Source: an optimization exercise on an open RTL-to-GDS flow (aim: small area and a short achievable clock period). Production flows keep margins and buffers that such runs may drop. At most, simulation tests tie the RTL to the original design; equivalence was not proved. Not every run is shown, and edits may drop behaviour that the tests do not exercise. For run 1, only the layout was checked, not whether the RTL still works.

==> flow/design.v, too long to show whole: its modules and the start of the top module <==
// module lrn_fa: 4 lines
// module lrn_ha: 4 lines
// module lrn_pgi: 4 lines
// module lrn_xor2: 3 lines
// module lrn_nor2: 3 lines
// module lrn_bsel: 3 lines
// module lrn_inc: 8 lines
// module lrn_step: 15 lines
// module mapper_lrn: 2015 lines
module mapper_lrn #(
    parameter N_WIDTH = 2,     
    parameter M_WIDTH = 10,     
    parameter E_WIDTH = 6,     
    parameter F_WIDTH = 6,     
    parameter V_WIDTH = 2,     
    parameter ADDR_BUS_WIDTH = 20,     
    parameter DATA_WIDTH     = 16,     
    parameter ROW_MAJOR      = 1      
)(
    input  logic                             core_clk,                
    input  logic                             reset,                   
    input  logic                             start_normalization,     
    input  logic [N_WIDTH- 1 : 0]            dim4,                    
    input  logic [M_WIDTH- 1 : 0]            dim3,                    
    input  logic [E_WIDTH- 1 : 0]            dim2,                    
    input  logic [F_WIDTH- 1 : 0]            dim1,                    
    input  logic [V_WIDTH- 1 : 0]            padding_num,             
    input  logic                             normalized_window,    
    input  logic                             full_flag,               
    input  logic                             div_out_valid,           
    output logic [ADDR_BUS_WIDTH - 1 : 0]    r_addr,                  
    output logic                             r_enable,                
    output logic [ADDR_BUS_WIDTH - 1 : 0]    w_addr,                  
    output logic                             w_enable,                
    output logic                             normalized_layer         
);
  // ...
==> flow/flow/run.sh <==
#!/bin/bash
set -euo pipefail
bash standard.sh BUFFER_PORTS_ARGS="-buffer_cell sky130_fd_sc_hd__buf_1" finish > standard.log 2>&1
==> flow/standard.sh <==
#!/bin/bash
# synth_recipe.tcl (not shown) runs the flow's synth.tcl, then flattens the netlist and writes it again
# the make line also repeats each setting of config.mk as NAME=value (left out here)
make -C /OpenROAD-flow-scripts/flow DESIGN_CONFIG=/design/flow/config.mk WORK_HOME=/design/flow/orfs CLKGATE_MAP_FILE= SYNTH_SCRIPT=/design/flow/synth_recipe.tcl "${@:-finish}"
==> flow/config.mk <==
export PLATFORM = sky130hd
export DESIGN_NAME = mapper_lrn
export DESIGN_NICKNAME = mapper_lrn
export VERILOG_FILES = /design/flow/design.v
export SDC_FILE = /design/flow/constraint.sdc
export NUM_CORES = 4
export LEC_CHECK = 0
export CAP_MARGIN = 20
export CORE_MARGIN = 2
export CORE_UTILIZATION = 40
export CTS_BUF_LIST = sky130_fd_sc_hd__clkbuf_8
export SETUP_SLACK_MARGIN = 3.5
export SLEW_MARGIN = 20
export SYNTH_HIERARCHICAL = 1
export SYNTH_MINIMUM_KEEP_SIZE = 0
==> flow/constraint.sdc <==
create_clock -name core_clock -period 20.0 [get_ports {core_clk}]
set_input_delay 4.0000 -clock core_clock [delete_from_list [all_inputs] [get_ports {core_clk}]]
set_output_delay 4.0000 -clock core_clock [all_outputs]
set_load 0.01 [all_outputs]
Fig. 1: run 1, routed metal, one colour a layer
Only two layers are drawn.
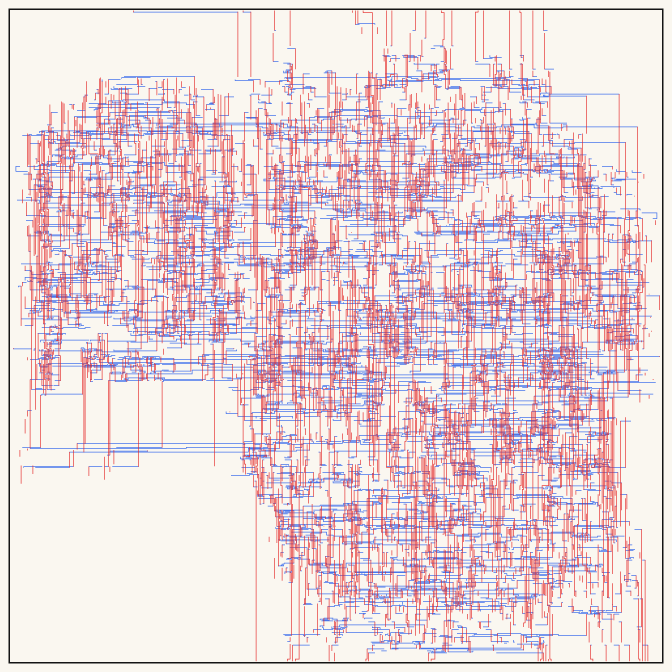
layer	colour	wire length
met1	blue	20.8 mm
met2	red	25.7 mm
total via count after detailed routing: 15,100
Routed Wire Length: 49,900 um
routed length per placed instance: 17.8 um
global router's overall resource usage: 0.198

Fig. 2: run 1, a small window of the routed layout
The bar under the picture is 10 um long. Region (102, 56) to (127, 81) um. Cells in grey, sequential cells in the stronger grey; small squares are vias.
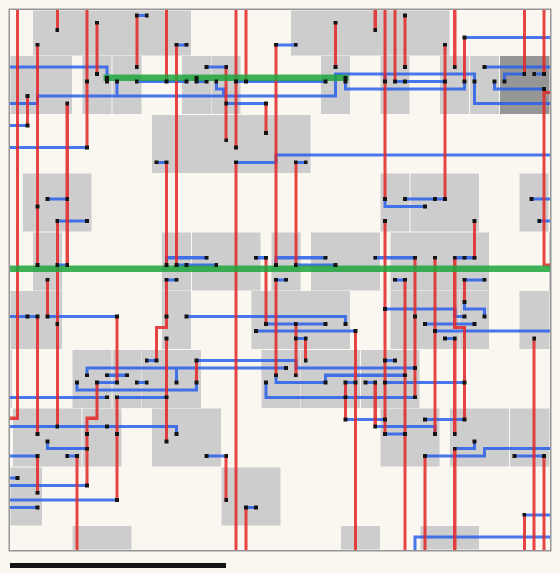
layer	colour
met2	red
met1	blue
met3	green
cells with their middle in the window	39
most frequent	nand2_1 (8), nor2_1 (7), xor2_1 (4)
sequential cells in the window	0

Fig. 3: run 1, gate-type map
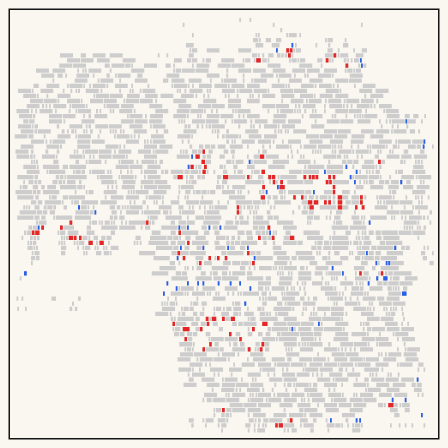
family	colour	cells	most used
inverters	blue	66	inv_1
inverting AOI/OAI gates	red	102	o21ai_0

==> results.txt, run 1 <==
* Run status: complete, no violations
- Overflow after GRT: 0
* Diodes inserted: 2
- R2r setup slk: 11,700 ps
* Number of filler instances in the final layout: 4,980
- The fraction of final cell area spent on clock buffers and inverters in this run is 0.00999.
- Crit share post-route: 0.806
* Sink count of the clock tree: 76
- Cell with the most instances on the worst path: sky130_fd_sc_hd__fa_1
* Number of logic inverters in the finished layout: 66
* Crit. End Element: primary output
* Average vias per placed instance: 5.35
* Max capacitance violation total: 0
- Tap cell count: 672
* Top library cells by usage in the layout, fill and taps aside: 661 x sky130_fd_sc_hd__nand2_1, 489 x sky130_fd_sc_hd__fa_1, 142 x sky130_fd_sc_hd__nor2_1
- Along the worst hold path, the cell count comes to 1.
- For the worst setup path, the data arrival time is 12,130 ps.
- Synthesis-stage register bit count: 76
- Num ports: 75
- Counting plain and timing-repair buffers in the layout gives 125.
* Number of setup violations in the final report: 0
- Once detail routing completed, the nets flagged for antenna violations numbered 0.
- Final-layout worst hold slack: 514 ps
* DRC violation count after routing: 0
- After floorplanning, the core was divided into 82 placement rows.
- Number of antenna violations at the first check in global routing: 2
- Setup CP Type: in -> out
* Share of synthesized area occupied by flip-flops and latches: 0.0933
- The core region is 50,300 um2.
- In this run the horizontal extent of the chip is 230 um.
- Of the total standard cell area in the layout, the sequential portion is 0.0878.
* WP data required: 16,000 ps
* Synthesized instance count: 2,173
- Starting density of the core: 0.405
- Of the total standard cell area in the layout, the multi-input combinational portion is 0.818.
- Crit path max-delay cell type: sky130_fd_sc_hd__fa_1
* Average footprint of a synthesized cell: 9.38 um2
- Final estimated routing congestion in global placement: 0.854
* Number of hold-slack violations in the final timing report: 0
* Maximum fanout count along the critical path: 14
- The library cell used most frequently in the layout, excluding fill and tap cells, is sky130_fd_sc_hd__nand2_1.
- For this run, the slowest stage of the critical path takes 570 ps.
* Final core utilization: 0.431
* Seq_cells: 76
- Number of library cell types mapped by synthesis: 60
- The clock reaches the later pin of the worst-skew pair after 380 ps.
- Detailed placement finished with a half-perimeter wire length of 40,400 um.
- Sum Neg Setup Slack: 0 ps
* Tightest Pin Transition: 1150 ps
- Multi-input combinational cells in the finished layout were counted as 1,854.
* Port Buffer Count: 74
- Number of buffers created by CTS: 9
- Netlist area before placement: 20,400 um2
- Final period demand of the worst path: 16,130 ps
* Count of yosys warnings during synthesis: 7
- Based on the critical path, the design can be clocked at up to 0.0620 GHz.
* Fraction of cell area in non-clock buffers: 0.0330
* Clock buffer count: 9
- Sequential cell area: 1900 um2
* DRT Pass-1 Iters: 5
- The count of final max-slew check failures came to 0.
* Relative max-transition margin: 0.231
- Worst Reg-to-Reg Cells: 17
- Clock-pin slew on the worst setup and hold paths: 80 ps
- Number of flops mapped to enable cells by yosys: 0
* Synth async-reset ratio: 1.00
* CTS Root Cell: sky130_fd_sc_hd__clkbuf_8
- Largest cell class by area: multi-input combinational cells
* Violation count after the first detailed-routing iteration: 730
* Maximum number of pins on one net before global-route repair: 72
- Wire length of the first global-routing pass: 84,100 um
* Die Footprint: 52,800 um2
- Ratio of cells with drive above 1 in the final layout: 0.0664
* Final Skew: 10.7 ps
- In this run the vertical extent of the chip is 230 um.
- Cts hold-fix bufs: 0
* Synthesized Nets: 2,762
- TritonCTS built the clock tree.
- Max Buffers Root-to-Sink: 2
- Relative area change from synthesis to final layout: 6.29%
* Area taken by multi-input logic gates: 17,700 um2
- CTS H-tree lvls: 3
- Number of flip-flops in the largest register: 22
- Setup repair after global routing could not meet its margin everywhere.
==> run 1: repair_timing <==
item                                    CTS  global route
endpoints found under the setup margin    8             8
buffers inserted                          0            18
gates resized for setup                  17            50
pin swaps                                 0             8
gates cloned                              0             0
endpoints found under the hold margin     0             0
==> run 1: kinds of logic after synthesis <==
group / share of synthesized area
multiplexers: 0.00344
AO/OA/AOI/OAI: 0.0538
AND/OR/NAND/NOR: 0.197
flip-flops: 0.0933
XOR/XNOR: 0.0742
adder cells (fa/ha/maj): 0.524
other: 0.000737
buffers and inverters: 0.0543
==> run 1: metal layers <==
metal  share of wire  GRT usage  up-vias
met3           0.053     0.0315       50
met5               0          0        -
li1                -          -     6674
met4           0.016     0.0397        0
met1            0.42      0.258     7957
met2            0.52      0.348      370
==> run 1: worst max-delay path: cells and delay by family <==
kind	cells	cell delay, ps
adders and majority gates	14	5740
and+or+nand+nor	8	920
buffers and inverters	4	760
AOI/OAI and AO/OA	2	390
xor gates and xnor gates	2	310
==> run 1: cell usage after synthesis (17+ instances only) <==
master                       n  area share
sky130_fd_sc_hd__nor2_1    146       0.027
sky130_fd_sc_hd__inv_1      64       0.012
sky130_fd_sc_hd__xnor2_1    61       0.026
sky130_fd_sc_hd__a21oi_1    22      0.0054
sky130_fd_sc_hd__dfrtp_1    76       0.093
sky130_fd_sc_hd__nand2_1   661        0.12
sky130_fd_sc_hd__o21ai_0    36      0.0088
sky130_fd_sc_hd__buf_4      47       0.017
sky130_fd_sc_hd__xor2_1    108       0.046
sky130_fd_sc_hd__o21ai_1    17      0.0042
sky130_fd_sc_hd__fa_1      493        0.48
sky130_fd_sc_hd__nand3_1    40      0.0098
sky130_fd_sc_hd__clkbuf_1  111       0.020
sky130_fd_sc_hd__ha_1       64       0.039
sky130_fd_sc_hd__a22o_1     34       0.015
==> run 1: metrics by stage <==
stage	instance area (um2)	setup WS [ps]	instances
after floorplan	20400	4050	2173
after global placement	20900	2910	2775
after detailed placement	20900	2750	2775
after CTS	21300	3520	2791
after global routing	21700	3420	2810
final	21700	3870	2811
Fig. 4: run 1, worst path highlighted
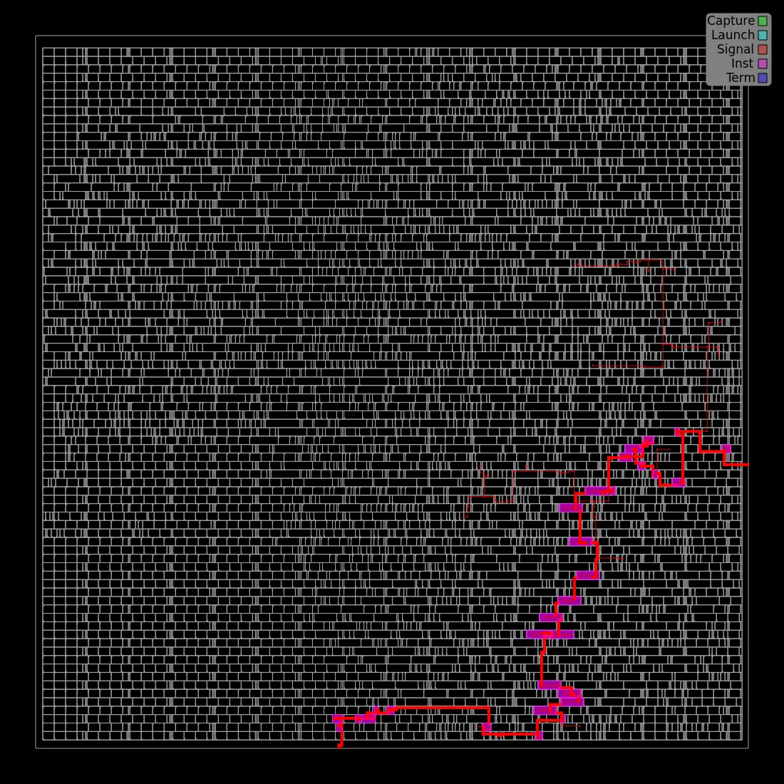

==> run 2: too many edits to list; what changed since run 1 <==
flow/design.v: 2059 -> 2011 lines; modules unchanged: 2
  mapper_lrn: edited, 2015 -> 2003 lines
  removed: lrn_pgi, lrn_xor2, lrn_nor2, lrn_bsel, lrn_inc, lrn_step
==> flow/run.sh (new file) <==
#!/bin/bash
# synth_recipe.tcl (not shown) runs the flow's synth.tcl, then flattens the netlist and writes it again
# the make line also repeats each setting of config.mk as NAME=value (left out here)
make -C /OpenROAD-flow-scripts/flow DESIGN_CONFIG=/design/flow/config.mk WORK_HOME=/design/flow/orfs CLKGATE_MAP_FILE= SYNTH_SCRIPT=/design/flow/synth_recipe.tcl finish
--- a/flow/config.mk
+++ b/flow/config.mk
@@ -9,6 +9,5 @@
 export CORE_MARGIN = 2
 export CORE_UTILIZATION = 40
-export CTS_BUF_LIST = sky130_fd_sc_hd__clkbuf_8
-export SETUP_SLACK_MARGIN = 3.5
+export SETUP_SLACK_MARGIN = 2.5
 export SLEW_MARGIN = 20
 export SYNTH_HIERARCHICAL = 1
removed: flow/flow/run.sh
removed: flow/standard.sh
Fig. 5: run 2, worst path highlighted
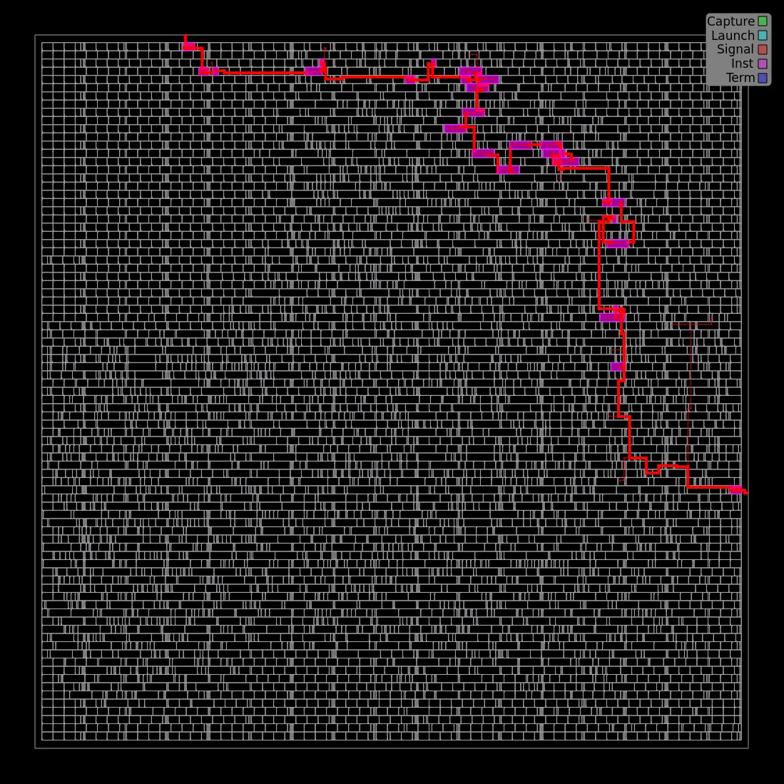
number of cells in the finished layout apart from fillers: 2,895
worst path setup slack after routing: 2820 ps

Fig. 6: run 2, routed metal, one colour a layer
Only two layers are drawn.
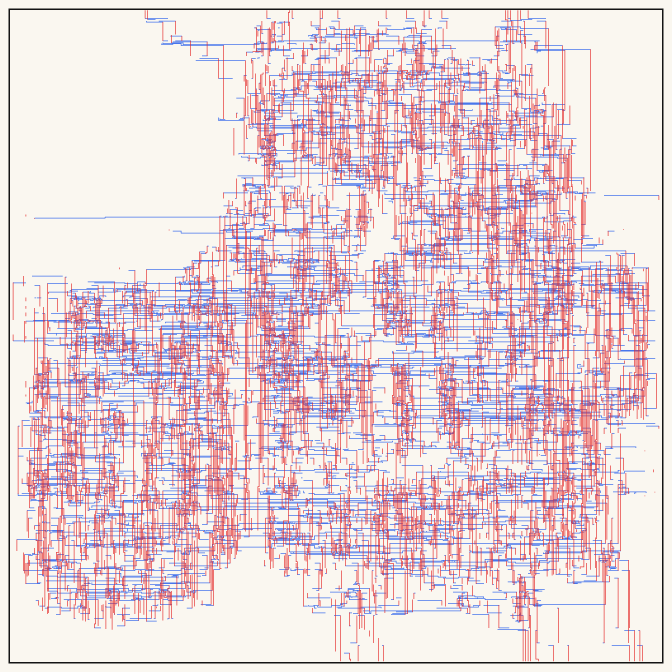
layer	colour	wire length
met2	red	27.2 mm
met1	blue	22.8 mm

Fig. 7: run 2, gate-type map
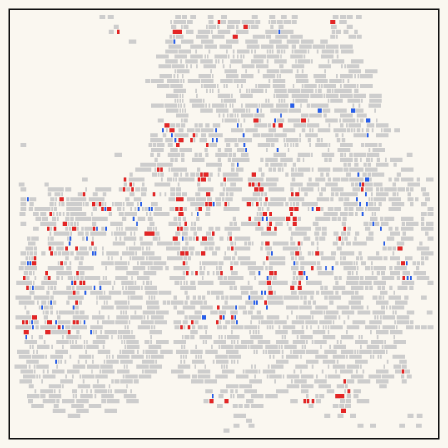
family	colour	cells	most used
inverting AOI/OAI gates	red	160	o21ai_0
inverters	blue	95	inv_1

==> run 2 against run 1 <==
Effect of this change: register-to-register slack better by 410 ps; count of clock-buffer cells in the layout increased by 1; still clean on timing, DRC and antenna; critical path type unchanged; worst hold slack worse by 11 ps; flip-flop and latch count unchanged.
==> results.txt, run 2 <==
- The number of input and output port buffers inserted is 74 (unchanged).
* Maximum number of pins on one net before global-route repair: 77 (+6.9%)
* Seq_cells: 76 (unchanged)
- Clock-pin slew on the worst setup and hold paths: 60 ps (-20 ps)
- Routed length per placed instance: 18.4 um (+3.3%)
* Number of library cell types mapped by synthesis: 77 (+28%)
- Diodes inserted: 0 (-2)
* GRT Max-Usage Layer: met2
- Maximum fanout count along the critical path: 9 (-5)
- The count of standard-cell rows is 85 (+3.7%).
- The minimum period implied by the final worst setup slack came to 17,180 ps (+1050 ps).
* Sequential cell area: 1900 um2 (unchanged)
* CTS Root Cell: sky130_fd_sc_hd__clkbuf_16
- Final estimated routing congestion in global placement: 0.848 (-0.70%)
- Multi-input gates: 1,896 (+2.3%)
- Violation count after the first detailed-routing iteration: 1,027 (+41%)
* Vertical die dimension: 236 um (+2.9%)
- Sorting the synthesized cells by area gives the leading types as sky130_fd_sc_hd__fa_1 47%, sky130_fd_sc_hd__nor2_1 9.1%, sky130_fd_sc_hd__dfrtp_1 8.8%.
* R2r setup slk: 12,110 ps (+410 ps)
* Synthesized Nets: 2,864 (+3.7%)
- Run status: complete, no violations
- Relative max-transition margin: 0.307 (+0.0759)
* Arrival time reported for the critical path endpoint: 13,180 ps (+1050 ps)
- Sum Neg Setup Slack: 0 ps (unchanged)
* Count of plain and timing-repair buffers: 116 (-7.2%)
* Total via count after detailed routing: 15,700 (+4.6%)
- The number of design rule violations left after detail routing was 0 (unchanged).
- The routed length on met2 was 27,200 um (+5.6%).
* Final Skew: 6.65 ps (-4.07 ps)
- The total global routing track utilization came to 0.199 (+0.00105).
- Starting density of the core: 0.403 (-0.00213)
- The sequential element share of the synthesized area was 0.0880 (-0.00533).
- The critical path is of the in -> out type.
* Fraction of cell area in non-clock buffers: 0.0459 (+0.0129)
* Worst Reg-to-Reg Cells: 21 (+4)
- The slew at the pin closest to its max-slew limit came to 1040 ps (-109 ps).
- Number of flops mapped to enable cells by yosys: 0 (unchanged)
[run 2: cell count changes after synthesis, sizes merged, moves of 25 or more]
cell	change
inv	+28
ha	+26
a22o	-25
nor2b	+37
nor2	+380
nand2	-589
xor2	-54
and2	+138
[run 2: logic make-up (layout without fill, tap and decap cells)]
family,count (synthesis),count (layout),share of synthesized area
adder cells (fa/ha/maj),599,599,0.524
multiplexers,11,11,0.00527
XOR/XNOR,138,138,0.0627
AO/OA/AOI/OAI,199,199,0.0612
buffers and inverters,261,227,0.0538
flip-flops,76,76,0.0880
AND/OR/NAND/NOR,949,949,0.205
[run 2: through the flow]
step	setup WS (ps)
after floorplan	3370
after global placement	1740
after detailed placement	1540
after CTS	2510
after global routing	2460
final	2820
[run 2: what timing repair did]
item / 4_1_cts / 5_1_grt
buffers inserted: 1 / 9
pin swaps: 1 / 1
gates cloned: 0 / 0
gates resized for setup: 21 / 29
setup endpoints to repair: 7 / 9
[run 2: critical path, stage by stage]
cell and delay [ps]:
sky130_fd_sc_hd__clkdlybuf4s15_1 390, sky130_fd_sc_hd__ha_1 350, sky130_fd_sc_hd__inv_1 80, sky130_fd_sc_hd__fa_2 480
sky130_fd_sc_hd__nor2_1 180, sky130_fd_sc_hd__fa_1 470, sky130_fd_sc_hd__ha_1 340, sky130_fd_sc_hd__clkinvlp_4 130
sky130_fd_sc_hd__nor2_1 150, sky130_fd_sc_hd__fa_1 440, sky130_fd_sc_hd__fa_1 390, sky130_fd_sc_hd__fa_1 400
sky130_fd_sc_hd__fa_1 420, sky130_fd_sc_hd__fa_1 390, sky130_fd_sc_hd__fa_1 390, sky130_fd_sc_hd__fa_1 470
sky130_fd_sc_hd__fa_1 570, sky130_fd_sc_hd__fa_1 440, sky130_fd_sc_hd__fa_1 410, sky130_fd_sc_hd__fa_1 540
sky130_fd_sc_hd__and4_1 220, sky130_fd_sc_hd__nand2_1 90, sky130_fd_sc_hd__o21ai_2 180, sky130_fd_sc_hd__nand2_1 120
sky130_fd_sc_hd__o2111ai_2 270, sky130_fd_sc_hd__a21oi_1 120, sky130_fd_sc_hd__xnor2_1 160, sky130_fd_sc_hd__clkdlybuf4s50_1 560
Fig. 8: run 2, clock tree branches
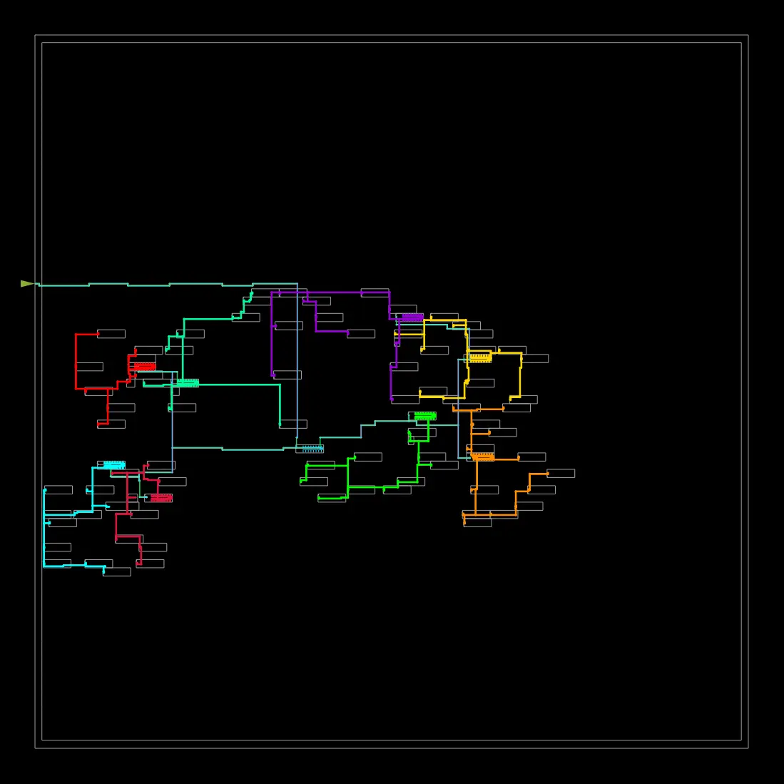

==> run 3: changes to the inputs <==
--- a/flow/config.mk
+++ b/flow/config.mk
@@ -8,7 +8,7 @@
 export CAP_MARGIN = 20
 export CORE_MARGIN = 2
 export CORE_UTILIZATION = 40
-export SETUP_SLACK_MARGIN = 2.5
+export SETUP_SLACK_MARGIN = 5
 export SLEW_MARGIN = 20
 export SYNTH_HIERARCHICAL = 1
 export SYNTH_MINIMUM_KEEP_SIZE = 0
Fig. 9: run 3, clock tree branches
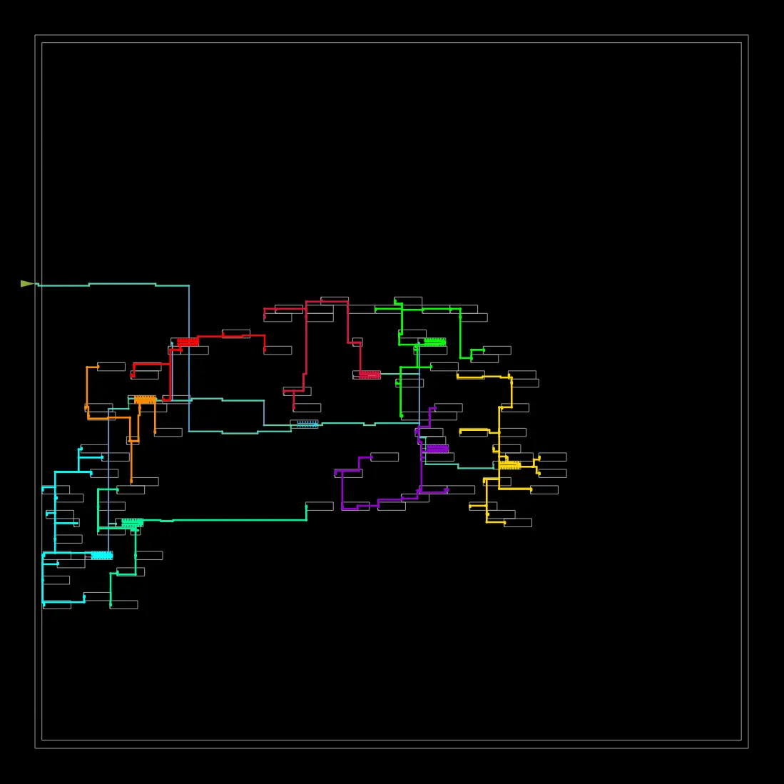
sink count of the clock tree: 76
CTS H-tree lvls: 3
number of buffers created by CTS: 9
CTS Root Cell: sky130_fd_sc_hd__clkbuf_16
seq_cells: 76

Fig. 10: run 3, worst path highlighted
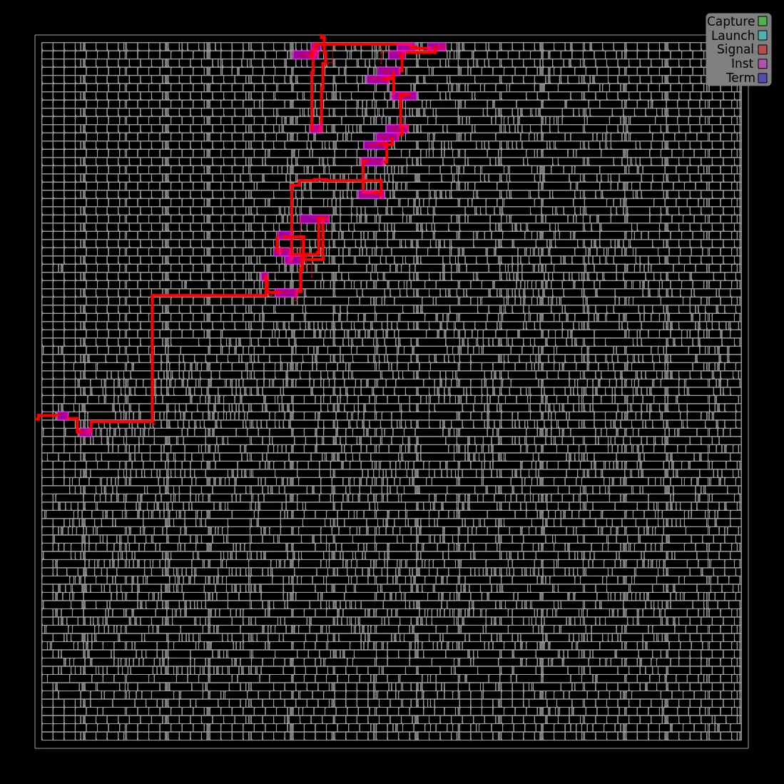
final core utilization: 0.468
worst path setup slack after routing: 4290 ps
Sum Neg Setup Slack: 0 ps

Fig. 11: run 3, a small window of the routed layout
The bar under the picture is 10 um long. Region (106, 58) to (131, 83) um. Cells in grey, sequential cells in the stronger grey; small squares are vias.
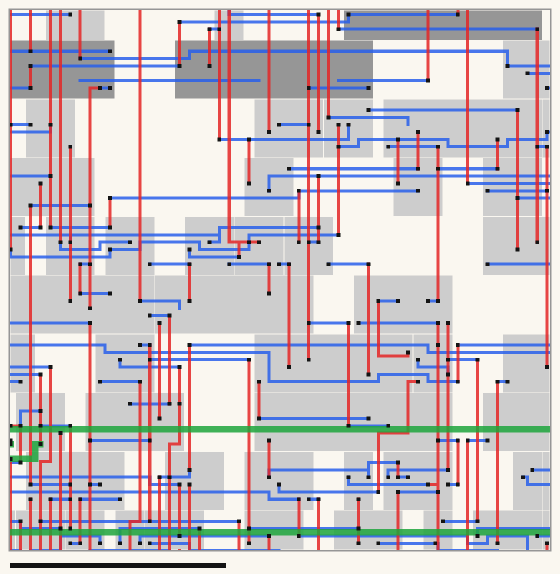
layer	colour
met3	green
met1	blue
met2	red
cells with their middle in the window	42
sequential cells in the window	3
most frequent	and2_1 (10), fa_1 (5), buf_4 (5)

==> run 3 against run 2 <==
Effect of this change: highest routed layer unchanged; clock skew grew 2.3 ps; worst hold slack lost 13 ps; cell area grew 7.7%; routed wire length grew 5.1%; fmax grew 9.4%; first-iteration DRC count grew 7.9%; via count grew 3.3%; still clean on timing, DRC and antenna; flip-flop and latch count is the same; sequential share of layout area shrank 0.59 points; synthesized cell count is the same; count of clock-buffer cells in the layout shrank 1; global-route usage grew 0.81 points.
==> results.txt, run 3 <==
* Topmost layer with routed signal wires: met5
- Tightest Pin Transition: 1020 ps (-14.6 ps)
* Starting density of the core: 0.403 (unchanged)
* Global router's overall resource usage: 0.207 (+0.00812)
- The adder and majority cell fraction of the synthesized area came to 0.524 (unchanged).
- Dominant delay contributor by cell family on the critical path: adder cells
- Largest cells by area after synthesis: sky130_fd_sc_hd__fa_1 47%, sky130_fd_sc_hd__nor2_1 9.1%, sky130_fd_sc_hd__dfrtp_1 8.8%
- The run finished with no timing, DRC or antenna violations.
- The share of the synthesized area in compound gates (AO/OA/AOI/OAI) was 0.0612 (unchanged).
- The number of stages on the worst setup path is 24 (-14%).
* Wire length on met2: 27,700 um (+2.0%)
- The minimum period implied by the final worst setup slack was 15,710 ps (-1470 ps).
- The number of input and output port buffers inserted is 74 (unchanged).
* Crit path max-delay cell type: sky130_fd_sc_hd__fa_1
* Netlist area before placement: 21,600 um2
- Setup CP Type: in -> out
* Number of max-slew violations in the final report: 0
- The number of cells on the worst reg-to-reg path was 21 (unchanged).
- Of all cell types, the one taking the most synthesized area is sky130_fd_sc_hd__fa_1.
* Stage delay of the slowest cell on the critical path: 550 ps (-20 ps)
- Proportion of synthesized area in mux cells: 0.00527 (unchanged)
- Average vias per placed instance: 5.44
- The layout has 5,038 filler cells.
* WP data required: 16,000 ps
- The library cell used most frequently in the layout, excluding fill and tap cells, is sky130_fd_sc_hd__nor2_1.
* Total via count after detailed routing: 16,300 (+3.3%)
- Arrival time reported for the critical path endpoint: 11,710 ps (-1470 ps)
- Maximum number of pins on one net before global-route repair: 77 (unchanged)
* Synthesized instance count: 2,233
- The headroom to the max-slew limit came to 0.314 (+0.00720).
- The clock-pin slew on the worst setup and hold paths is 60 ps (about the same).
* Crit. End Element: primary output
* Share of synthesized area occupied by flip-flops and latches: 0.0880 (unchanged)
- Number of flops mapped to enable cells by yosys: 0 (unchanged)
- The floorplan step set the die width to 236 um.
* Fraction of synthesized cell area in xor and xnor cells: 0.0627 (unchanged)
* Clock tree from TritonCTS: done
- The net count of the finished layout is 2,919.
* Cell with the most instances on the worst path: sky130_fd_sc_hd__fa_1
- The number of design rule violations left after detail routing came to 0 (unchanged).
- The simple-gate share of the synthesized area came to 0.205 (unchanged).
- Wire length on met3: 2330 um
* Ordered cell list for the critical path: clkdlybuf4s50_1, buf_6, and2_1, fa_1, ha_1, and2_1, a22o_1, a311oi_4, o21ba_4, nor2_1, fa_1, fa_1, fa_1, fa_1, fa_1, fa_2, fa_1, fa_1, ha_2, nor3_4, o21ai_4, a31o_2, fa_2, buf_6
* Worst hold stages: 1
* Overflow after GRT: 0
- R2r setup slk: 12,260 ps (+150 ps)
- Element type at the critical path start: primary input
- Main combinational cell family by area after synthesis: adder cells
* Critical path buffers and inverters: 3 (-1)
- The first detailed-routing pass ran for 5 iterations.
* Final Skew: 8.93 ps (+2.28 ps)
- Synthesized Nets: 2,864 (unchanged)
- The number of inserted diodes was 0 (unchanged).
- Min-delay worst type: reg -> reg
- Relative area change from synthesis to final layout: 16.1%
- The count of standard-cell rows is 85 (unchanged).
- Number of library cell types mapped by synthesis: 77 (unchanged)
* Final estimated routing congestion in global placement: 0.871 (+2.8%)
* Number of setup violations in the final report: 0
* Synth async-reset ratio: 1.00
- RSZ-0062 raised after global routing: yes
- Ratio of cells with drive above 1 in the final layout: 0.179
- The highest net fanout along the worst path was 3 (-6).
- Max capacitance violation total: 0
- The routed wirelength normalized by instance count was 18.7 um (+1.8%).
- The count of nets left with antenna violations once routing finished came out at 0.
- The floorplan step defined a die boundary enclosing 55,900 um2.
- Number of flip-flops in the largest register: 22
* Routed length on met1: 25,200 um
* Vertical die dimension: 236 um (unchanged)
- Violation count after the first detailed-routing iteration: 1,108 (+7.9%)
- Number of hold-slack violations in the final timing report: 0
- Pin placement for this block handled 75 I/O pins.
run 3: cell count changes in the layout (fill, tap and decap cells not counted), moves of 23 or more:
cell,delta
sky130_fd_sc_hd__fa_2,+66
sky130_fd_sc_hd__buf_6,+25
sky130_fd_sc_hd__clkdlybuf4s50_1,-29
sky130_fd_sc_hd__fa_1,-66
sky130_fd_sc_hd__ha_1,-23
sky130_fd_sc_hd__buf_4,+65
sky130_fd_sc_hd__nor2_1,-24
run 3: cells by family after synthesis:
family	after synthesis
buf+inv	261
simple gates	949
mux	11
fa+ha+maj	599
compound gates	199
flops	76
xor+xnor	138
run 3: cell type report:
cell class	instances	area (um2)	area share
repair inverters	1	5.00	0.000199
well taps	696	871	0.0347
inverters	95	399	0.0159
multi-input cells	1896	19700	0.785
flip-flops and latches	76	1900	0.0758
clock inverters	7	105	0.00419
repair buffers	209	1900	0.0757
clock buffers	9	225	0.00897
run 3: per-stage QoR:
stage	instances	worst slack, ps	utilization	hold WS, ps
5_1_grt	2989	4070	0.468	519
4_1_cts	2978	4270	0.462	490
3_5_place_dp	2867	2180	0.426	478
2_1_floorplan	2233	4300	-	453
3_3_place_gp	2867	2240	0.426	471
6_report	2989	4290	0.468	489
run 3: repair_timing:
| item | in CTS | in global routing |
|---|---|---|
| resized for setup | 347 | 61 |
| setup endpoints to repair | 27 | 22 |
| pin swaps | 115 | 55 |
| buffers inserted | 93 | 10 |
| gates cloned | 2 | 1 |
run 3: routing by layer:
layer  up-vias  track usage
li1       7190            -
met1      8584        0.294
met2       426        0.349
met3        61       0.0237
met4         2       0.0313
met5         -            0
Fig. 12: run 3, gate-type map
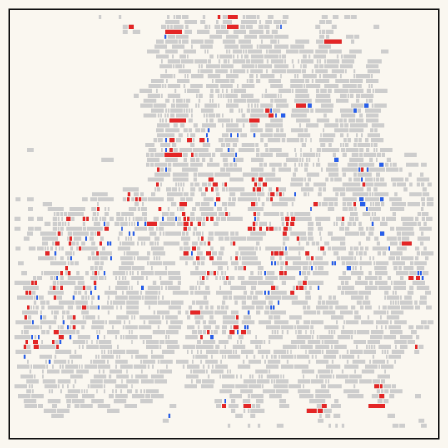

==> run 4: changes to the inputs <==
--- a/flow/config.mk
+++ b/flow/config.mk
@@ -8,7 +8,6 @@
 export CAP_MARGIN = 20
 export CORE_MARGIN = 2
 export CORE_UTILIZATION = 40
-export SETUP_SLACK_MARGIN = 5
 export SLEW_MARGIN = 20
 export SYNTH_HIERARCHICAL = 1
 export SYNTH_MINIMUM_KEEP_SIZE = 0
Fig. 13: run 4, gate-type map
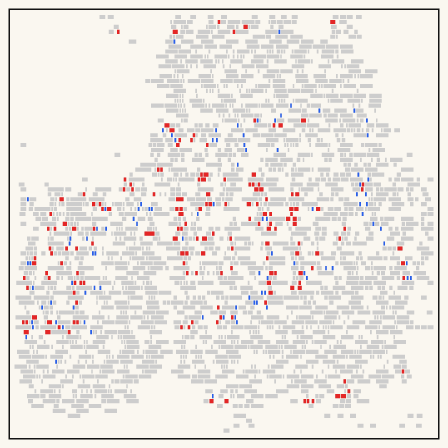
family	colour	cells	most used
inverting AOI/OAI gates	red	160	o21ai_0
inverters	blue	95	inv_1
most common library cell in the layout ignoring fill and taps: sky130_fd_sc_hd__nor2_1
multi-input gate share of the layout cell area: 0.808
number of cells in the finished layout apart from fillers: 2,885

Fig. 14: run 4, nets reached from selected ports
The bar under the picture is 50 um long.
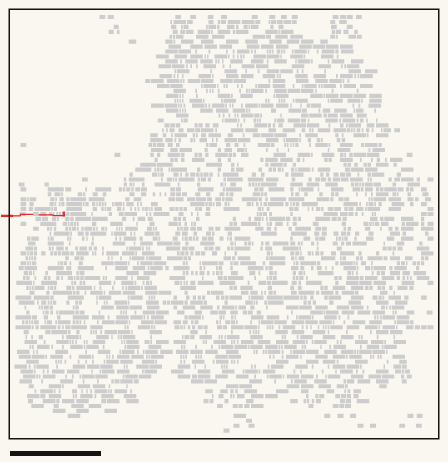
port	colour	bits	direction	end cells	buffers	wire
full_flag	red	1	input	1	1	28.3 um

==> run 4 against run 3 <==
Effect of this change: still clean; final cell count decreased by 3.5%; worst hold slack improved by 17 ps; sequential share of layout area grew 0.68 points; global-route usage decreased by 0.83 points; area after synthesis is the same; count of clock-buffer cells in the layout increased by 1; die area unchanged; critical path type unchanged; largest cell class unchanged; highest routed layer unchanged.
==> results.txt, run 4 <==
* Worst Reg-to-Reg Cells: 21 (unchanged)
- The floorplan die height came to 236 um (unchanged).
- The number of stages on the worst setup path was 27 (+13%).
* DRT Pass-1 Iters: 5 (unchanged)
- In this design, the critical path's most frequently occurring cell is sky130_fd_sc_hd__fa_1.
* WP data required: 16,000 ps (about the same)
* Leading area contributor after synthesis: sky130_fd_sc_hd__fa_1
- The critical path in this run is classified as in -> out.
* Number of flops mapped to enable cells by yosys: 0 (unchanged)
- Number of flip-flops in the largest register: 22 (unchanged)
* Tightest Pin Transition: 1120 ps (+95.4 ps)
- Final estimated routing congestion in global placement: 0.848 (-2.7%)
* Starting density of the core: 0.403 (unchanged)
- Diodes inserted: 0 (unchanged)
* Number of max-slew violations in the final report: 0 (unchanged)
- Total via count after detailed routing: 15,600 (-4.0%)
- The number of endpoints failing setup at the final stage was 0 (unchanged).
- Violation count after the first detailed-routing iteration: 1,032 (-6.9%)
- The share of the synthesized area in compound gates (AO/OA/AOI/OAI) is 0.0612 (unchanged).
- Stage delay of the slowest cell on the critical path: 980 ps (+430 ps)
- The sequential element share of the synthesized area came to 0.0880 (unchanged).
- Clock-pin slew on the worst setup and hold paths: 60 ps (about the same)
- Post-CTS Setup Inserts: 0 (-100%)
- Setup repair after global routing left no endpoint under its margin.
* Crit. End Element: primary output
- The number of design rule violations left after detail routing was 0 (unchanged).
* Worst hold stages: 1 (unchanged)
- The number of vias per cell came to 5.41 (-0.54%).
* Topmost layer with routed signal wires: met5
- The total I/O pin count is 75 (unchanged).
- The adder and majority cell fraction of the synthesized area is 0.524 (unchanged).
- The number of distinct library cell variants in the gate-level netlist after synthesis came to 77 (unchanged).
* Die Footprint: 55,900 um2 (unchanged)
* Crit share post-route: 0.919
- The number of gates resized after cts came to 0 (-100%).
- Fraction of synthesized cell area in xor and xnor cells: 0.0627 (unchanged)
- The number of nets in the layout is 2,815 (-3.6%).
- Crit path max-delay cell type: sky130_fd_sc_hd__fa_1
- Routed length on met1: 22,700 um (-9.8%)
* Sink count of the clock tree: 76 (unchanged)
* Min-delay worst type: reg -> reg
- Port Buffer Count: 74 (unchanged)
- Maximum number of pins on one net before global-route repair: 77 (unchanged)
- Number of buffers created by CTS: 9 (unchanged)
* CTS Root Cell: sky130_fd_sc_hd__clkbuf_16
- Dominant delay contributor by cell family on the critical path: adder cells
- Max capacitance violation total: 0 (unchanged)
- The worst setup path is launched from a primary input.
* Critical path buffers and inverters: 4 (+1)
- Netlist area before placement: 21,600 um2 (unchanged)
* Wire length on met2: 26,900 um (-2.9%)
- Proportion of synthesized area in mux cells: 0.00527 (unchanged)
- The sum of negative setup slack is 0 ps (unchanged).
- Relative max-transition margin: 0.253 (-0.0613)
- Arrival time reported for the critical path endpoint: 14,380 ps (+2670 ps)
- The routed wirelength normalized by instance count came to 18.3 um (-1.9%).
* Largest cells by area after synthesis: sky130_fd_sc_hd__fa_1 47%, sky130_fd_sc_hd__nor2_1 9.1%, sky130_fd_sc_hd__dfrtp_1 8.8%
- CTS H-tree lvls: 3 (unchanged)
- Synthesized instance count: 2,233 (unchanged)
- Main combinational cell family by area after synthesis: adder cells
- Clock tree from TritonCTS: done
* Final Skew: 7.56 ps (-1.37 ps)
* Ratio of cells with drive above 1 in the final layout: 0.0347 (-0.144)
- Synth async-reset ratio: 1.00 (unchanged)
- The highest net fanout along the worst path was 14 (+11).
- Run status: complete, no violations
* Standard-cell rows: 85 (unchanged)
- The total count of hold-check failures in the final report was 0 (unchanged).
* Average footprint of a synthesized cell: 9.68 um2
* Remaining antenna violation count: 0 (unchanged)
* R2r setup slk: 12,130 ps (-130 ps)
- Synthesized Nets: 2,864 (unchanged)
Fig. 15: run 4, worst path highlighted
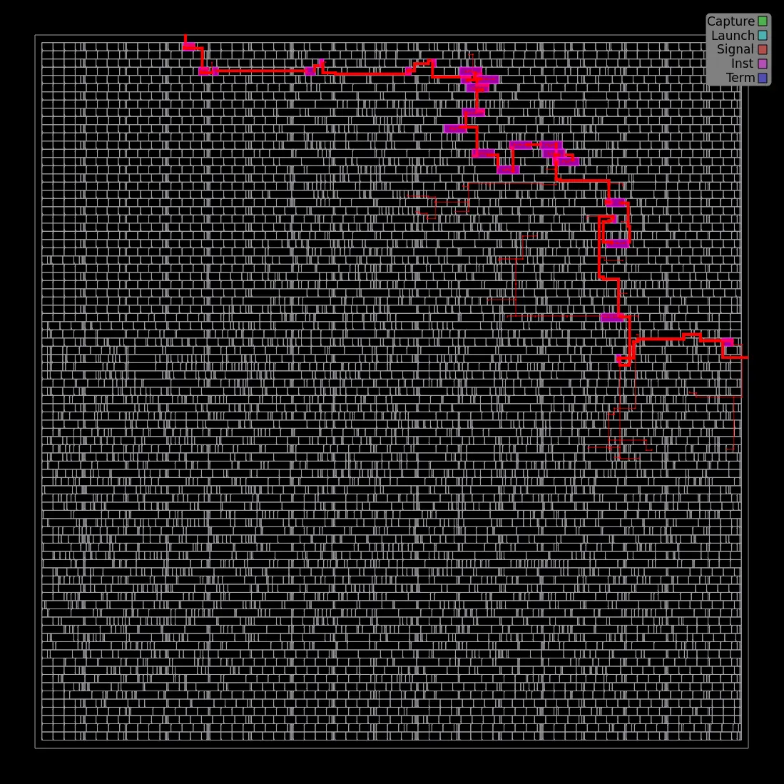
final period demand of the worst path: 18,380 ps
worst path setup slack after routing: 1620 ps
final core utilization: 0.430

## run 4: changes by cell type in the layout (fill, tap and decap cells not counted), moves of 20 or more
cell,previous run,this run
sky130_fd_sc_hd__ha_1,66,90
sky130_fd_sc_hd__clkdlybuf4s50_1,34,74
sky130_fd_sc_hd__fa_1,438,509
sky130_fd_sc_hd__buf_4,106,31
sky130_fd_sc_hd__ha_4,20,0
sky130_fd_sc_hd__nor2_1,502,526
sky130_fd_sc_hd__buf_6,26,1
sky130_fd_sc_hd__fa_2,71,0
## run 4: stage by stage
step / cells / cell area [um2] / util / worst slack, ps / hold WS, ps
floorplan: 2233 / 21600 / - / 3370 / 453
global placement: 2869 / 22700 / 0.423 / 1740 / 471
detailed placement: 2869 / 22700 / 0.424 / 1540 / 490
CTS: 2885 / 23000 / 0.429 / 1490 / 494
global route: 2885 / 23000 / 0.430 / 1180 / 531
finish: 2885 / 23000 / 0.430 / 1620 / 507
## run 4: cell families (layout without fill, tap and decap cells)
| logic type | after synthesis | after routing |
|---|---|---|
| buf+inv | 261 | 217 |
| flops | 76 | 76 |
| mux | 11 | 11 |
| fa+ha+maj | 599 | 599 |
| xor+xnor | 138 | 138 |
| compound gates | 199 | 199 |
| simple gates | 949 | 949 |
## run 4: layout make-up
type	instances	area (um2)
clock buffers	10	239
clock inverters	6	63.8
fillers	5272	30600
inverters	95	357
multi-input cells	1896	18600
flip-flops and latches	76	1900
well taps	696	871
repair buffers	106	985
## run 4: layer usage
layer / up-vias / track usage
li1: 6988 / -
met1: 8202 / 0.271
met2: 359 / 0.344
met3: 62 / 0.0217
met4: 2 / 0.0372
met5: - / 0
Fig. 16: run 4, a small window of the routed layout
The bar under the picture is 10 um long. Region (106, 58) to (131, 83) um. Cells in grey, sequential cells in the stronger grey; small squares are vias.
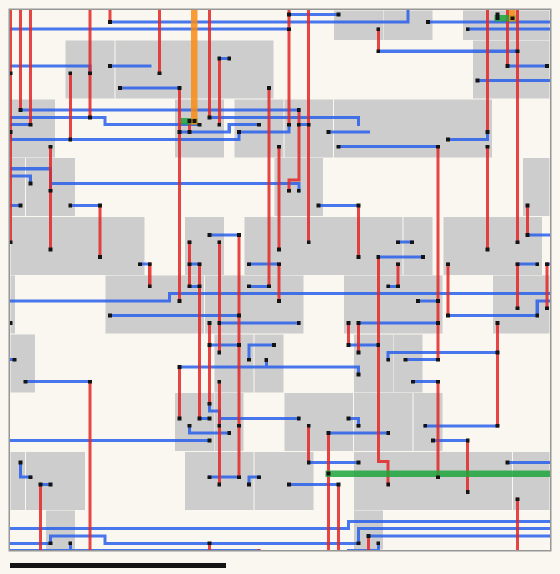

==> run 5: changes to the inputs <==
==> flow/flow/run.sh (new file) <==
#!/bin/bash
set -euo pipefail
bash standard.sh BUFFER_PORTS_ARGS="-buffer_cell sky130_fd_sc_hd__buf_4" finish > standard.log 2>&1
==> flow/standard.sh (new file) <==
#!/bin/bash
# synth_recipe.tcl (not shown) runs the flow's synth.tcl, then flattens the netlist and writes it again
# the make line also repeats each setting of config.mk as NAME=value (left out here)
make -C /OpenROAD-flow-scripts/flow DESIGN_CONFIG=/design/flow/config.mk WORK_HOME=/design/flow/orfs CLKGATE_MAP_FILE= SYNTH_SCRIPT=/design/flow/synth_recipe.tcl "${@:-finish}"
--- a/flow/config.mk
+++ b/flow/config.mk
@@ -8,6 +8,7 @@
 export CAP_MARGIN = 20
 export CORE_MARGIN = 2
 export CORE_UTILIZATION = 40
+export SETUP_SLACK_MARGIN = 4
 export SLEW_MARGIN = 20
 export SYNTH_HIERARCHICAL = 1
 export SYNTH_MINIMUM_KEEP_SIZE = 0
removed: flow/run.sh
Fig. 17: run 5, a small window of the routed layout
The bar under the picture is 10 um long. Region (106, 58) to (131, 83) um. Cells in grey, sequential cells in the stronger grey; small squares are vias.
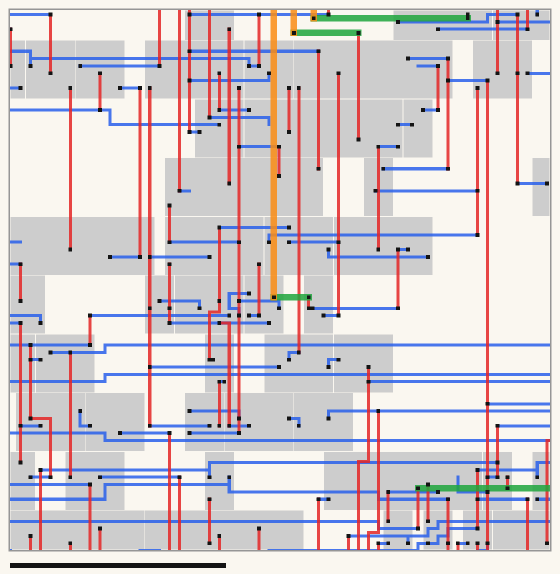
layer	colour
met4	orange
met1	blue
met3	green
met2	red
cells with their middle in the window	41
most frequent	fa_1 (7), nor2_1 (6)
sequential cells in the window	0

Fig. 18: run 5, nets reached from selected ports
The bar under the picture is 50 um long.
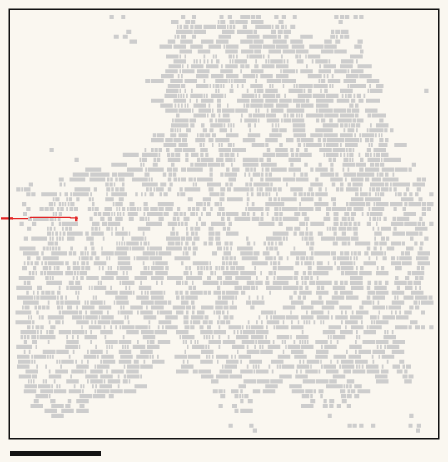
port	colour	bits	direction	end cells	buffers	wire
full_flag	red	1	input	1	1	36.4 um

==> run 5 against run 4 <==
Effect of this change: critical path type unchanged; worst setup slack gained 2400 ps; routed wire length grew 2.1%; final cell count grew 1.3%; fmax grew 15%; die area is the same; largest cell class unchanged; non-clock buffer count grew 39; worst hold slack lost 18 ps; core utilization grew 1.4 points; global-route usage grew 0.15 points; register-to-register slack gained 40 ps; critical path depth is the same.
==> results.txt, run 5 <==
- The instance area at placement is 22,500 um2 (-0.94%).
- The most numerous cell type found on the critical path is sky130_fd_sc_hd__fa_2.
- The worst setup path is launched from a primary input.
- The tree is rooted in a sky130_fd_sc_hd__clkbuf_16.
- Number of hold-slack violations in the final timing report: 0 (unchanged)
* Wire length of the first global-routing pass: 90,000 um
* WP depth: 27 (unchanged)
* Min-delay worst type: reg -> reg
* Average vias per placed instance: 5.46 (+0.86%)
- STA classifies the critical path endpoint as a primary output.
- Net count, final: 2,854 (+1.4%)
- The cell depth of the worst hold path was 1 (unchanged).
- The number of max-capacitance violations reported came to 0 (unchanged).
- Run status: complete, no violations
- Crit path max-delay cell type: sky130_fd_sc_hd__fa_2
* Standard-cell rows: 85 (unchanged)
- Overflow after GRT: 0
- Die Footprint: 55,900 um2 (unchanged)
- Tightest Pin Transition: 1100 ps (-17.5 ps)
- The number of distinct library cell variants in the gate-level netlist after synthesis came to 77 (unchanged).
* Number of buffers created by CTS: 9 (unchanged)
* Final Skew: 5.84 ps (-1.73 ps)
- The iteration count of the initial detailed-routing pass came to 7 (+2).
* Sequential cell area: 1900 um2 (unchanged)
* Final period demand of the worst path: 15,970 ps (-2410 ps)
- The data required time at the worst endpoint came to 16,000 ps (about the same).
- Remaining antenna violation count: 0 (unchanged)
* Crit share post-route: 0.799 (-0.121)
- Placement-stage worst setup slack: 2920 ps (+1380 ps)
* Arrival time reported for the critical path endpoint: 11,970 ps (-2410 ps)
- Setup CP Type: in -> out
- Worst Reg-to-Reg Cells: 21 (unchanged)
* Synth async-reset ratio: 1.00 (unchanged)
* Number of max-slew violations in the final report: 0 (unchanged)
- Leading area contributor after synthesis: sky130_fd_sc_hd__fa_1
* Clock-pin slew on the worst setup and hold paths: 60 ps (about the same)
* Clock tree from TritonCTS: done
* Critical path buffers and inverters: 5 (+1)
- The maximum number of pins on one net before global-route repair was 77 (unchanged).
* Vertical die dimension: 236 um (unchanged)
- The via total after detailed routing is 16,000 (+2.2%).
- The multi-input logic area came to 19,200 um2 (+2.9%).
- Number of setup violations in the final report: 0 (unchanged)
- The headroom to the max-slew limit came to 0.262 (+0.00891).
- Number of filler instances in the final layout: 5,165 (-2.0%)
- Sum Neg Setup Slack: 0 ps (unchanged)
- The combined area of all synthesized cells came to 21,600 um2 (unchanged).
* Ratio of cells with drive above 1 in the final layout: 0.126 (+0.0910)
- Routed length per placed instance: 18.5 um (+0.77%)
- The number of instances in the synthesized netlist is 2,233 (unchanged).
* Post-Layout Inst Area: 23,800 um2 (+3.4%)
- The number of inserted diodes is 0 (unchanged).
- The number of input and output port buffers inserted came to 74 (unchanged).
- Leaving out fill and tap cells, the most frequent cell in the layout is sky130_fd_sc_hd__nor2_1.
- Number of flops mapped to enable cells by yosys: 0 (unchanged)
* Violation count after the first detailed-routing iteration: 1,138 (+10%)
* Starting density of the core: 0.403 (unchanged)
- The sequential element share of the synthesized area is 0.0880 (unchanged).
* Maximum fanout count along the critical path: 5 (-9)
- R2r setup slk: 12,170 ps (+40 ps)
- Num ports: 75 (unchanged)
- The number of design rule violations left after detail routing was 0 (unchanged).
* Average footprint of a synthesized cell: 9.68 um2 (unchanged)
* Synthesized Nets: 2,864 (unchanged)
- The kind of cell with the highest combined delay along the critical path is adder cells.
- The number of flip-flops under the largest register name is 22 (unchanged).
- Largest cells by area after synthesis: sky130_fd_sc_hd__fa_1 47%, sky130_fd_sc_hd__nor2_1 9.1%, sky130_fd_sc_hd__dfrtp_1 8.8%
- The global placer's final weighted congestion is 0.876 (+3.3%).
- The delay contributed by the slowest stage of the critical path is 610 ps (-370 ps).
- Setup repair after global routing could not meet its margin everywhere.
Fig. 19: run 5, worst path highlighted
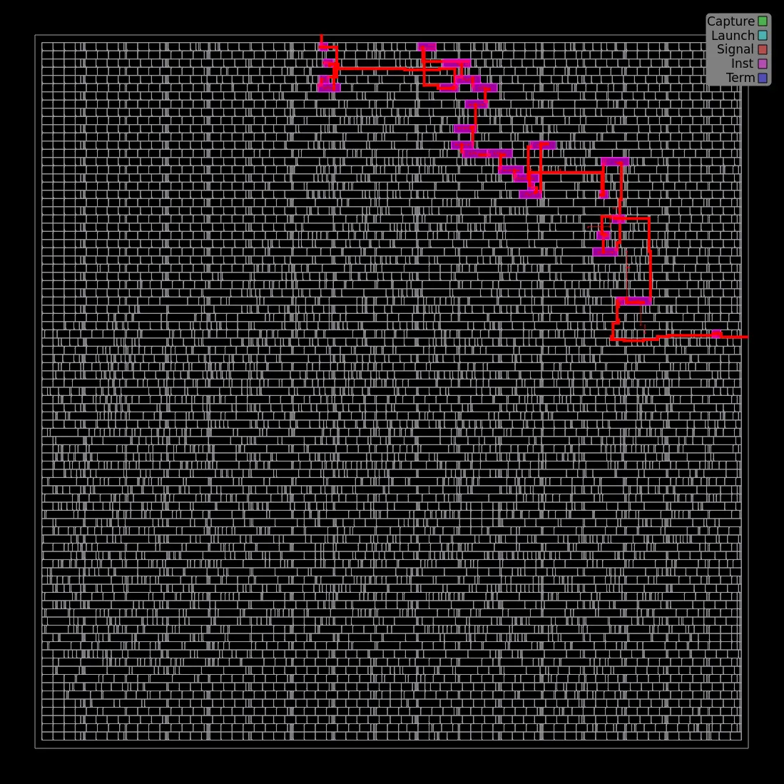
number of cells in the finished layout apart from fillers: 2,923
final core utilization: 0.444
worst path setup slack after routing: 4030 ps

-- run 5: what timing repair did --
action	CTS	global route
pin swaps	18	40
setup endpoints to repair	12	9
setup buffers	20	24
resized for setup	61	70
-- run 5: layout make-up --
type                       instances  area share
clock buffer                      11      0.0106
timing repair buffer             145      0.0489
multi-input combinational       1896       0.805
tap                              696      0.0366
clock inverter                     4     0.00305
sequential                        76      0.0799
inverter                          95      0.0162
-- run 5: cell families (layout without fill, tap and decap cells) --
kind of cell    after synthesis  count (layout)  share of synthesized area
simple gates                949             949                      0.205
flops                        76              76                     0.0880
compound gates              199             199                     0.0612
xor+xnor                    138             138                     0.0627
mux                          11              11                    0.00527
fa+ha+maj                   599             599                      0.524
buf+inv                     261             255                     0.0538
-- run 5: metrics by stage --
| stage | hold slack [ps] | instances |
|---|---|---|
| floorplan | 453 | 2233 |
| global placement | 478 | 2864 |
| detailed placement | 480 | 2864 |
| CTS | 490 | 2899 |
| global route | 540 | 2923 |
| finish | 488 | 2923 |
-- run 5: metal layers --
layer / up-vias / GRT usage / share of wire
met5: - / 0 / 0.00015
met4: 2 / 0.0416 / 0.017
met3: 59 / 0.0282 / 0.047
met2: 424 / 0.339 / 0.50
met1: 8406 / 0.274 / 0.44
li1: 7063 / - / -
Fig. 20: run 5, clock tree branches
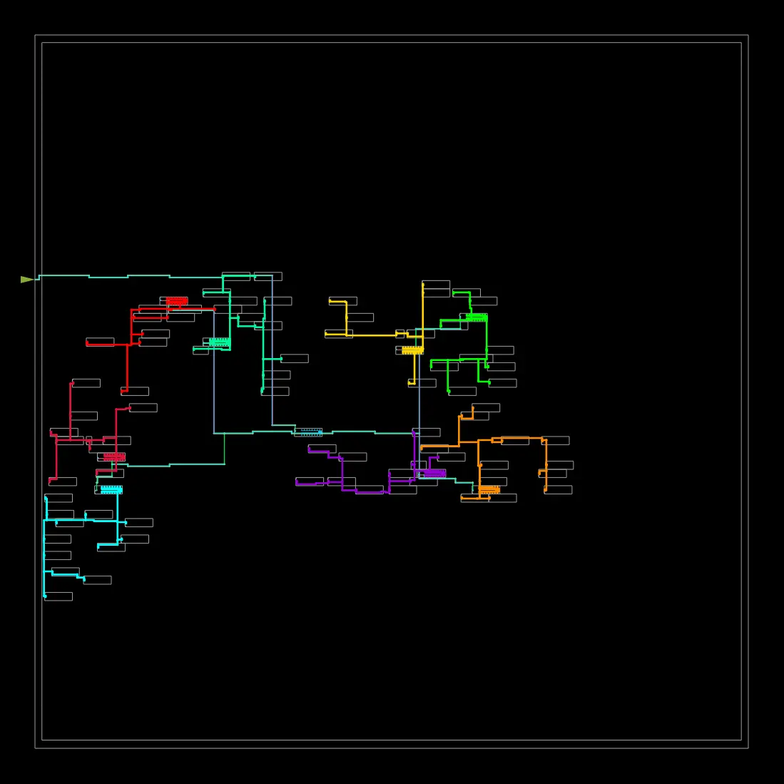

==> run 6: changes to the inputs <==
==> flow/flow/run.sh (replaced) <==
#!/bin/bash
set -euo pipefail
bash standard.sh BUFFER_PORTS_ARGS="-buffer_cell sky130_fd_sc_hd__buf_2" SETUP_SLACK_MARGIN=5.5 finish > standard.log 2>&1
--- a/flow/config.mk
+++ b/flow/config.mk
@@ -8,7 +8,6 @@
 export CAP_MARGIN = 20
 export CORE_MARGIN = 2
 export CORE_UTILIZATION = 40
-export SETUP_SLACK_MARGIN = 4
 export SLEW_MARGIN = 20
 export SYNTH_HIERARCHICAL = 1
 export SYNTH_MINIMUM_KEEP_SIZE = 0
Fig. 21: run 6, clock tree branches
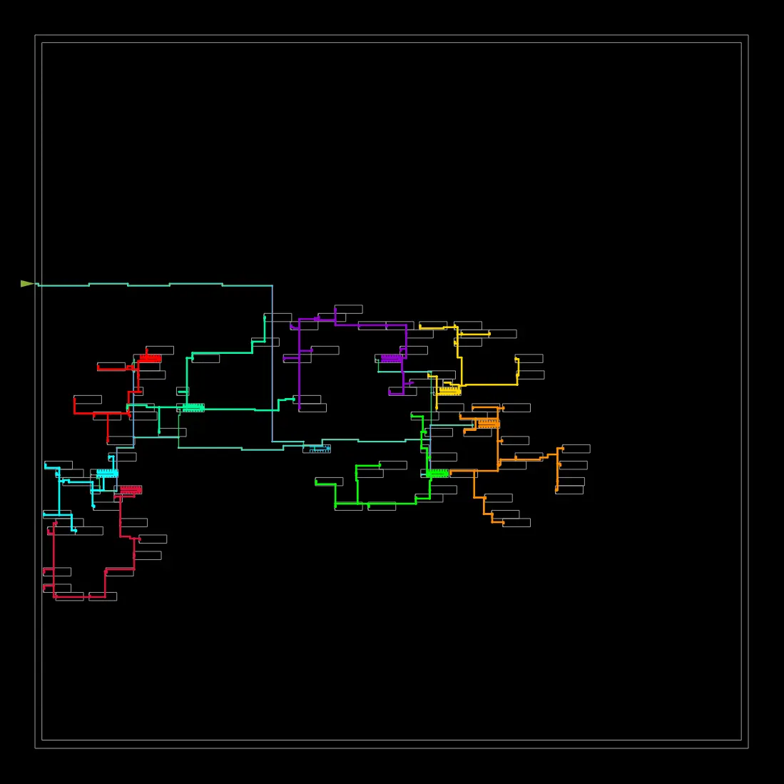

Fig. 22: run 6, routed metal, one colour a layer
Only two layers are drawn.
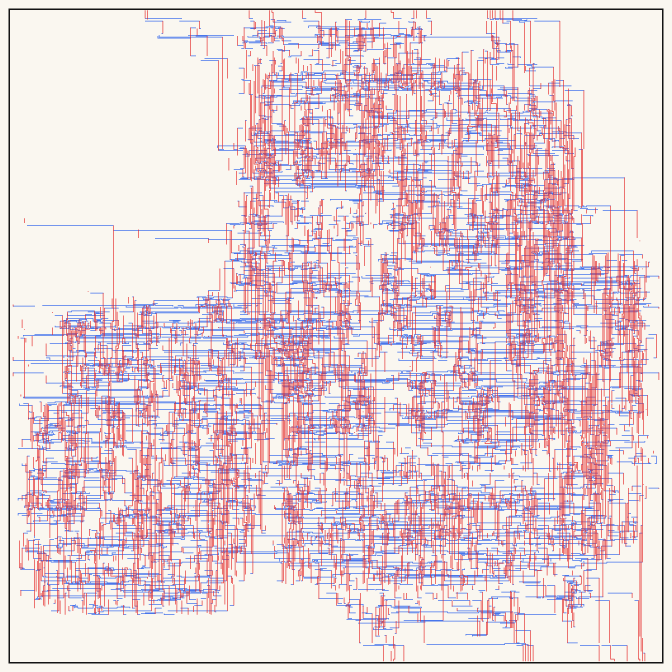
layer	colour	wire length
met2	red	27.6 mm
met1	blue	24.2 mm

==> run 6 against run 5 <==
Effect of this change: count of clock-buffer cells in the layout is 2 lower; fmax is 1.3% higher; via count is 2.3% higher; worst setup slack better by 200 ps; cell area is 4.1% higher; area after synthesis stayed put.
==> results.txt, run 6 <==
- Net count, final: 2,916 (+2.2%)
- Synth async-reset ratio: 1.00 (unchanged)
* Tightest Pin Transition: 1040 ps (-61.0 ps)
* Placement-stage worst setup slack: 3210 ps (+289 ps)
- Stage delay of the slowest cell on the critical path: 540 ps (-70 ps)
* Diodes inserted: 0 (unchanged)
- Setup repair after global routing could not meet its margin everywhere.
* Violation count after the first detailed-routing iteration: 981 (-14%)
- The library cell used most frequently in the layout, excluding fill and tap cells, is sky130_fd_sc_hd__nor2_1.
- Crit path max-delay cell type: sky130_fd_sc_hd__fa_1
- Clock tree from TritonCTS: done
- Clock-pin slew on the worst setup and hold paths: 60 ps (about the same)
- The worst-case clock skew came to 8.82 ps (+2.98 ps).
- The routed wirelength normalized by instance count was 18.7 um (+1.1%).
* Maximum fanout count along the critical path: 4 (-1)
- The number of distinct library cell variants in the gate-level netlist after synthesis came to 77 (unchanged).
* Number of flops mapped to enable cells by yosys: 0 (unchanged)
- Final period demand of the worst path: 15,770 ps (-202 ps)
- The overall die area is 55,900 um2 (unchanged).
* Port Buffer Count: 74 (unchanged)
* Number of hold-slack violations in the final timing report: 0 (unchanged)
- Sorting the synthesized cells by area gives the leading types as sky130_fd_sc_hd__fa_1 47%, sky130_fd_sc_hd__nor2_1 9.1%, sky130_fd_sc_hd__dfrtp_1 8.8%.
- Sum Neg Setup Slack: 0 ps (unchanged)
* Share of synthesized area occupied by flip-flops and latches: 0.0880 (unchanged)
* CTS Root Cell: sky130_fd_sc_hd__clkbuf_16
* Remaining antenna violation count: 0 (unchanged)
- The starting density of the core is 0.403 (unchanged).
- Num ports: 75 (unchanged)
- R2r setup slk: 12,100 ps (-70 ps)
* Cell with the most instances on the worst path: sky130_fd_sc_hd__fa_2
- Standard-cell rows: 85 (unchanged)
- Run status: complete, no violations
* Worst Reg-to-Reg Cells: 21 (unchanged)
* Min-delay worst type: reg -> reg
- Average vias per placed instance: 5.47 (+0.15%)
- Final estimated routing congestion in global placement: 0.879 (+0.31%)
* Worst hold stages: 1 (unchanged)
* Vertical die dimension: 236 um (unchanged)
- The critical path is of the in -> out type.
- The number of instances in the synthesized netlist is 2,233 (unchanged).
- Worst path setup slack after routing: 4230 ps (+202 ps)
- The largest total area in the synthesized netlist belongs to sky130_fd_sc_hd__fa_1.
- Synthesized Nets: 2,864 (unchanged)
- Critical path buffers and inverters: 5 (unchanged)
* Maximum number of pins on one net before global-route repair: 77 (unchanged)
* Average footprint of a synthesized cell: 9.68 um2 (unchanged)
* DRT Pass-1 Iters: 5 (-2)
* Number of setup violations in the final report: 0 (unchanged)
- STA classifies the critical path startpoint as a primary input.
- The number of flip-flops under the largest register name was 22 (unchanged).
- The headroom to the max-slew limit is 0.303 (+0.0410).
* Ratio of cells with drive above 1 in the final layout: 0.183 (+0.0572)
- The final worst-path cycle share was 0.789 (-0.0101).
- WP data required: 16,000 ps (about the same)
- STA classifies the critical path endpoint as a primary output.
Fig. 23: run 6, nets reached from selected ports
The bar under the picture is 50 um long.
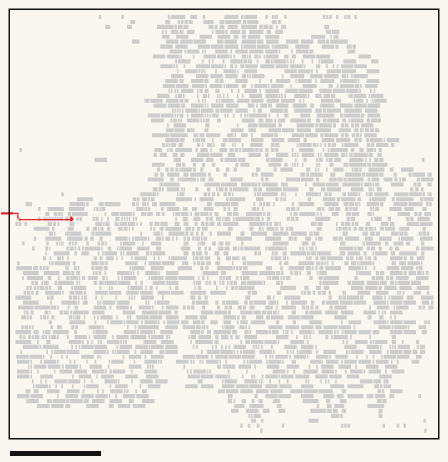
port	colour	bits	direction	end cells	buffers	wire
full_flag	red	1	input	1	1	37.4 um

-- run 6: cell counts after synthesis --
Identical to the previous run, type by type.
-- run 6: layout make-up --
class	count	area [um2]
fillers	5051	28800
multi-input cells	1896	19600
flip-flops and latches	76	1900
repair buffers	206	1700
well taps	696	871
inverters	95	397
clock buffers	9	225
clock inverters	7	82.6
repair inverters	1	5.00
-- run 6: logic make-up (layout without fill, tap and decap cells) --
logic type | after synthesis | count (layout) | share of synthesized area
multiplexers | 11 | 11 | 0.00527
adder cells (fa/ha/maj) | 599 | 599 | 0.524
XOR/XNOR | 138 | 138 | 0.0627
buffers and inverters | 261 | 318 | 0.0538
AND/OR/NAND/NOR | 949 | 949 | 0.205
AO/OA/AOI/OAI | 199 | 199 | 0.0612
flip-flops | 76 | 76 | 0.0880
-- run 6: per-stage QoR --
step | std cells | hold slack, ps | utilization | cell area [um2]
finish | 2986 | 497 | 0.463 | 24800
global route | 2986 | 516 | 0.463 | 24800
CTS | 2937 | 495 | 0.448 | 24000
detailed placement | 2862 | 484 | 0.420 | 22500
global placement | 2862 | 471 | 0.419 | 22500
floorplan | 2233 | 453 | - | 21900
-- run 6: what timing repair did --
action	CTS	global route
resized for setup	150	72
setup endpoints to repair	24	24
pin swaps	77	75
hold endpoints to repair	0	0
cloned	2	3
buffers inserted	57	46
-- run 6: per-layer routing --
| metal | track usage | wire length, um | vias up |
|---|---|---|---|
| met5 | 0 | 13 | - |
| met4 | 0.0351 | 824 | 2 |
| met3 | 0.0319 | 3140 | 72 |
| met2 | 0.343 | 27600 | 444 |
| met1 | 0.280 | 24200 | 8613 |
| li1 | - | - | 7191 |
Fig. 24: run 6, gate-type map
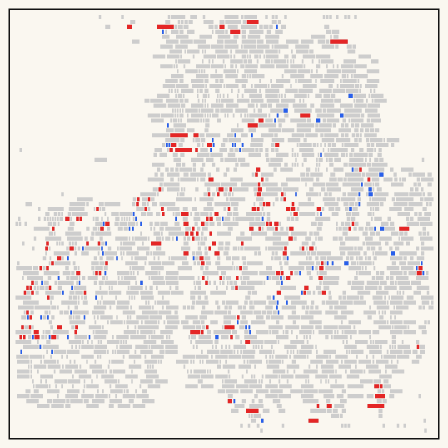

==> run 7: changes to the inputs <==
==> flow/flow/run.sh (replaced) <==
#!/bin/bash
set -euo pipefail
bash standard.sh BUFFER_PORTS_ARGS="-buffer_cell sky130_fd_sc_hd__buf_2" SETUP_SLACK_MARGIN=7 finish > standard.log 2>&1
Fig. 25: run 7, gate-type map
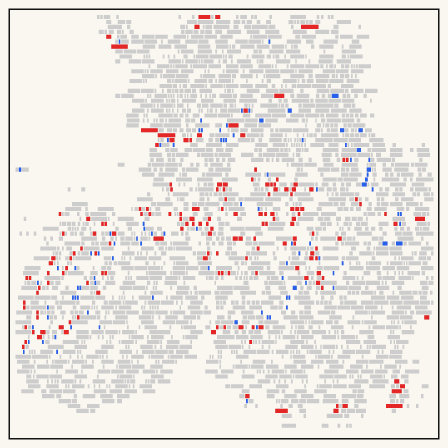
family	colour	cells	most used
inverters	blue	96	inv_1
inverting AOI/OAI gates	red	160	o21ai_0
number of cells in the finished layout apart from fillers: 2,989
multi-input gate share of the layout cell area: 0.791

Fig. 26: run 7, clock tree branches
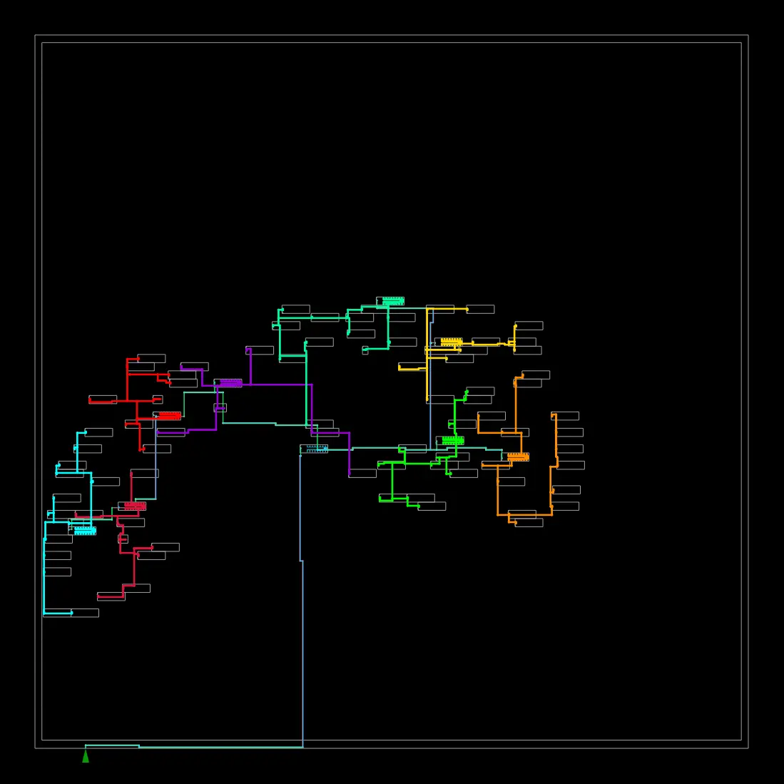

Fig. 27: run 7, worst path highlighted
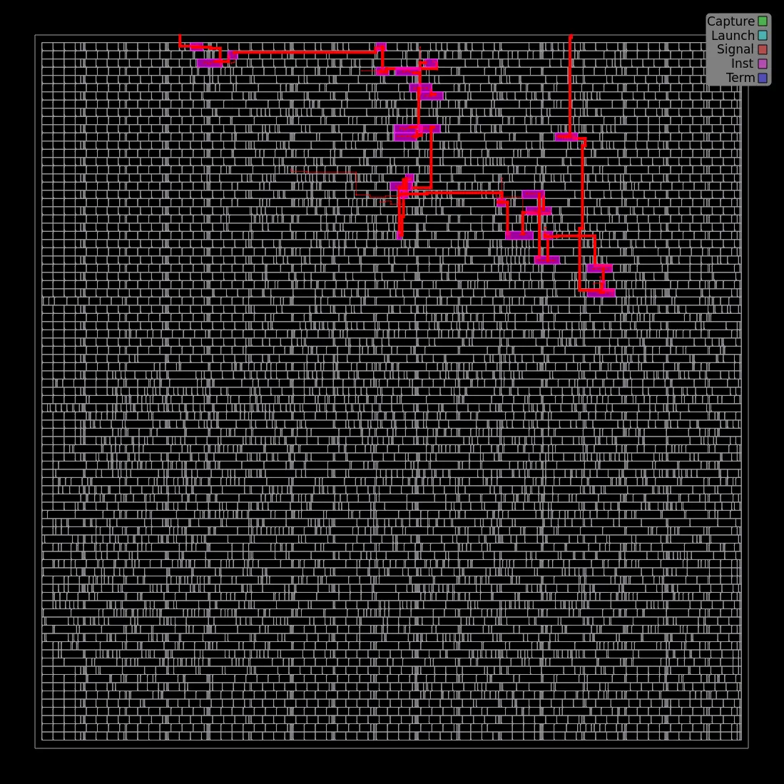
final period demand of the worst path: 15,830 ps
worst path setup slack after routing: 4170 ps
final core utilization: 0.467

==> run 7 against run 6 <==
Effect of this change: synthesized cell count unchanged; area after synthesis unchanged; clock skew down 1.1 ps; sequential share of layout area down 0.081 points; critical path type unchanged.
==> results.txt, run 7 <==
* Number of flip-flops in the largest register: 22 (unchanged)
* Final estimated routing congestion in global placement: 0.875 (-0.40%)
* Crit share post-route: 0.792 (+0.00314)
- Global router's overall resource usage: 0.209
* Most common library cell in the layout ignoring fill and taps: sky130_fd_sc_hd__nor2_1
- Peak clock frequency supported by timing: 0.0632 GHz
- Number of flops mapped to enable cells by yosys: 0 (unchanged)
- Violation count after the first detailed-routing iteration: 947 (-3.5%)
* Number of library cell types mapped by synthesis: 77 (unchanged)
* Synth top area share: 0.471
- Run status: complete, no violations
- The tree built by TritonCTS fans out to 76 sinks.
* Port Buffer Count: 74 (unchanged)
- Synthesized Nets: 2,864 (unchanged)
* Number of max-slew violations in the final report: 0
- The register cell area after layout is 1900 um2 (unchanged).
- DRT Pass-1 Iters: 5 (unchanged)
- In the post-synthesis netlist, the cell with the most instances is sky130_fd_sc_hd__nor2_1.
- The maximum number of pins on one net before global-route repair came to 77 (unchanged).
- Max capacitance violation total: 0
- The count of standard-cell rows came to 85 (unchanged).
- Count of yosys warnings during synthesis: 7
- Number of setup violations in the final report: 0 (unchanged)
- The via count of the first global-routing pass was 17,800.
- DRC violation count after routing: 0
- Num ports: 75 (unchanged)
* Largest cells by area after synthesis: sky130_fd_sc_hd__fa_1 47%, sky130_fd_sc_hd__nor2_1 9.1%, sky130_fd_sc_hd__dfrtp_1 8.8%
* Sum Neg Setup Slack: 0 ps (unchanged)
- Routed Wire Length: 56,200 um
- Die Footprint: 55,900 um2 (unchanged)
* Maximum fanout count along the critical path: 5 (+1)
* CTS H-tree lvls: 3
* Diodes inserted: 0 (unchanged)
* Relative max-transition margin: 0.301 (-0.00151)
- The critical path is of the in -> out type.
- Vertical die dimension: 236 um (unchanged)
* Worst hold stages: 1 (unchanged)
* Worst Reg-to-Reg Cells: 21 (unchanged)
- Cts hold-fix bufs: 0
- The worst-case clock skew came to 7.74 ps (-1.07 ps).
* Number of filler instances in the final layout: 5,037 (-0.28%)
* Total via count after detailed routing: 16,200
* Average footprint of a synthesized cell: 9.68 um2 (unchanged)
- The clock-pin slew on the worst setup and hold paths is 60 ps (about the same).
* Post-Layout Inst Area: 25,100 um2 (+1.1%)
- Min-delay worst type: reg -> reg
* Die Wd: 236 um
- Netlist area before placement: 21,600 um2
* Wire length of the first global-routing pass: 93,900 um
- The number of antenna violations at the first check in global routing is 3.
* Remaining antenna violation count: 0 (unchanged)
* Synthesized instance count: 2,233 (unchanged)
* HPWL after detailed placement: 42,800 um
- Average vias per placed instance: 5.41 (-1.0%)
- The number of clock buffers added by TritonCTS is 9.
- CTS placed an instance of sky130_fd_sc_hd__clkbuf_16 at the clock tree root.
- Among all flip-flop cells after synthesis, the most frequent one is sky130_fd_sc_hd__dfrtp_1.
- Top library cells by usage in the layout, fill and taps aside: 499 x sky130_fd_sc_hd__nor2_1, 419 x sky130_fd_sc_hd__fa_1, 139 x sky130_fd_sc_hd__and2_1
- The slew at the pin closest to its max-slew limit was 1040 ps (+2.24 ps).
- Number of hold-slack violations in the final timing report: 0 (unchanged)
- Post-detailed-placement cell area: 22,700 um2 (+0.97%)
- Placeable core area: 53,600 um2
- The later pin in the worst-skew pair is clocked with a latency of 360 ps.
- Element type at the critical path start: primary input
- Share of synthesized area occupied by flip-flops and latches: 0.0880 (unchanged)
- The setup slack of the worst register-to-register path was 12,290 ps (+190 ps).
* Relative area change from synthesis to final layout: 15.9%
- Area taken by multi-input logic gates: 19,800 um2 (+1.1%)
- Setup repair after global routing could not meet its margin everywhere.
- Synth async-reset ratio: 1.00 (unchanged)
- Max Buffers Root-to-Sink: 2
- Clock tree from TritonCTS: done
* Placement-stage worst setup slack: 3210 ps (+5.22 ps)
- WP data required: 16,000 ps (about the same)
- For the worst setup path, the data arrival time is 11,830 ps.
- The synthesized design contains 76 register bits.
- Crit. End Element: primary output
- Starting density of the core: 0.403 (unchanged)
- Summed over all instances, the cell type with the most area after synthesis is sky130_fd_sc_hd__fa_1.
- Final-layout worst hold slack: 489 ps (-7.50 ps)
* Ratio of cells with drive above 1 in the final layout: 0.206 (+0.0233)
- Number of placed instances, taps included: 2,859 (-0.10%)
- The number of nets in the layout came to 2,919 (+0.10%).
* Cell types with the highest counts after synthesis: 526 x sky130_fd_sc_hd__nor2_1, 509 x sky130_fd_sc_hd__fa_1, 145 x sky130_fd_sc_hd__and2_1
- Routed length per placed instance: 18.8 um (+0.69%)
- Overflow after GRT: 0
-- run 7: cell counts after synthesis --
No cell type changed its count.
-- run 7: area by class of cell --
type / count / share of cell area
multi-input combinational: 1897 / 0.791
sequential: 76 / 0.0759
timing repair buffer: 208 / 0.0680
tap: 696 / 0.0348
inverter: 95 / 0.0165
clock buffer: 10 / 0.00954
clock inverter: 6 / 0.00374
timing repair inverter: 1 / 0.000150
-- run 7: critical path, stage by stage --
cell and delay (ps):
sky130_fd_sc_hd__buf_12 90, sky130_fd_sc_hd__ha_4 130, sky130_fd_sc_hd__inv_2 40, sky130_fd_sc_hd__fa_2 610, sky130_fd_sc_hd__nor2b_2 70, sky130_fd_sc_hd__fa_2 400, sky130_fd_sc_hd__fa_1 530, sky130_fd_sc_hd__fa_2 470
sky130_fd_sc_hd__ha_4 300, sky130_fd_sc_hd__clkinvlp_4 160, sky130_fd_sc_hd__buf_4 180, sky130_fd_sc_hd__buf_4 130, sky130_fd_sc_hd__nor2_1 150, sky130_fd_sc_hd__fa_1 470, sky130_fd_sc_hd__fa_1 410, sky130_fd_sc_hd__fa_1 570
sky130_fd_sc_hd__fa_1 440, sky130_fd_sc_hd__fa_1 490, sky130_fd_sc_hd__fa_2 350, sky130_fd_sc_hd__fa_2 550, sky130_fd_sc_hd__and4_4 230, sky130_fd_sc_hd__nand2_4 60, sky130_fd_sc_hd__o21ai_2 230, sky130_fd_sc_hd__a31o_2 200
sky130_fd_sc_hd__fa_2 440, sky130_fd_sc_hd__buf_6 130
-- run 7: what timing repair did --
| item | 4_1_cts | 5_1_grt |
|---|---|---|
| gates cloned | 3 | 0 |
| setup buffers | 71 | 40 |
| endpoints found under the setup margin | 46 | 45 |
| endpoints found under the hold margin | 0 | 0 |
| pin swaps | 84 | 72 |
| resized for setup | 149 | 90 |
-- run 7: cell families after synthesis --
family,share of synthesized area
buffers and inverters,0.0538
muxes,0.00527
and+or+nand+nor,0.205
AOI/OAI and AO/OA,0.0612
xor gates and xnor gates,0.0627
DFF,0.0880
adders and majority gates,0.524
-- run 7: routing by layer --
layer / up-vias / global-route usage / wire length, um
met2: 397 / 0.349 / 27900
met5: - / 0 / 18
met4: 4 / 0.0418 / 729
met1: 8535 / 0.288 / 24300
met3: 48 / 0.0361 / 3200
li1: 7186 / - / -
Fig. 28: run 7, nets reached from selected ports
The bar under the picture is 50 um long.
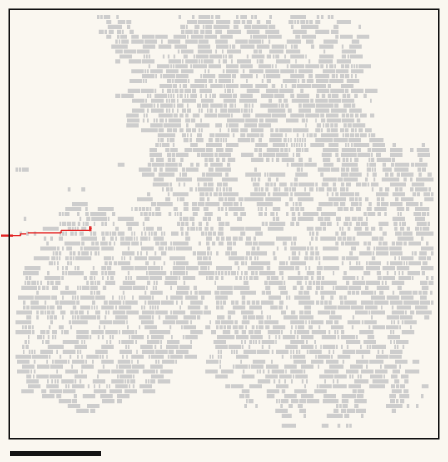

==> run 8: changes to the inputs <==
==> flow/flow/run.sh (replaced) <==
#!/bin/bash
set -euo pipefail
bash standard.sh BUFFER_PORTS_ARGS="-buffer_cell sky130_fd_sc_hd__buf_2" finish > standard.log 2>&1
--- a/flow/config.mk
+++ b/flow/config.mk
@@ -8,6 +8,7 @@
 export CAP_MARGIN = 20
 export CORE_MARGIN = 2
 export CORE_UTILIZATION = 40
+export SETUP_SLACK_MARGIN = 4
 export SLEW_MARGIN = 20
 export SYNTH_HIERARCHICAL = 1
 export SYNTH_MINIMUM_KEEP_SIZE = 0
Fig. 29: run 8, nets reached from selected ports
The bar under the picture is 50 um long.
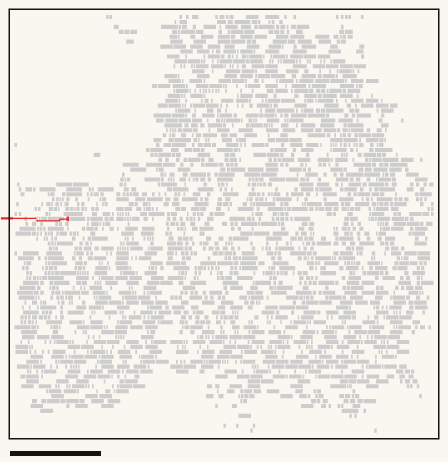
port	colour	bits	direction	end cells	buffers	wire
full_flag	red	1	input	1	1	32.5 um

Fig. 30: run 8, worst path highlighted
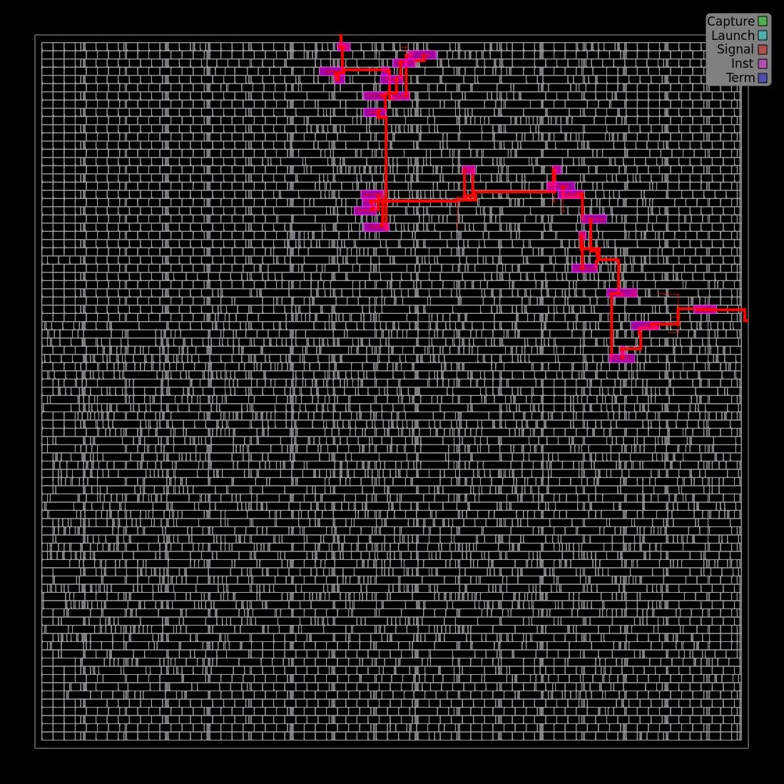
final period demand of the worst path: 15,860 ps
worst path setup slack after routing: 4140 ps
number of cells in the finished layout apart from fillers: 2,933
final core utilization: 0.446

Fig. 31: run 8, routed metal, one colour a layer
Only two layers are drawn.
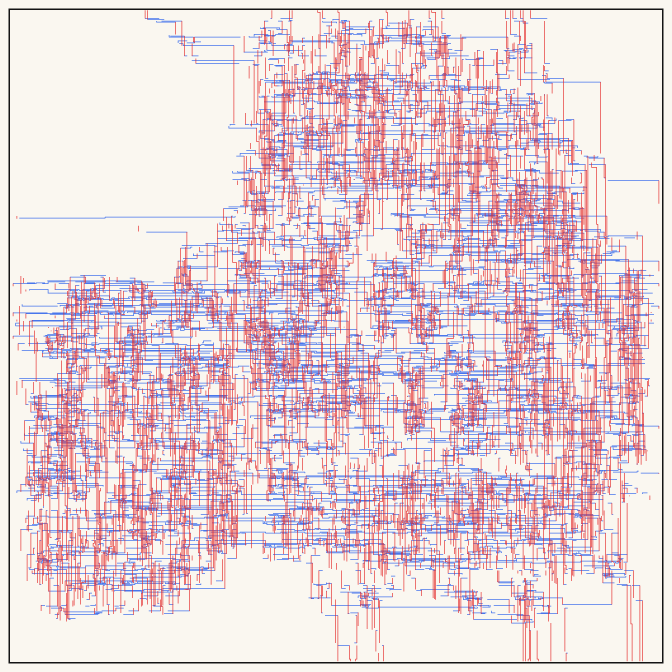
layer	colour	wire length
met2	red	27.5 mm
met1	blue	24.0 mm

==> run 8 against run 7 <==
Effect of this change: cell area fell by 4.6%; routed wire length is 3.2% lower; fmax is 0.16% lower; count of clock-buffer cells in the layout shrank 1; still clean; critical path depth did not move; core utilization is 2.1 points lower; non-clock buffer count fell by 54.
==> results.txt, run 8 <==
- Number of antenna violations at the first check in global routing: 0 (-3)
* DRC violation count after routing: 0 (unchanged)
- Max Buffers Root-to-Sink: 2 (unchanged)
* Average vias per placed instance: 5.45 (+0.74%)
- The via count of the first global-routing pass is 17,500 (-1.6%).
- Clock-pin slew on the worst setup and hold paths: 60 ps (about the same)
* Run status: complete, no violations
- TritonCTS built the clock tree.
- Cell with the most instances after synthesis: sky130_fd_sc_hd__nor2_1
- Number of library cell types mapped by synthesis: 77 (unchanged)
* DRT Pass-1 Iters: 5 (unchanged)
- Later-pin clock latency in the skew report: 340 ps (-20 ps)
- HPWL after detailed placement: 42,800 um (about the same)
* Synthesized instance count: 2,233 (unchanged)
- The cell count after placement was 2,863 (+0.14%).
- The instance area at placement came to 22,300 um2 (-1.8%).
* Cell types with the highest counts after synthesis: 526 x sky130_fd_sc_hd__nor2_1, 509 x sky130_fd_sc_hd__fa_1, 145 x sky130_fd_sc_hd__and2_1
* Final-layout worst hold slack: 488 ps (-1.04 ps)
- The number of inserted diodes was 0 (unchanged).
* CTS Root Cell: sky130_fd_sc_hd__clkbuf_16
- Placement-stage worst setup slack: 2870 ps (-343 ps)
* Tightest Pin Transition: 1050 ps (+12.4 ps)
* Number of filler instances in the final layout: 5,123 (+1.7%)
- The die span in x came to 236 um (unchanged).
- Routed length per placed instance: 18.5 um (-1.3%)
- Most common library cell in the layout ignoring fill and taps: sky130_fd_sc_hd__nor2_1
* Worst hold stages: 1 (unchanged)
* Maximum fanout count along the critical path: 4 (-1)
* Number of max-slew violations in the final report: 0 (unchanged)
* Sink count of the clock tree: 76 (unchanged)
- The H-tree level count was 3 (unchanged).
* Relative area change from synthesis to final layout: 10.6%
- Synth top area share: 0.471 (unchanged)
- The sum of negative setup slack came to 0 ps (unchanged).
* Area taken by multi-input logic gates: 19,300 um2 (-2.5%)
* Number of setup violations in the final report: 0 (unchanged)
- The headroom to the max-slew limit was 0.296 (-0.00563).
* Overflow after GRT: 0 (unchanged)
- Largest cells by area after synthesis: sky130_fd_sc_hd__fa_1 47%, sky130_fd_sc_hd__nor2_1 9.1%, sky130_fd_sc_hd__dfrtp_1 8.8%
- Port Buffer Count: 74 (unchanged)
- Setup CP Type: in -> out
- Synth async-reset ratio: 1.00 (unchanged)
* Sequential cell area: 1900 um2 (unchanged)
- The worst-case clock skew came to 6.78 ps (-0.959 ps).
- The number of cells on the worst reg-to-reg path came to 21 (unchanged).
- The data required time at the worst endpoint was 16,000 ps (about the same).
- The maximum number of pins on one net before global-route repair is 77 (unchanged).
- The total count of hold-check failures in the final report came to 0 (unchanged).
- Net count, final: 2,863 (-1.9%)
* Critical path buffers and inverters: 5 (-1)
* Max capacitance violation total: 0 (unchanged)
- The total global routing track utilization came to 0.201 (-0.00819).
- The overall die area is 55,900 um2 (unchanged).
- Vertical die dimension: 236 um (unchanged)
* Routed Wire Length: 54,400 um (-3.2%)
- Top FF cell, synth: sky130_fd_sc_hd__dfrtp_1
* Remaining antenna violation count: 0 (unchanged)
- The final design area excluding fillers is 23,900 um2 (-4.6%).
- The register bit count reported by yosys was 76 (unchanged).
- Wire length of the first global-routing pass: 91,300 um (-2.8%)
- The number of stages on the worst setup path came to 26 (unchanged).
- Min-delay worst type: reg -> reg
* Share of synthesized area occupied by flip-flops and latches: 0.0880 (unchanged)
- Netlist area before placement: 21,600 um2 (unchanged)
- Leading area contributor after synthesis: sky130_fd_sc_hd__fa_1
- The average footprint of a synthesized cell was 9.68 um2 (unchanged).
- The peak clock frequency supported by timing came to 0.0631 GHz (-0.16%).
* Starting density of the core: 0.403 (unchanged)
- Cts hold-fix bufs: 0 (unchanged)
* Num ports: 75 (unchanged)
* Final estimated routing congestion in global placement: 0.894 (+2.2%)
* Number of flip-flops in the largest register: 22 (unchanged)
- The data arrival time of the critical path came to 11,860 ps (+30 ps).
- The share of cells above drive strength 1 came to 0.148 (-0.0588).
* Crit share post-route: 0.793 (+0.00126)
* Crit. End Element: primary output
- Setup repair after global routing could not meet its margin everywhere.
## run 8: logic make-up (layout without fill, tap and decap cells)
logic type      Yosys count  count (layout)  share of synthesized area
compound gates          199             199                     0.0612
xor+xnor                138             138                     0.0627
fa+ha+maj               599             599                      0.524
buf+inv                 261             265                     0.0538
flops                    76              76                     0.0880
mux                      11              11                    0.00527
simple gates            949             949                      0.205
## run 8: cell type report
| class | count | area share |
|---|---|---|
| multi-input combinational | 1896 | 0.808 |
| sequential | 76 | 0.0796 |
| timing repair buffer | 154 | 0.0458 |
| tap | 696 | 0.0364 |
| inverter | 95 | 0.0165 |
| clock buffer | 9 | 0.00942 |
| clock inverter | 7 | 0.00382 |
## run 8: what timing repair did
item                                    4_1_cts  5_1_grt
endpoints found under the setup margin       12       10
pin swaps                                    26       88
cloned                                        0        0
buffers inserted                             27       27
gates resized for setup                      70      127
## run 8: worst reg2reg max path, cell delays in order (launching register included)
cell                      delay [ps]
sky130_fd_sc_hd__dfrtp_1         410
sky130_fd_sc_hd__inv_1           100
sky130_fd_sc_hd__fa_1            470
sky130_fd_sc_hd__fa_1            500
sky130_fd_sc_hd__fa_1            420
sky130_fd_sc_hd__fa_1            440
sky130_fd_sc_hd__fa_1            440
sky130_fd_sc_hd__fa_1            450
sky130_fd_sc_hd__fa_1            430
sky130_fd_sc_hd__fa_1            430
sky130_fd_sc_hd__fa_1            420
sky130_fd_sc_hd__fa_1            390
sky130_fd_sc_hd__fa_1            390
sky130_fd_sc_hd__fa_1            390
sky130_fd_sc_hd__xnor2_1         160
sky130_fd_sc_hd__nor4_1          320
sky130_fd_sc_hd__nand2_1         190
sky130_fd_sc_hd__o22ai_1         170
sky130_fd_sc_hd__buf_4           240
sky130_fd_sc_hd__nand3_1         350
sky130_fd_sc_hd__or3_1           460
sky130_fd_sc_hd__a21oi_1         160
## run 8: layer usage
layer  part of all wire  vias to the layer above  track usage
li1                   -                     7083            -
met3              0.044                       37       0.0204
met2               0.51                      405        0.348
met4             0.0087                        0       0.0234
met5                  0                        -            0
met1               0.44                     8460        0.282
Fig. 32: run 8, gate-type map
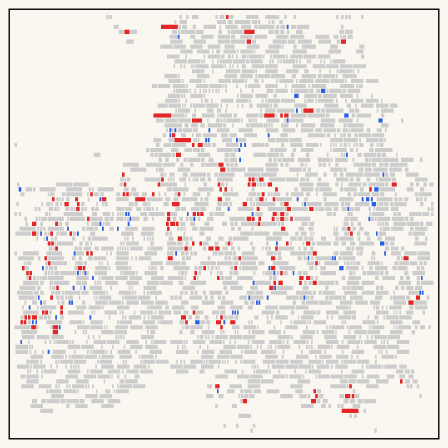

==> run 9: changes to the inputs <==
--- a/flow/config.mk
+++ b/flow/config.mk
@@ -7,7 +7,8 @@
 export LEC_CHECK = 0
 export CAP_MARGIN = 20
 export CORE_MARGIN = 2
-export CORE_UTILIZATION = 40
+export CORE_UTILIZATION = 60
+export CTS_BUF_LIST = sky130_fd_sc_hd__clkbuf_8
 export SETUP_SLACK_MARGIN = 4
 export SLEW_MARGIN = 20
 export SYNTH_HIERARCHICAL = 1
Fig. 33: run 9, gate-type map
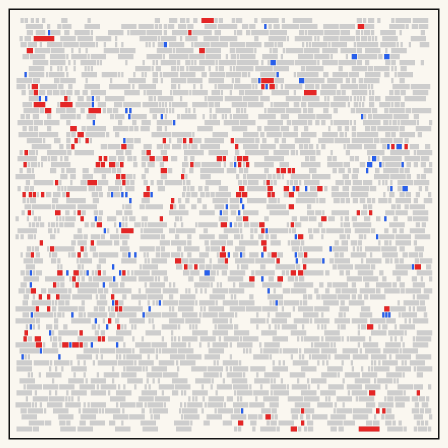
family	colour	cells	most used
inverters	blue	95	inv_1
inverting AOI/OAI gates	red	160	o21ai_0

Fig. 34: run 9, routed metal, one colour a layer
Only two layers are drawn.
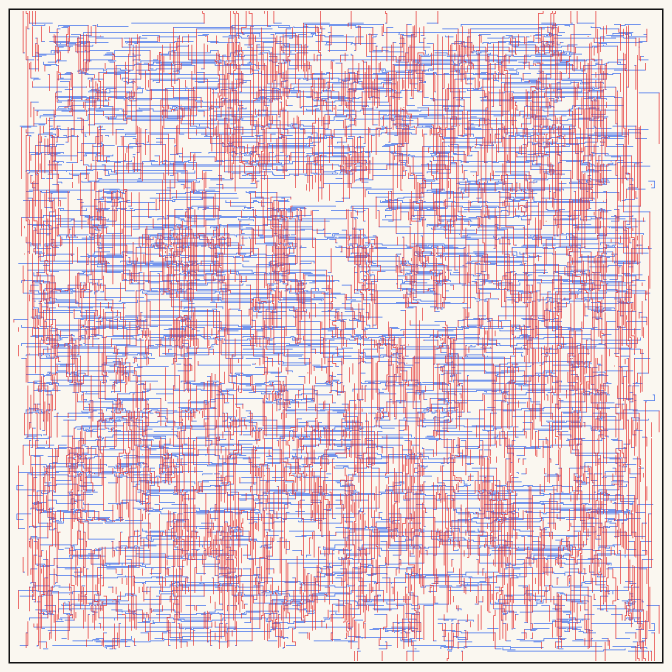
layer	colour	wire length
met1	blue	24.1 mm
met2	red	26.9 mm
global router's overall resource usage: 0.306
total via count after detailed routing: 16,200

==> run 9 against run 8 <==
Effect of this change: still clean on timing, DRC and antenna; register-to-register slack lost 230 ps; worst hold slack gained 6.6 ps; clock skew up 8.9 ps; critical endpoint unchanged.
==> results.txt, run 9 <==
- Run status: complete, no violations
- Synth top area share: 0.471 (unchanged)
- Counting instances in the post-synthesis netlist gives the leading cell types as 526 x sky130_fd_sc_hd__nor2_1, 509 x sky130_fd_sc_hd__fa_1, 145 x sky130_fd_sc_hd__and2_1.
- Multi-input gates: 1,896 (unchanged)
- Number of antenna violations at the first check in global routing: 2 (+2)
- The cell depth of the worst hold path is 1 (unchanged).
- The buffer levels on the longest clock path came to 2 (unchanged).
- Clock network contribution to total cell area: 0.00982 (-0.00342)
- Later-pin clock latency in the skew report: 370 ps (+30 ps)
* Die Wd: 194 um (-18%)
- The number of non-clock buffers in the layout came to 167 (+8.4%).
- The H-tree level count was 3 (unchanged).
* Number of placed instances, taps included: 2,633 (-8.0%)
- The multi-input combinational area share is 0.819 (+0.0106).
* Top library cells by usage in the layout, fill and taps aside: 509 x sky130_fd_sc_hd__nor2_1, 472 x sky130_fd_sc_hd__fa_1, 145 x sky130_fd_sc_hd__and2_1
- Number of max-slew violations in the final report: 0 (unchanged)
* Post-Layout Inst Area: 23,600 um2 (-1.4%)
- The number of nets in the layout came to 2,876 (+0.45%).
- WP data required: 16,000 ps (about the same)
* Sequential cell area: 1900 um2 (unchanged)
- The clock-pin slew on the worst setup and hold paths came to 90 ps (+30 ps).
- Cts hold-fix bufs: 0 (unchanged)
- Clock tree from TritonCTS: done
- Maximum number of pins on one net before global-route repair: 77 (unchanged)
- Synth async-reset ratio: 1.00 (unchanged)
- Max capacitance violation total: 0 (unchanged)
- Number of filler instances in the final layout: 2,945 (-43%)
- The register bit count reported by yosys came to 76 (unchanged).
- The starting density of the core is 0.609 (+0.206).
- Remaining antenna violation count: 0 (unchanged)
- Ratio of cells with drive above 1 in the final layout: 0.143 (-0.00485)
* Number of library cell types mapped by synthesis: 77 (unchanged)
- Number of global-route vias before repair: 17,500 (-0.21%)
- Final period demand of the worst path: 15,910 ps (+53.0 ps)
- The data-path buffer share of cell area in the final layout is 0.0492 (+0.00343).
* Arrival time reported for the critical path endpoint: 11,910 ps (+50 ps)
- The sum of negative setup slack is 0 ps (unchanged).
- Leading area contributor after synthesis: sky130_fd_sc_hd__fa_1
* Number of hold-slack violations in the final timing report: 0 (unchanged)
- The number of logic inverters in the finished layout was 95 (unchanged).
* Diodes inserted: 1 (+1)
* Final-layout worst hold slack: 495 ps (+6.57 ps)
- RSZ-0062 raised after global routing: yes
- The peak clock frequency supported by timing is 0.0628 GHz (-0.33%).
- DRT Pass-1 Iters: 6 (+1)
- Top FF cell, synth: sky130_fd_sc_hd__dfrtp_1
- Most common library cell in the layout ignoring fill and taps: sky130_fd_sc_hd__nor2_1
- Tightest Pin Transition: 1000 ps (-48.5 ps)
- Largest cells by area after synthesis: sky130_fd_sc_hd__fa_1 47%, sky130_fd_sc_hd__nor2_1 9.1%, sky130_fd_sc_hd__dfrtp_1 8.8%
* Tap cell count: 461 (-34%)
- Synthesized instance count: 2,233 (unchanged)
* Routed Wire Length: 54,900 um (+0.97%)
- Crit. End Element: primary output
- Number of flip-flops in the largest register: 22 (unchanged)
- Post-detailed-placement cell area: 22,100 um2 (-1.1%)
- The number of clock buffers in the layout came to 10 (+1).
* Cell with the most instances after synthesis: sky130_fd_sc_hd__nor2_1
- The sequential element share of the synthesized area is 0.0880 (unchanged).
* Num ports: 75 (unchanged)
* Area taken by multi-input logic gates: 19,300 um2 (-0.16%)
* Number of setup violations in the final report: 0 (unchanged)
- The worst hold path belongs to the class reg -> reg.
- Port Buffer Count: 74 (unchanged)
* Relative max-transition margin: 0.330 (+0.0340)
- Worst Reg-to-Reg Cells: 21 (unchanged)
- Sink count of the clock tree: 76 (unchanged)
- In this run the clock root is driven by a sky130_fd_sc_hd__clkbuf_8.
* HPWL after detailed placement: 42,300 um (-1.3%)
- The routed wirelength normalized by instance count came to 20.3 um (+9.2%).
* Final Skew: 15.7 ps (+8.94 ps)
- The overall die area came to 37,600 um2 (-33%).
- The global placer's final weighted congestion is 0.901 (+0.74%).
* Netlist area before placement: 21,600 um2 (unchanged)
- The number of cells in the finished layout apart from fillers was 2,712 (-7.5%).
* Setup CP Type: in -> out
* Average footprint of a synthesized cell: 9.68 um2 (unchanged)
- The register fraction of the total cell area was 0.0807 (+0.00117).
- Relative area change from synthesis to final layout: 9.00%
* Largest cell class by area: multi-input combinational cells
- Maximum fanout count along the critical path: 7 (+3)
- Crit share post-route: 0.796 (+0.00265)
* Overflow after GRT: 0 (unchanged)
- The floorplan die height came to 194 um (-18%).
- Seq_cells: 76 (unchanged)
* Average vias per placed instance: 5.97 (+9.5%)
Fig. 35: run 9, a small window of the routed layout
The bar under the picture is 10 um long. Region (84, 46) to (109, 71) um. Cells in grey, sequential cells in the stronger grey; small squares are vias.
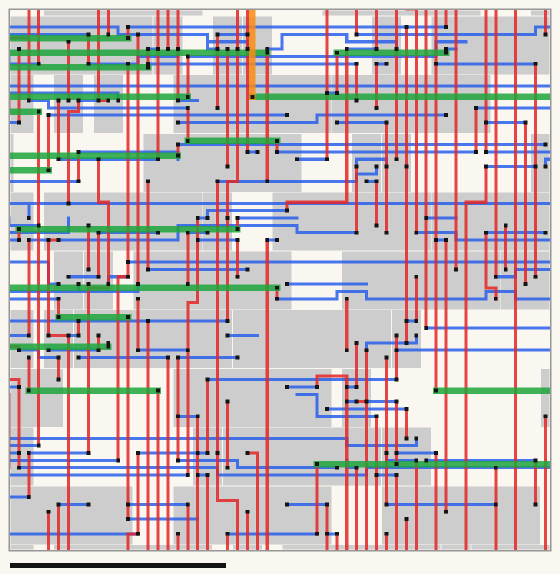
layer	colour
met3	green
met2	red
met1	blue
met4	orange
sequential cells in the window	0
most frequent	nor2_1 (18), fa_1 (17), nand4_1 (1)
cells with their middle in the window	36

==> run 9: cells by family (layout without fill, tap and decap cells) <==
logic type,Yosys count,in the layout,synth area share
simple gates,949,949,0.205
fa+ha+maj,599,599,0.524
buf+inv,261,278,0.0538
compound gates,199,199,0.0612
xor+xnor,138,138,0.0627
flops,76,76,0.0880
mux,11,11,0.00527
other cells,0,1,0
==> run 9: per-stage QoR <==
stage	setup WS [ps]
floorplan	4020
global placement	2990
detailed placement	2760
CTS	4010
global route	3830
finish	4090
==> run 9: what timing repair did <==
action	CTS	global route
endpoints found under the hold margin	0	0
gates resized for setup	86	84
gates cloned	0	1
pin swaps	32	46
buffers inserted	28	33
setup endpoints to repair	12	10
==> run 9: routing by layer <==
| metal | track usage | vias to the layer above | share of wire | wire [um] |
|---|---|---|---|---|
| met1 | 0.445 | 8510 | 0.44 | 24100 |
| met2 | 0.503 | 505 | 0.49 | 26900 |
| met4 | 0.0588 | 2 | 0.016 | 862 |
| met3 | 0.0390 | 59 | 0.056 | 3070 |
| met5 | 0 | - | 0.00013 | 7 |
| li1 | - | 7112 | - | - |
==> run 9: critical path, cell delays in order <==
cell                         delay, ps
sky130_fd_sc_hd__buf_12             90
sky130_fd_sc_hd__ha_4              130
sky130_fd_sc_hd__inv_2              40
sky130_fd_sc_hd__fa_2              640
sky130_fd_sc_hd__nor2_4             50
sky130_fd_sc_hd__fa_1              510
sky130_fd_sc_hd__ha_4              300
sky130_fd_sc_hd__clkinvlp_4        140
sky130_fd_sc_hd__nor2_4            140
sky130_fd_sc_hd__fa_1              440
sky130_fd_sc_hd__fa_2              350
sky130_fd_sc_hd__fa_2              350
sky130_fd_sc_hd__fa_2              370
sky130_fd_sc_hd__fa_2              340
sky130_fd_sc_hd__fa_2              340
sky130_fd_sc_hd__fa_1              520
sky130_fd_sc_hd__fa_1              450
sky130_fd_sc_hd__fa_1              500
sky130_fd_sc_hd__fa_2              370
sky130_fd_sc_hd__fa_2              560
sky130_fd_sc_hd__and4_1            200
sky130_fd_sc_hd__nand2_2            90
sky130_fd_sc_hd__o21ai_4           210
sky130_fd_sc_hd__a31o_4            190
sky130_fd_sc_hd__fa_2              410
sky130_fd_sc_hd__buf_2             150
Fig. 36: run 9, clock tree branches
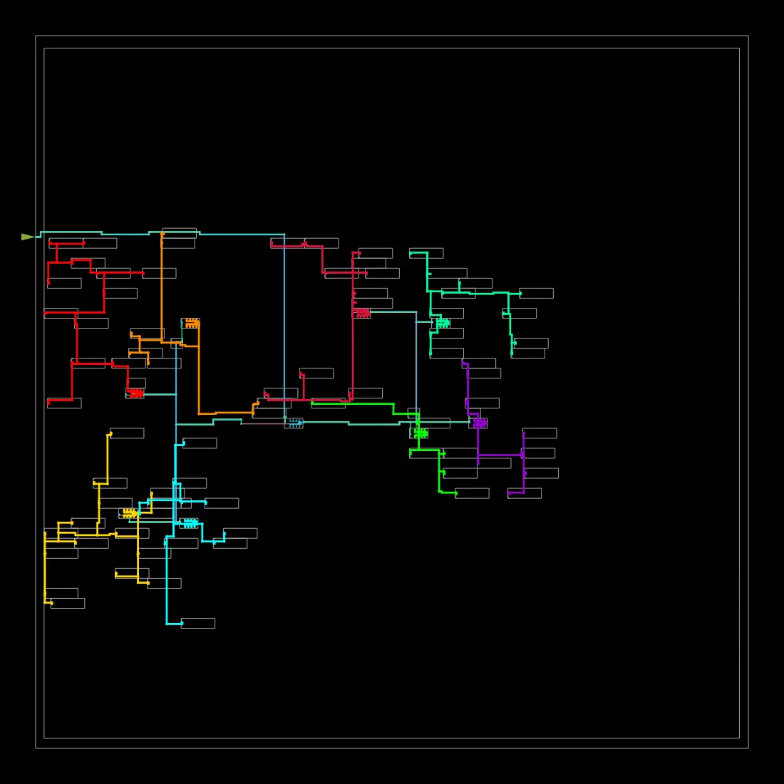

==> run 10: changes to the inputs <==
--- a/flow/design.v
+++ b/flow/design.v
@@ -6,6 +6,29 @@
     assign s  = a ^ b;
     assign co = a & b;
 endmodule
+module lrn_inc #(parameter W = 4) (input logic [W-1:0] a, output logic [W:0] y);
+    logic [W:0] c;
+    assign c[0] = 1'b1;
+    for (genvar i = 0; i < W; i++) begin : g_bit
+        lrn_ha u_ha (.a(a[i]), .b(c[i]), .s(y[i]), .co(c[i+1]));
+    end
+    assign y[W] = c[W];
+endmodule
+module lrn_step #(parameter W = 4) (
+    input  logic [W-1:0] a_r,
+    input  logic [W-1:0] a_w,
+    input  logic         sel_w,
+    input  logic [W-1:0] dim,
+    output logic [W-1:0] nx,
+    output logic         wrap
+);
+    logic [W-1:0] a;
+    logic [W:0]   inc;
+    assign a = sel_w ? a_w : a_r;
+    lrn_inc #(.W(W)) u_inc (.a(a), .y(inc));
+    assign wrap = (inc == {1'b0, dim});
+    assign nx = wrap ? '0 : inc[W-1:0];
+endmodule
 module mapper_lrn #(
     parameter N_WIDTH = 2,     
     parameter M_WIDTH = 10,     
@@ -1862,150 +1885,112 @@
     assign r_addr = {n684, n683, n682, n681, n680, n679, n678, n677, n676, n675, n674, n673, n672, n671, n670, n669, n668, n667, n536, s393};
     assign w_addr = {n1414, n1413, n1412, n1411, n1410, n1409, n1408, n1407, n1406, n1405, n1404, n1403, n1402, n1401, n1400, n1399, n1398, n1397, n1294, s1134};
     assign layer_done = &{n1815, n1814, n1813, n1812, n1811, n1810, n1809, n1808, n1807, s1751, s1740, s1729, s1719, s1710, s1702, s1695, s1689, s1684, s1680, s1677, s1675, n1806};
-    typedef enum logic [2:0] {IDLE, WAIT, READ, PROCESS, WRITE} state_t;
-    (* fsm_encoding = "gray" *)
-    state_t current_state, next_state;
-    always_ff @ (posedge core_clk or posedge reset)
-    begin
-        if (reset)
-            current_state <= IDLE;
-        else 
-            current_state <= next_state;
-    end  
-    always @(*) begin
-        case(current_state) 
-            IDLE  : next_state = (start_normalization) ? READ : IDLE;
-            READ  : begin 
-                if(full_flag) begin
-                    next_state = PROCESS; 
-                end else begin
-                    next_state = READ; 
-                end
-            end 
-            PROCESS: begin
-                if(normalized_layer) begin
-                    next_state = IDLE; 
-                end
-                else if(div_out_valid) begin
-                    next_state = WRITE;         
-                end else if (normalized_window) begin
-                    next_state = WAIT;
-                end else begin
-                    next_state = PROCESS;       
-                end
-            end
-            WRITE  : begin
-                 if(!normalized_window) begin
-                    next_state = PROCESS;           
-                end
-                else begin
-                    next_state = WRITE;             
-                end
-            end 
-            WAIT   : begin
-                next_state = READ; 
-            end
-            default: next_state = IDLE;
-        endcase 
+    localparam logic [2:0] S_IDLE = 3'd0, S_WAIT = 3'd1, S_READ = 3'd2, S_PROCESS = 3'd3, S_WRITE = 3'd4;
+    logic [2:0] current_state, next_state;
+    logic st_idle, st_wait, st_read, st_process, st_write;
+    assign st_idle    = (current_state == S_IDLE);
+    assign st_wait    = (current_state == S_WAIT);
+    assign st_read    = (current_state == S_READ);
+    assign st_process = (current_state == S_PROCESS);
+    assign st_write   = (current_state == S_WRITE);
+    always_comb begin
+        next_state = S_IDLE;
+        if (st_idle)         next_state = start_normalization ? S_READ : S_IDLE;
+        else if (st_read)    next_state = full_flag ? S_PROCESS : S_READ;
+        else if (st_process) next_state = normalized_layer ? S_IDLE :
+                                          div_out_valid ? S_WRITE :
+                                          normalized_window ? S_WAIT : S_PROCESS;
+        else if (st_write)   next_state = normalized_window ? S_WRITE : S_PROCESS;
+        else if (st_wait)    next_state = S_READ;
     end
+    logic [N_WIDTH - 1 : 0] s4;
+    logic [M_WIDTH - 1 : 0] s3;
+    logic [E_WIDTH - 1 : 0] s2;
+    logic [F_WIDTH - 1 : 0] s1;
+    logic [N_WIDTH : 0] s4_inc;
+    logic [M_WIDTH : 0] s3_inc;
+    logic [E_WIDTH : 0] s2_inc;
+    logic [F_WIDTH : 0] s1_inc;
+    logic s4_wrap, s3_wrap, s2_wrap, s1_wrap;
+    assign s4 = st_write ? idx4_w : idx4_r;
+    assign s3 = st_write ? idx3_w : idx3_r;
+    assign s2 = st_write ? idx2_w : idx2_r;
+    assign s1 = st_write ? idx1_w : idx1_r;
+    lrn_inc #(.W(N_WIDTH)) u_inc4 (.a(s4), .y(s4_inc));
+    lrn_inc #(.W(M_WIDTH)) u_inc3 (.a(s3), .y(s3_inc));
+    lrn_inc #(.W(E_WIDTH)) u_inc2 (.a(s2), .y(s2_inc));
+    lrn_inc #(.W(F_WIDTH)) u_inc1 (.a(s1), .y(s1_inc));
+    assign s4_wrap = (s4_inc == {1'b0, dim4});
+    assign s3_wrap = (s3_inc == {1'b0, dim3});
+    assign s2_wrap = (s2_inc == {1'b0, dim2});
+    assign s1_wrap = (s1_inc == {1'b0, dim1});
+    logic [N_WIDTH - 1 : 0] nx4;
+    logic [M_WIDTH - 1 : 0] nx3;
+    logic [E_WIDTH - 1 : 0] nx2;
+    logic [F_WIDTH - 1 : 0] nx1;
+    assign nx4 = s4_wrap ? '0 : s4_inc[N_WIDTH-1:0];
+    assign nx3 = s3_wrap ? '0 : s3_inc[M_WIDTH-1:0];
+    assign nx2 = s2_wrap ? '0 : s2_inc[E_WIDTH-1:0];
+    assign nx1 = s1_wrap ? '0 : s1_inc[F_WIDTH-1:0];
+    logic r_step, w_step;
+    assign r_step = st_read & r_enable;
+    assign w_step = st_write & w_enable;
+    logic [(F_WIDTH + E_WIDTH + M_WIDTH) - 1 : 0] count_inc;
+    assign count_inc = normalized_pixels_count + 1'b1;
     always_ff @ (posedge core_clk or posedge reset) begin
         if (reset) begin
-            idx4_r <= 0;
-            idx3_r <= 0;
-            idx2_r <= 0;
-            idx1_r <= 0;
-            idx4_w <= 0;
-            idx3_w <= 0;
-            idx2_w <= 0;
-            idx1_w <= 0;
-            w_enable <= 0;
-            r_enable <= 0;
-            normalized_pixels_count <= 0;
-            normalized_layer <= 0;
+            current_state <= S_IDLE;
+            idx4_r <= '0;
+            idx3_r <= '0;
+            idx2_r <= '0;
+            idx1_r <= '0;
+            idx4_w <= '0;
+            idx3_w <= '0;
+            idx2_w <= '0;
+            idx1_w <= '0;
+            w_enable <= 1'b0;
+            r_enable <= 1'b0;
+            normalized_pixels_count <= '0;
+            normalized_layer <= 1'b0;
         end
         else begin
-            case (current_state)
-                IDLE: begin
-                    idx4_r <= 0;
-                    idx3_r <= 0;
-                    idx2_r <= 0;
-                    idx1_r <= 0;
-                    idx4_w <= 0;
-                    idx3_w <= 0;
-                    idx2_w <= 0;
-                    idx1_w <= 0;
-                    w_enable <= 0;
-                    r_enable <= 0;
-                    normalized_pixels_count <= 0;
-                    normalized_layer <= 0;
-                    if(next_state == READ) r_enable <= 1;
-                end
-                READ: begin
-                        w_enable <= 0;
-                        if (idx3_r == dim3-1) r_enable <= 0;
-                        if(r_enable) begin
-                            if (idx4_r == dim4-1) begin
-                                idx4_r <= 0;
-                                if (idx3_r == dim3-1) begin
-                                    idx3_r <= 0;
-                                    if (idx2_r == dim2-1) begin
-                                        idx2_r <= 0;
-                                        if (idx1_r == dim1-1) begin
-                                            idx1_r <= 0;
-                                        end
-                                        else begin
-                                            idx1_r <= idx1_r + 1;
-                                        end
-                                    end
-                                    else idx2_r <= idx2_r + 1;
-                                end
-                                else idx3_r <= idx3_r + 1;
-                            end
-                            else idx4_r <= idx4_r + 1;
-                        end
-                end
-                PROCESS: begin
-                    r_enable <= 0;
-                    normalized_layer <= 0; 
-                    if(div_out_valid) begin
-                        w_enable <= 1;
-                        normalized_pixels_count <= normalized_pixels_count + 1;
+            current_state <= next_state;
+            if (st_idle) begin
+                idx4_r <= '0; idx3_r <= '0; idx2_r <= '0; idx1_r <= '0;
+            end
+            else if (r_step) begin
+                idx4_r <= nx4;
+                if (s4_wrap) begin
+                    idx3_r <= nx3;
+                    if (s3_wrap) begin
+                        idx2_r <= nx2;
+                        if (s2_wrap) idx1_r <= nx1;
                     end
                 end
-                WRITE: begin
-                        r_enable <= 0;
-                        w_enable <= 0;
-                        if (layer_done) begin
-                                normalized_pixels_count <= 0;
-                                normalized_layer        <= 1;        
-                        end
-                        if (w_enable) begin
-                        if (idx4_w == dim4-1) begin
-                                idx4_w <= 0;
-                                if (idx3_w == dim3-1) begin
-                                    idx3_w <= 0;
-                                    if (idx2_w == dim2-1) begin
-                                        idx2_w <= 0;
-                                        if (idx1_w == dim1-1) begin
-                                            idx1_w <= 0;
-                                        end
-                                        else begin
-                                            idx1_w <= idx1_w + 1;
-                                        end
-                                    end
-                                    else idx2_w <= idx2_w + 1;
-                                end
-                                else idx3_w <= idx3_w + 1;
-                            end
-                            else idx4_w <= idx4_w + 1;
-                        end              
-                end
-                WAIT: begin
-                    if(next_state == IDLE) r_enable <= 0;
-                    else                   r_enable <= 1;
-                    normalized_layer <= 0;
+            end
+            if (st_idle) begin
+                idx4_w <= '0; idx3_w <= '0; idx2_w <= '0; idx1_w <= '0;
+            end
+            else if (w_step) begin
+                idx4_w <= nx4;
+                if (s4_wrap) begin
+                    idx3_w <= nx3;
+                    if (s3_wrap) begin
+                        idx2_w <= nx2;
+                        if (s2_wrap) idx1_w <= nx1;
+                    end
                 end
-            endcase 
+            end
+            if (st_idle)                   r_enable <= start_normalization;
+            else if (st_read)              begin if (s3_wrap) r_enable <= 1'b0; end
+            else if (st_process | st_write) r_enable <= 1'b0;
+            else if (st_wait)              r_enable <= 1'b1;
+            if (st_idle | st_read | st_write) w_enable <= 1'b0;
+            else if (st_process & div_out_valid) w_enable <= 1'b1;
+            if (st_idle | (st_write & layer_done)) normalized_pixels_count <= '0;
+            else if (st_process & div_out_valid)   normalized_pixels_count <= count_inc;
+            if (st_idle | st_process | st_wait) normalized_layer <= 1'b0;
+            else if (st_write & layer_done)     normalized_layer <= 1'b1;
         end
     end
 endmodule
--- a/flow/config.mk
+++ b/flow/config.mk
@@ -7,8 +7,7 @@
 export LEC_CHECK = 0
 export CAP_MARGIN = 20
 export CORE_MARGIN = 2
-export CORE_UTILIZATION = 60
-export CTS_BUF_LIST = sky130_fd_sc_hd__clkbuf_8
+export CORE_UTILIZATION = 40
 export SETUP_SLACK_MARGIN = 4
 export SLEW_MARGIN = 20
 export SYNTH_HIERARCHICAL = 1
Fig. 37: run 10, clock tree branches
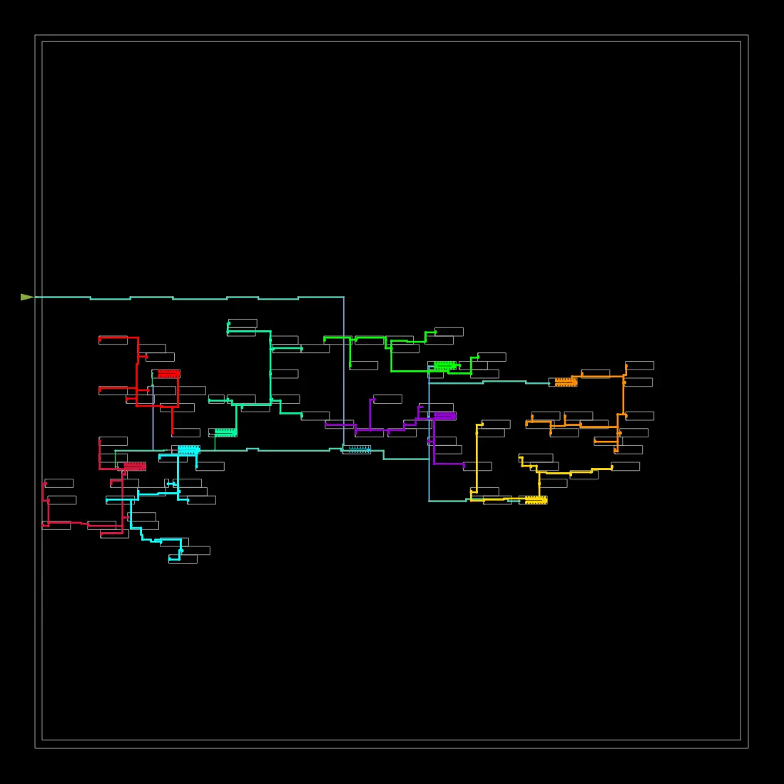

Fig. 38: run 10, routed metal, one colour a layer
Only two layers are drawn.
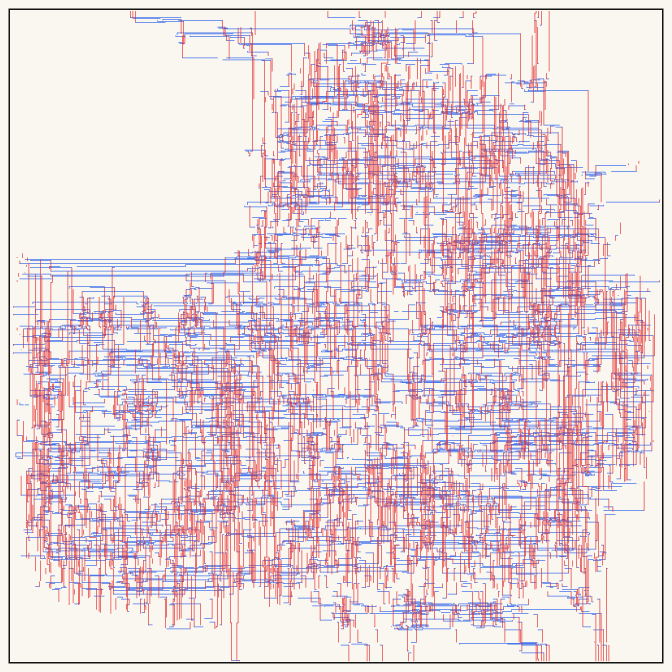
layer	colour	wire length
met1	blue	21.3 mm
met2	red	25.3 mm
routed length per placed instance: 17.4 um
Routed Wire Length: 49,200 um
global router's overall resource usage: 0.197
total via count after detailed routing: 14,700

==> run 10 against run 9 <==
Effect of this change: cell area shrank 3.1%; synthesized cell count down 5.2%.
==> results.txt, run 10 <==
- The flow ran to the end and the layout has no timing, DRC or antenna violations.
- Average footprint of a synthesized cell: 9.70 um2 (+0.19%)
* Count of yosys warnings during synthesis: 7
- Placeable core area: 51,000 um2
- Final period demand of the worst path: 15,920 ps (+3.29 ps)
* Synthesis-stage register bit count: 76 (unchanged)
* Ratio of cells with drive above 1 in the final layout: 0.144 (+0.00126)
- Share of synthesized area occupied by flip-flops and latches: 0.0926 (+0.00460)
* Number of global-route vias before repair: 16,500 (-5.3%)
- The final design area excluding fillers was 22,800 um2 (-3.1%).
* Setup CP Type: in -> out
* Maximum fanout count along the critical path: 16 (+9)
- For this run, design rule violations remaining after detail routing come to 0.
* Clock tree from TritonCTS: done
* Final-layout worst hold slack: 532 ps (+36.8 ps)
- Leaving out fill and tap cells, the most frequent cell in the layout is sky130_fd_sc_hd__nor2_1.
* Starting density of the core: 0.403 (-0.206)
- In this run, the number of DRC markers left after iteration 0 of detailed routing was 764.
* Final Skew: 4.43 ps (-11.3 ps)
- Peak clock frequency supported by timing: 0.0628 GHz (about the same)
- The combined area of all synthesized cells came to 20,500 um2 (-5.0%).
- Synthesized instance count: 2,118 (-5.2%)
- Final estimated routing congestion in global placement: 0.850 (-5.6%)
* Die Footprint: 53,200 um2 (+42%)
* Number of cells in the finished layout apart from fillers: 2,827 (+4.2%)
- Synth async-reset ratio: 1.00 (unchanged)
- HPWL after detailed placement: 39,000 um (-7.8%)
- The number of flip-flops under the largest register name is 22 (unchanged).
- The count of final max-slew check failures was 0 (unchanged).
* Worst Reg-to-Reg Cells: 18 (-14%)
- Standard-cell rows: 83
- Top FF cell, synth: sky130_fd_sc_hd__dfrtp_1
- The tree is rooted in a sky130_fd_sc_hd__clkbuf_16.
* Largest cells by area after synthesis: sky130_fd_sc_hd__fa_1 50%, sky130_fd_sc_hd__nor2_1 9.7%, sky130_fd_sc_hd__dfrtp_1 9.3%
- The total count of hold-check failures in the final report came to 0 (unchanged).
- Final core utilization: 0.448
- The iteration count of the initial detailed-routing pass came to 5 (-1).
- Sink count of the clock tree: 76 (unchanged)
- The number of nets still failing antenna checks after routing is 0 (unchanged).
- Of all cell types, the one taking the most synthesized area is sky130_fd_sc_hd__fa_1.
* Ordered cell list for the critical path: buf_2, clkinvlp_4, buf_4, nor2_1, fa_1, fa_1, fa_1, fa_1, fa_1, fa_2, fa_2, fa_2, fa_1, fa_1, fa_1, fa_2, fa_2, ha_4, and3_4, and3_4, a31o_4, fa_2, xor2_1, buf_2
- The count of hold buffers inserted by post-cts repair came to 0 (unchanged).
- The buffer levels on the longest clock path is 2 (unchanged).
* Relative max-transition margin: 0.311 (-0.0188)
- The total global routing overflow came to 0 (unchanged).
- The number of input and output port buffers inserted was 74 (unchanged).
* Diodes inserted: 0 (-1)
- STA classifies the critical path startpoint as a primary input.
* Number of setup violations in the final report: 0 (unchanged)
- Number of buffers created by CTS: 9
* Number of placed instances, taps included: 2,746 (+4.3%)
- The delay contributed by the slowest stage of the critical path is 530 ps (-110 ps).
- Clock-pin slew on the worst setup and hold paths: 60 ps (-30 ps)
* Top library cells by usage in the layout, fill and taps aside: 520 x sky130_fd_sc_hd__nor2_1, 479 x sky130_fd_sc_hd__fa_1, 151 x sky130_fd_sc_hd__nand2_1
- Average vias per placed instance: 5.20 (-13%)
- Net count, final: 2,787 (-3.1%)
- The total I/O pin count is 75 (unchanged).
* Cell with the most instances after synthesis: sky130_fd_sc_hd__nor2_1
- Wire length of the first global-routing pass: 84,300 um
- Cell with the most instances on the worst path: sky130_fd_sc_hd__fa_1
- RSZ-0062 raised after global routing: yes
- The H-tree level count is 3 (unchanged).
- The instance area at placement came to 21,300 um2 (-3.4%).
* Max capacitance violation total: 0 (unchanged)
- Number of antenna violations at the first check in global routing: 1 (-1)
- The cell depth of the worst hold path was 2 (+1).
* Maximum number of pins on one net before global-route repair: 77 (unchanged)
- The floorplan die height came to 231 um (+19%).
- Sum Neg Setup Slack: 0 ps (unchanged)
- The source-to-sink clock delay at the later pin of the worst-skew pair was 350 ps (-20 ps).
- Number of flops mapped to enable cells by yosys: 0
- Synthesized Nets: 2,763
* Crit share post-route: 0.796 (about the same)
* Cell types with the highest counts after synthesis: 533 x sky130_fd_sc_hd__nor2_1, 509 x sky130_fd_sc_hd__fa_1, 152 x sky130_fd_sc_hd__nand2_1
- The min-delay analysis places its worst path in the category reg -> reg.
* R2r setup slk: 12,540 ps
* Crit. End Element: primary output
- The data required time at the worst endpoint was 16,000 ps (about the same).
- Relative area change from synthesis to final layout: 11.2%
- Crit path max-delay cell type: sky130_fd_sc_hd__fa_1
- The slew at the pin closest to its max-slew limit was 1030 ps (+28.2 ps).
- Die Wd: 231 um (+19%)
- The data arrival time of the critical path is 11,920 ps (about the same).
- Synth top area share: 0.496 (+0.0246)
- Number of library cell types mapped by synthesis: 66 (-14%)
- The number of fill cells was 4,811 (+63%).
Fig. 39: run 10, a small window of the routed layout
The bar under the picture is 10 um long. Region (103, 57) to (128, 82) um. Cells in grey, sequential cells in the stronger grey; small squares are vias.
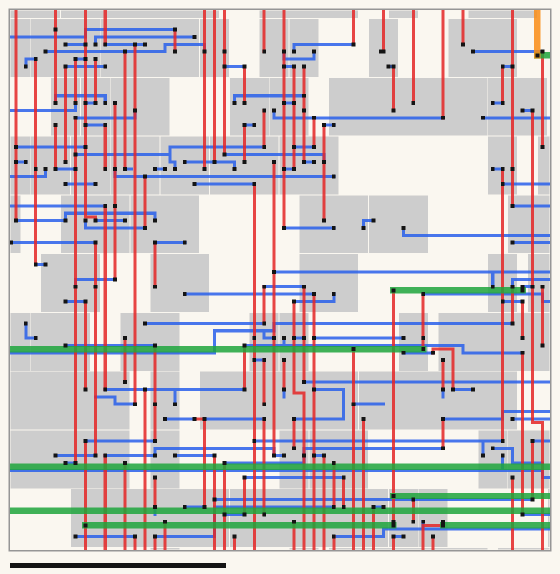
layer	colour
met4	orange
met1	blue
met2	red
met3	green
sequential cells in the window	0
most frequent	nor2_1 (14), fa_1 (7), buf_4 (7)
cells with their middle in the window	49

-- run 10: cells by family after synthesis --
| group | share of synthesized area |
|---|---|
| AOI/OAI and AO/OA | 0.0454 |
| and+or+nand+nor | 0.199 |
| adders and majority gates | 0.559 |
| xor gates and xnor gates | 0.0499 |
| muxes | 0.000487 |
| DFF | 0.0926 |
| other | 0.000731 |
| buffers and inverters | 0.0529 |
-- run 10: per-layer routing --
metal	global-route usage	routed length (um)
met3	0.0224	1960
met1	0.267	21300
met2	0.349	25300
met5	0	0
met4	0.0294	600
-- run 10: worst max-delay path: cells and delay by family --
family / cells / cell delay [ps]
adders and majority gates: 15 / 6040
buffers and inverters: 4 / 970
and+or+nand+nor: 3 / 490
AOI/OAI and AO/OA: 1 / 240
xor gates and xnor gates: 1 / 150
-- run 10: area by class of cell --
type | instances | area, um2 | share of cell area
clock inverters | 4 | 95.1 | 0.00416
well taps | 680 | 851 | 0.0373
repair buffers | 165 | 1200 | 0.0526
multi-input cells | 1805 | 18200 | 0.796
inverters | 85 | 347 | 0.0152
clock buffers | 12 | 256 | 0.0112
flip-flops and latches | 76 | 1900 | 0.0833
-- run 10: through the flow --
step | setup WS (ps)
floorplan | 4010
global placement | 2750
detailed placement | 2750
CTS | 3940
global route | 3810
finish | 4080
-- run 10: what timing repair did --
action | in CTS | in global routing
resized for setup | 109 | 26
gates cloned | 1 | 0
setup buffers | 51 | 13
endpoints found under the setup margin | 13 | 10
pin swaps | 57 | 39

## separate check: timing with driven ports
The flow's constraints put no driver on any port. The routed layouts listed below were extracted and timed again, unchanged, in two steps. Step 1: set_driving_cell puts a clkbuf_16 on core_clk and a buf_2 on each other input, an assumption about the parent block. Step 2 times the ports against the registers' clock, not the clock port: input delays grow and output delays shrink by t, the midpoint of the rising clock arrivals with the driver on. Three values: no drivers, after step 1, after step 2; two values: the first two.
run | shift t [ns] | setup WS [ns] | worst setup path after step 2 | clock arrival spread, ns
run 1 | 0.411 | 3.871 / 3.809 / 3.809 | input to output | 0.012 / 0.013
run 2 | 0.400 | 2.818 / 2.795 / 2.795 | input to output | 0.008 / 0.008
run 3 | 0.401 | 4.288 / 4.216 / 4.216 | input to output | 0.009 / 0.009
run 4 | 0.400 | 1.616 / 1.583 / 1.583 | input to output | 0.008 / 0.008
run 5 | 0.395 | 4.026 / 3.980 / 3.980 | input to output | 0.008 / 0.008
run 6 | 0.393 | 4.228 / 4.160 / 4.160 | input to output | 0.010 / 0.010
run 7 | 0.400 | 4.166 / 4.086 / 4.086 | input to output | 0.007 / 0.008
run 8 | 0.387 | 4.140 / 4.070 / 4.070 | input to output | 0.009 / 0.008
run 9 | 0.405 | 4.087 / 4.020 / 4.020 | input to output | 0.017 / 0.017
run 10 | 0.392 | 4.084 / 4.033 / 4.033 | input to output | 0.004 / 0.005
After both steps setup and hold are still met in every run listed. The setup slack of run 7, which loses most, moves by -0.080 ns with the drivers and by -0.080 ns with both steps.
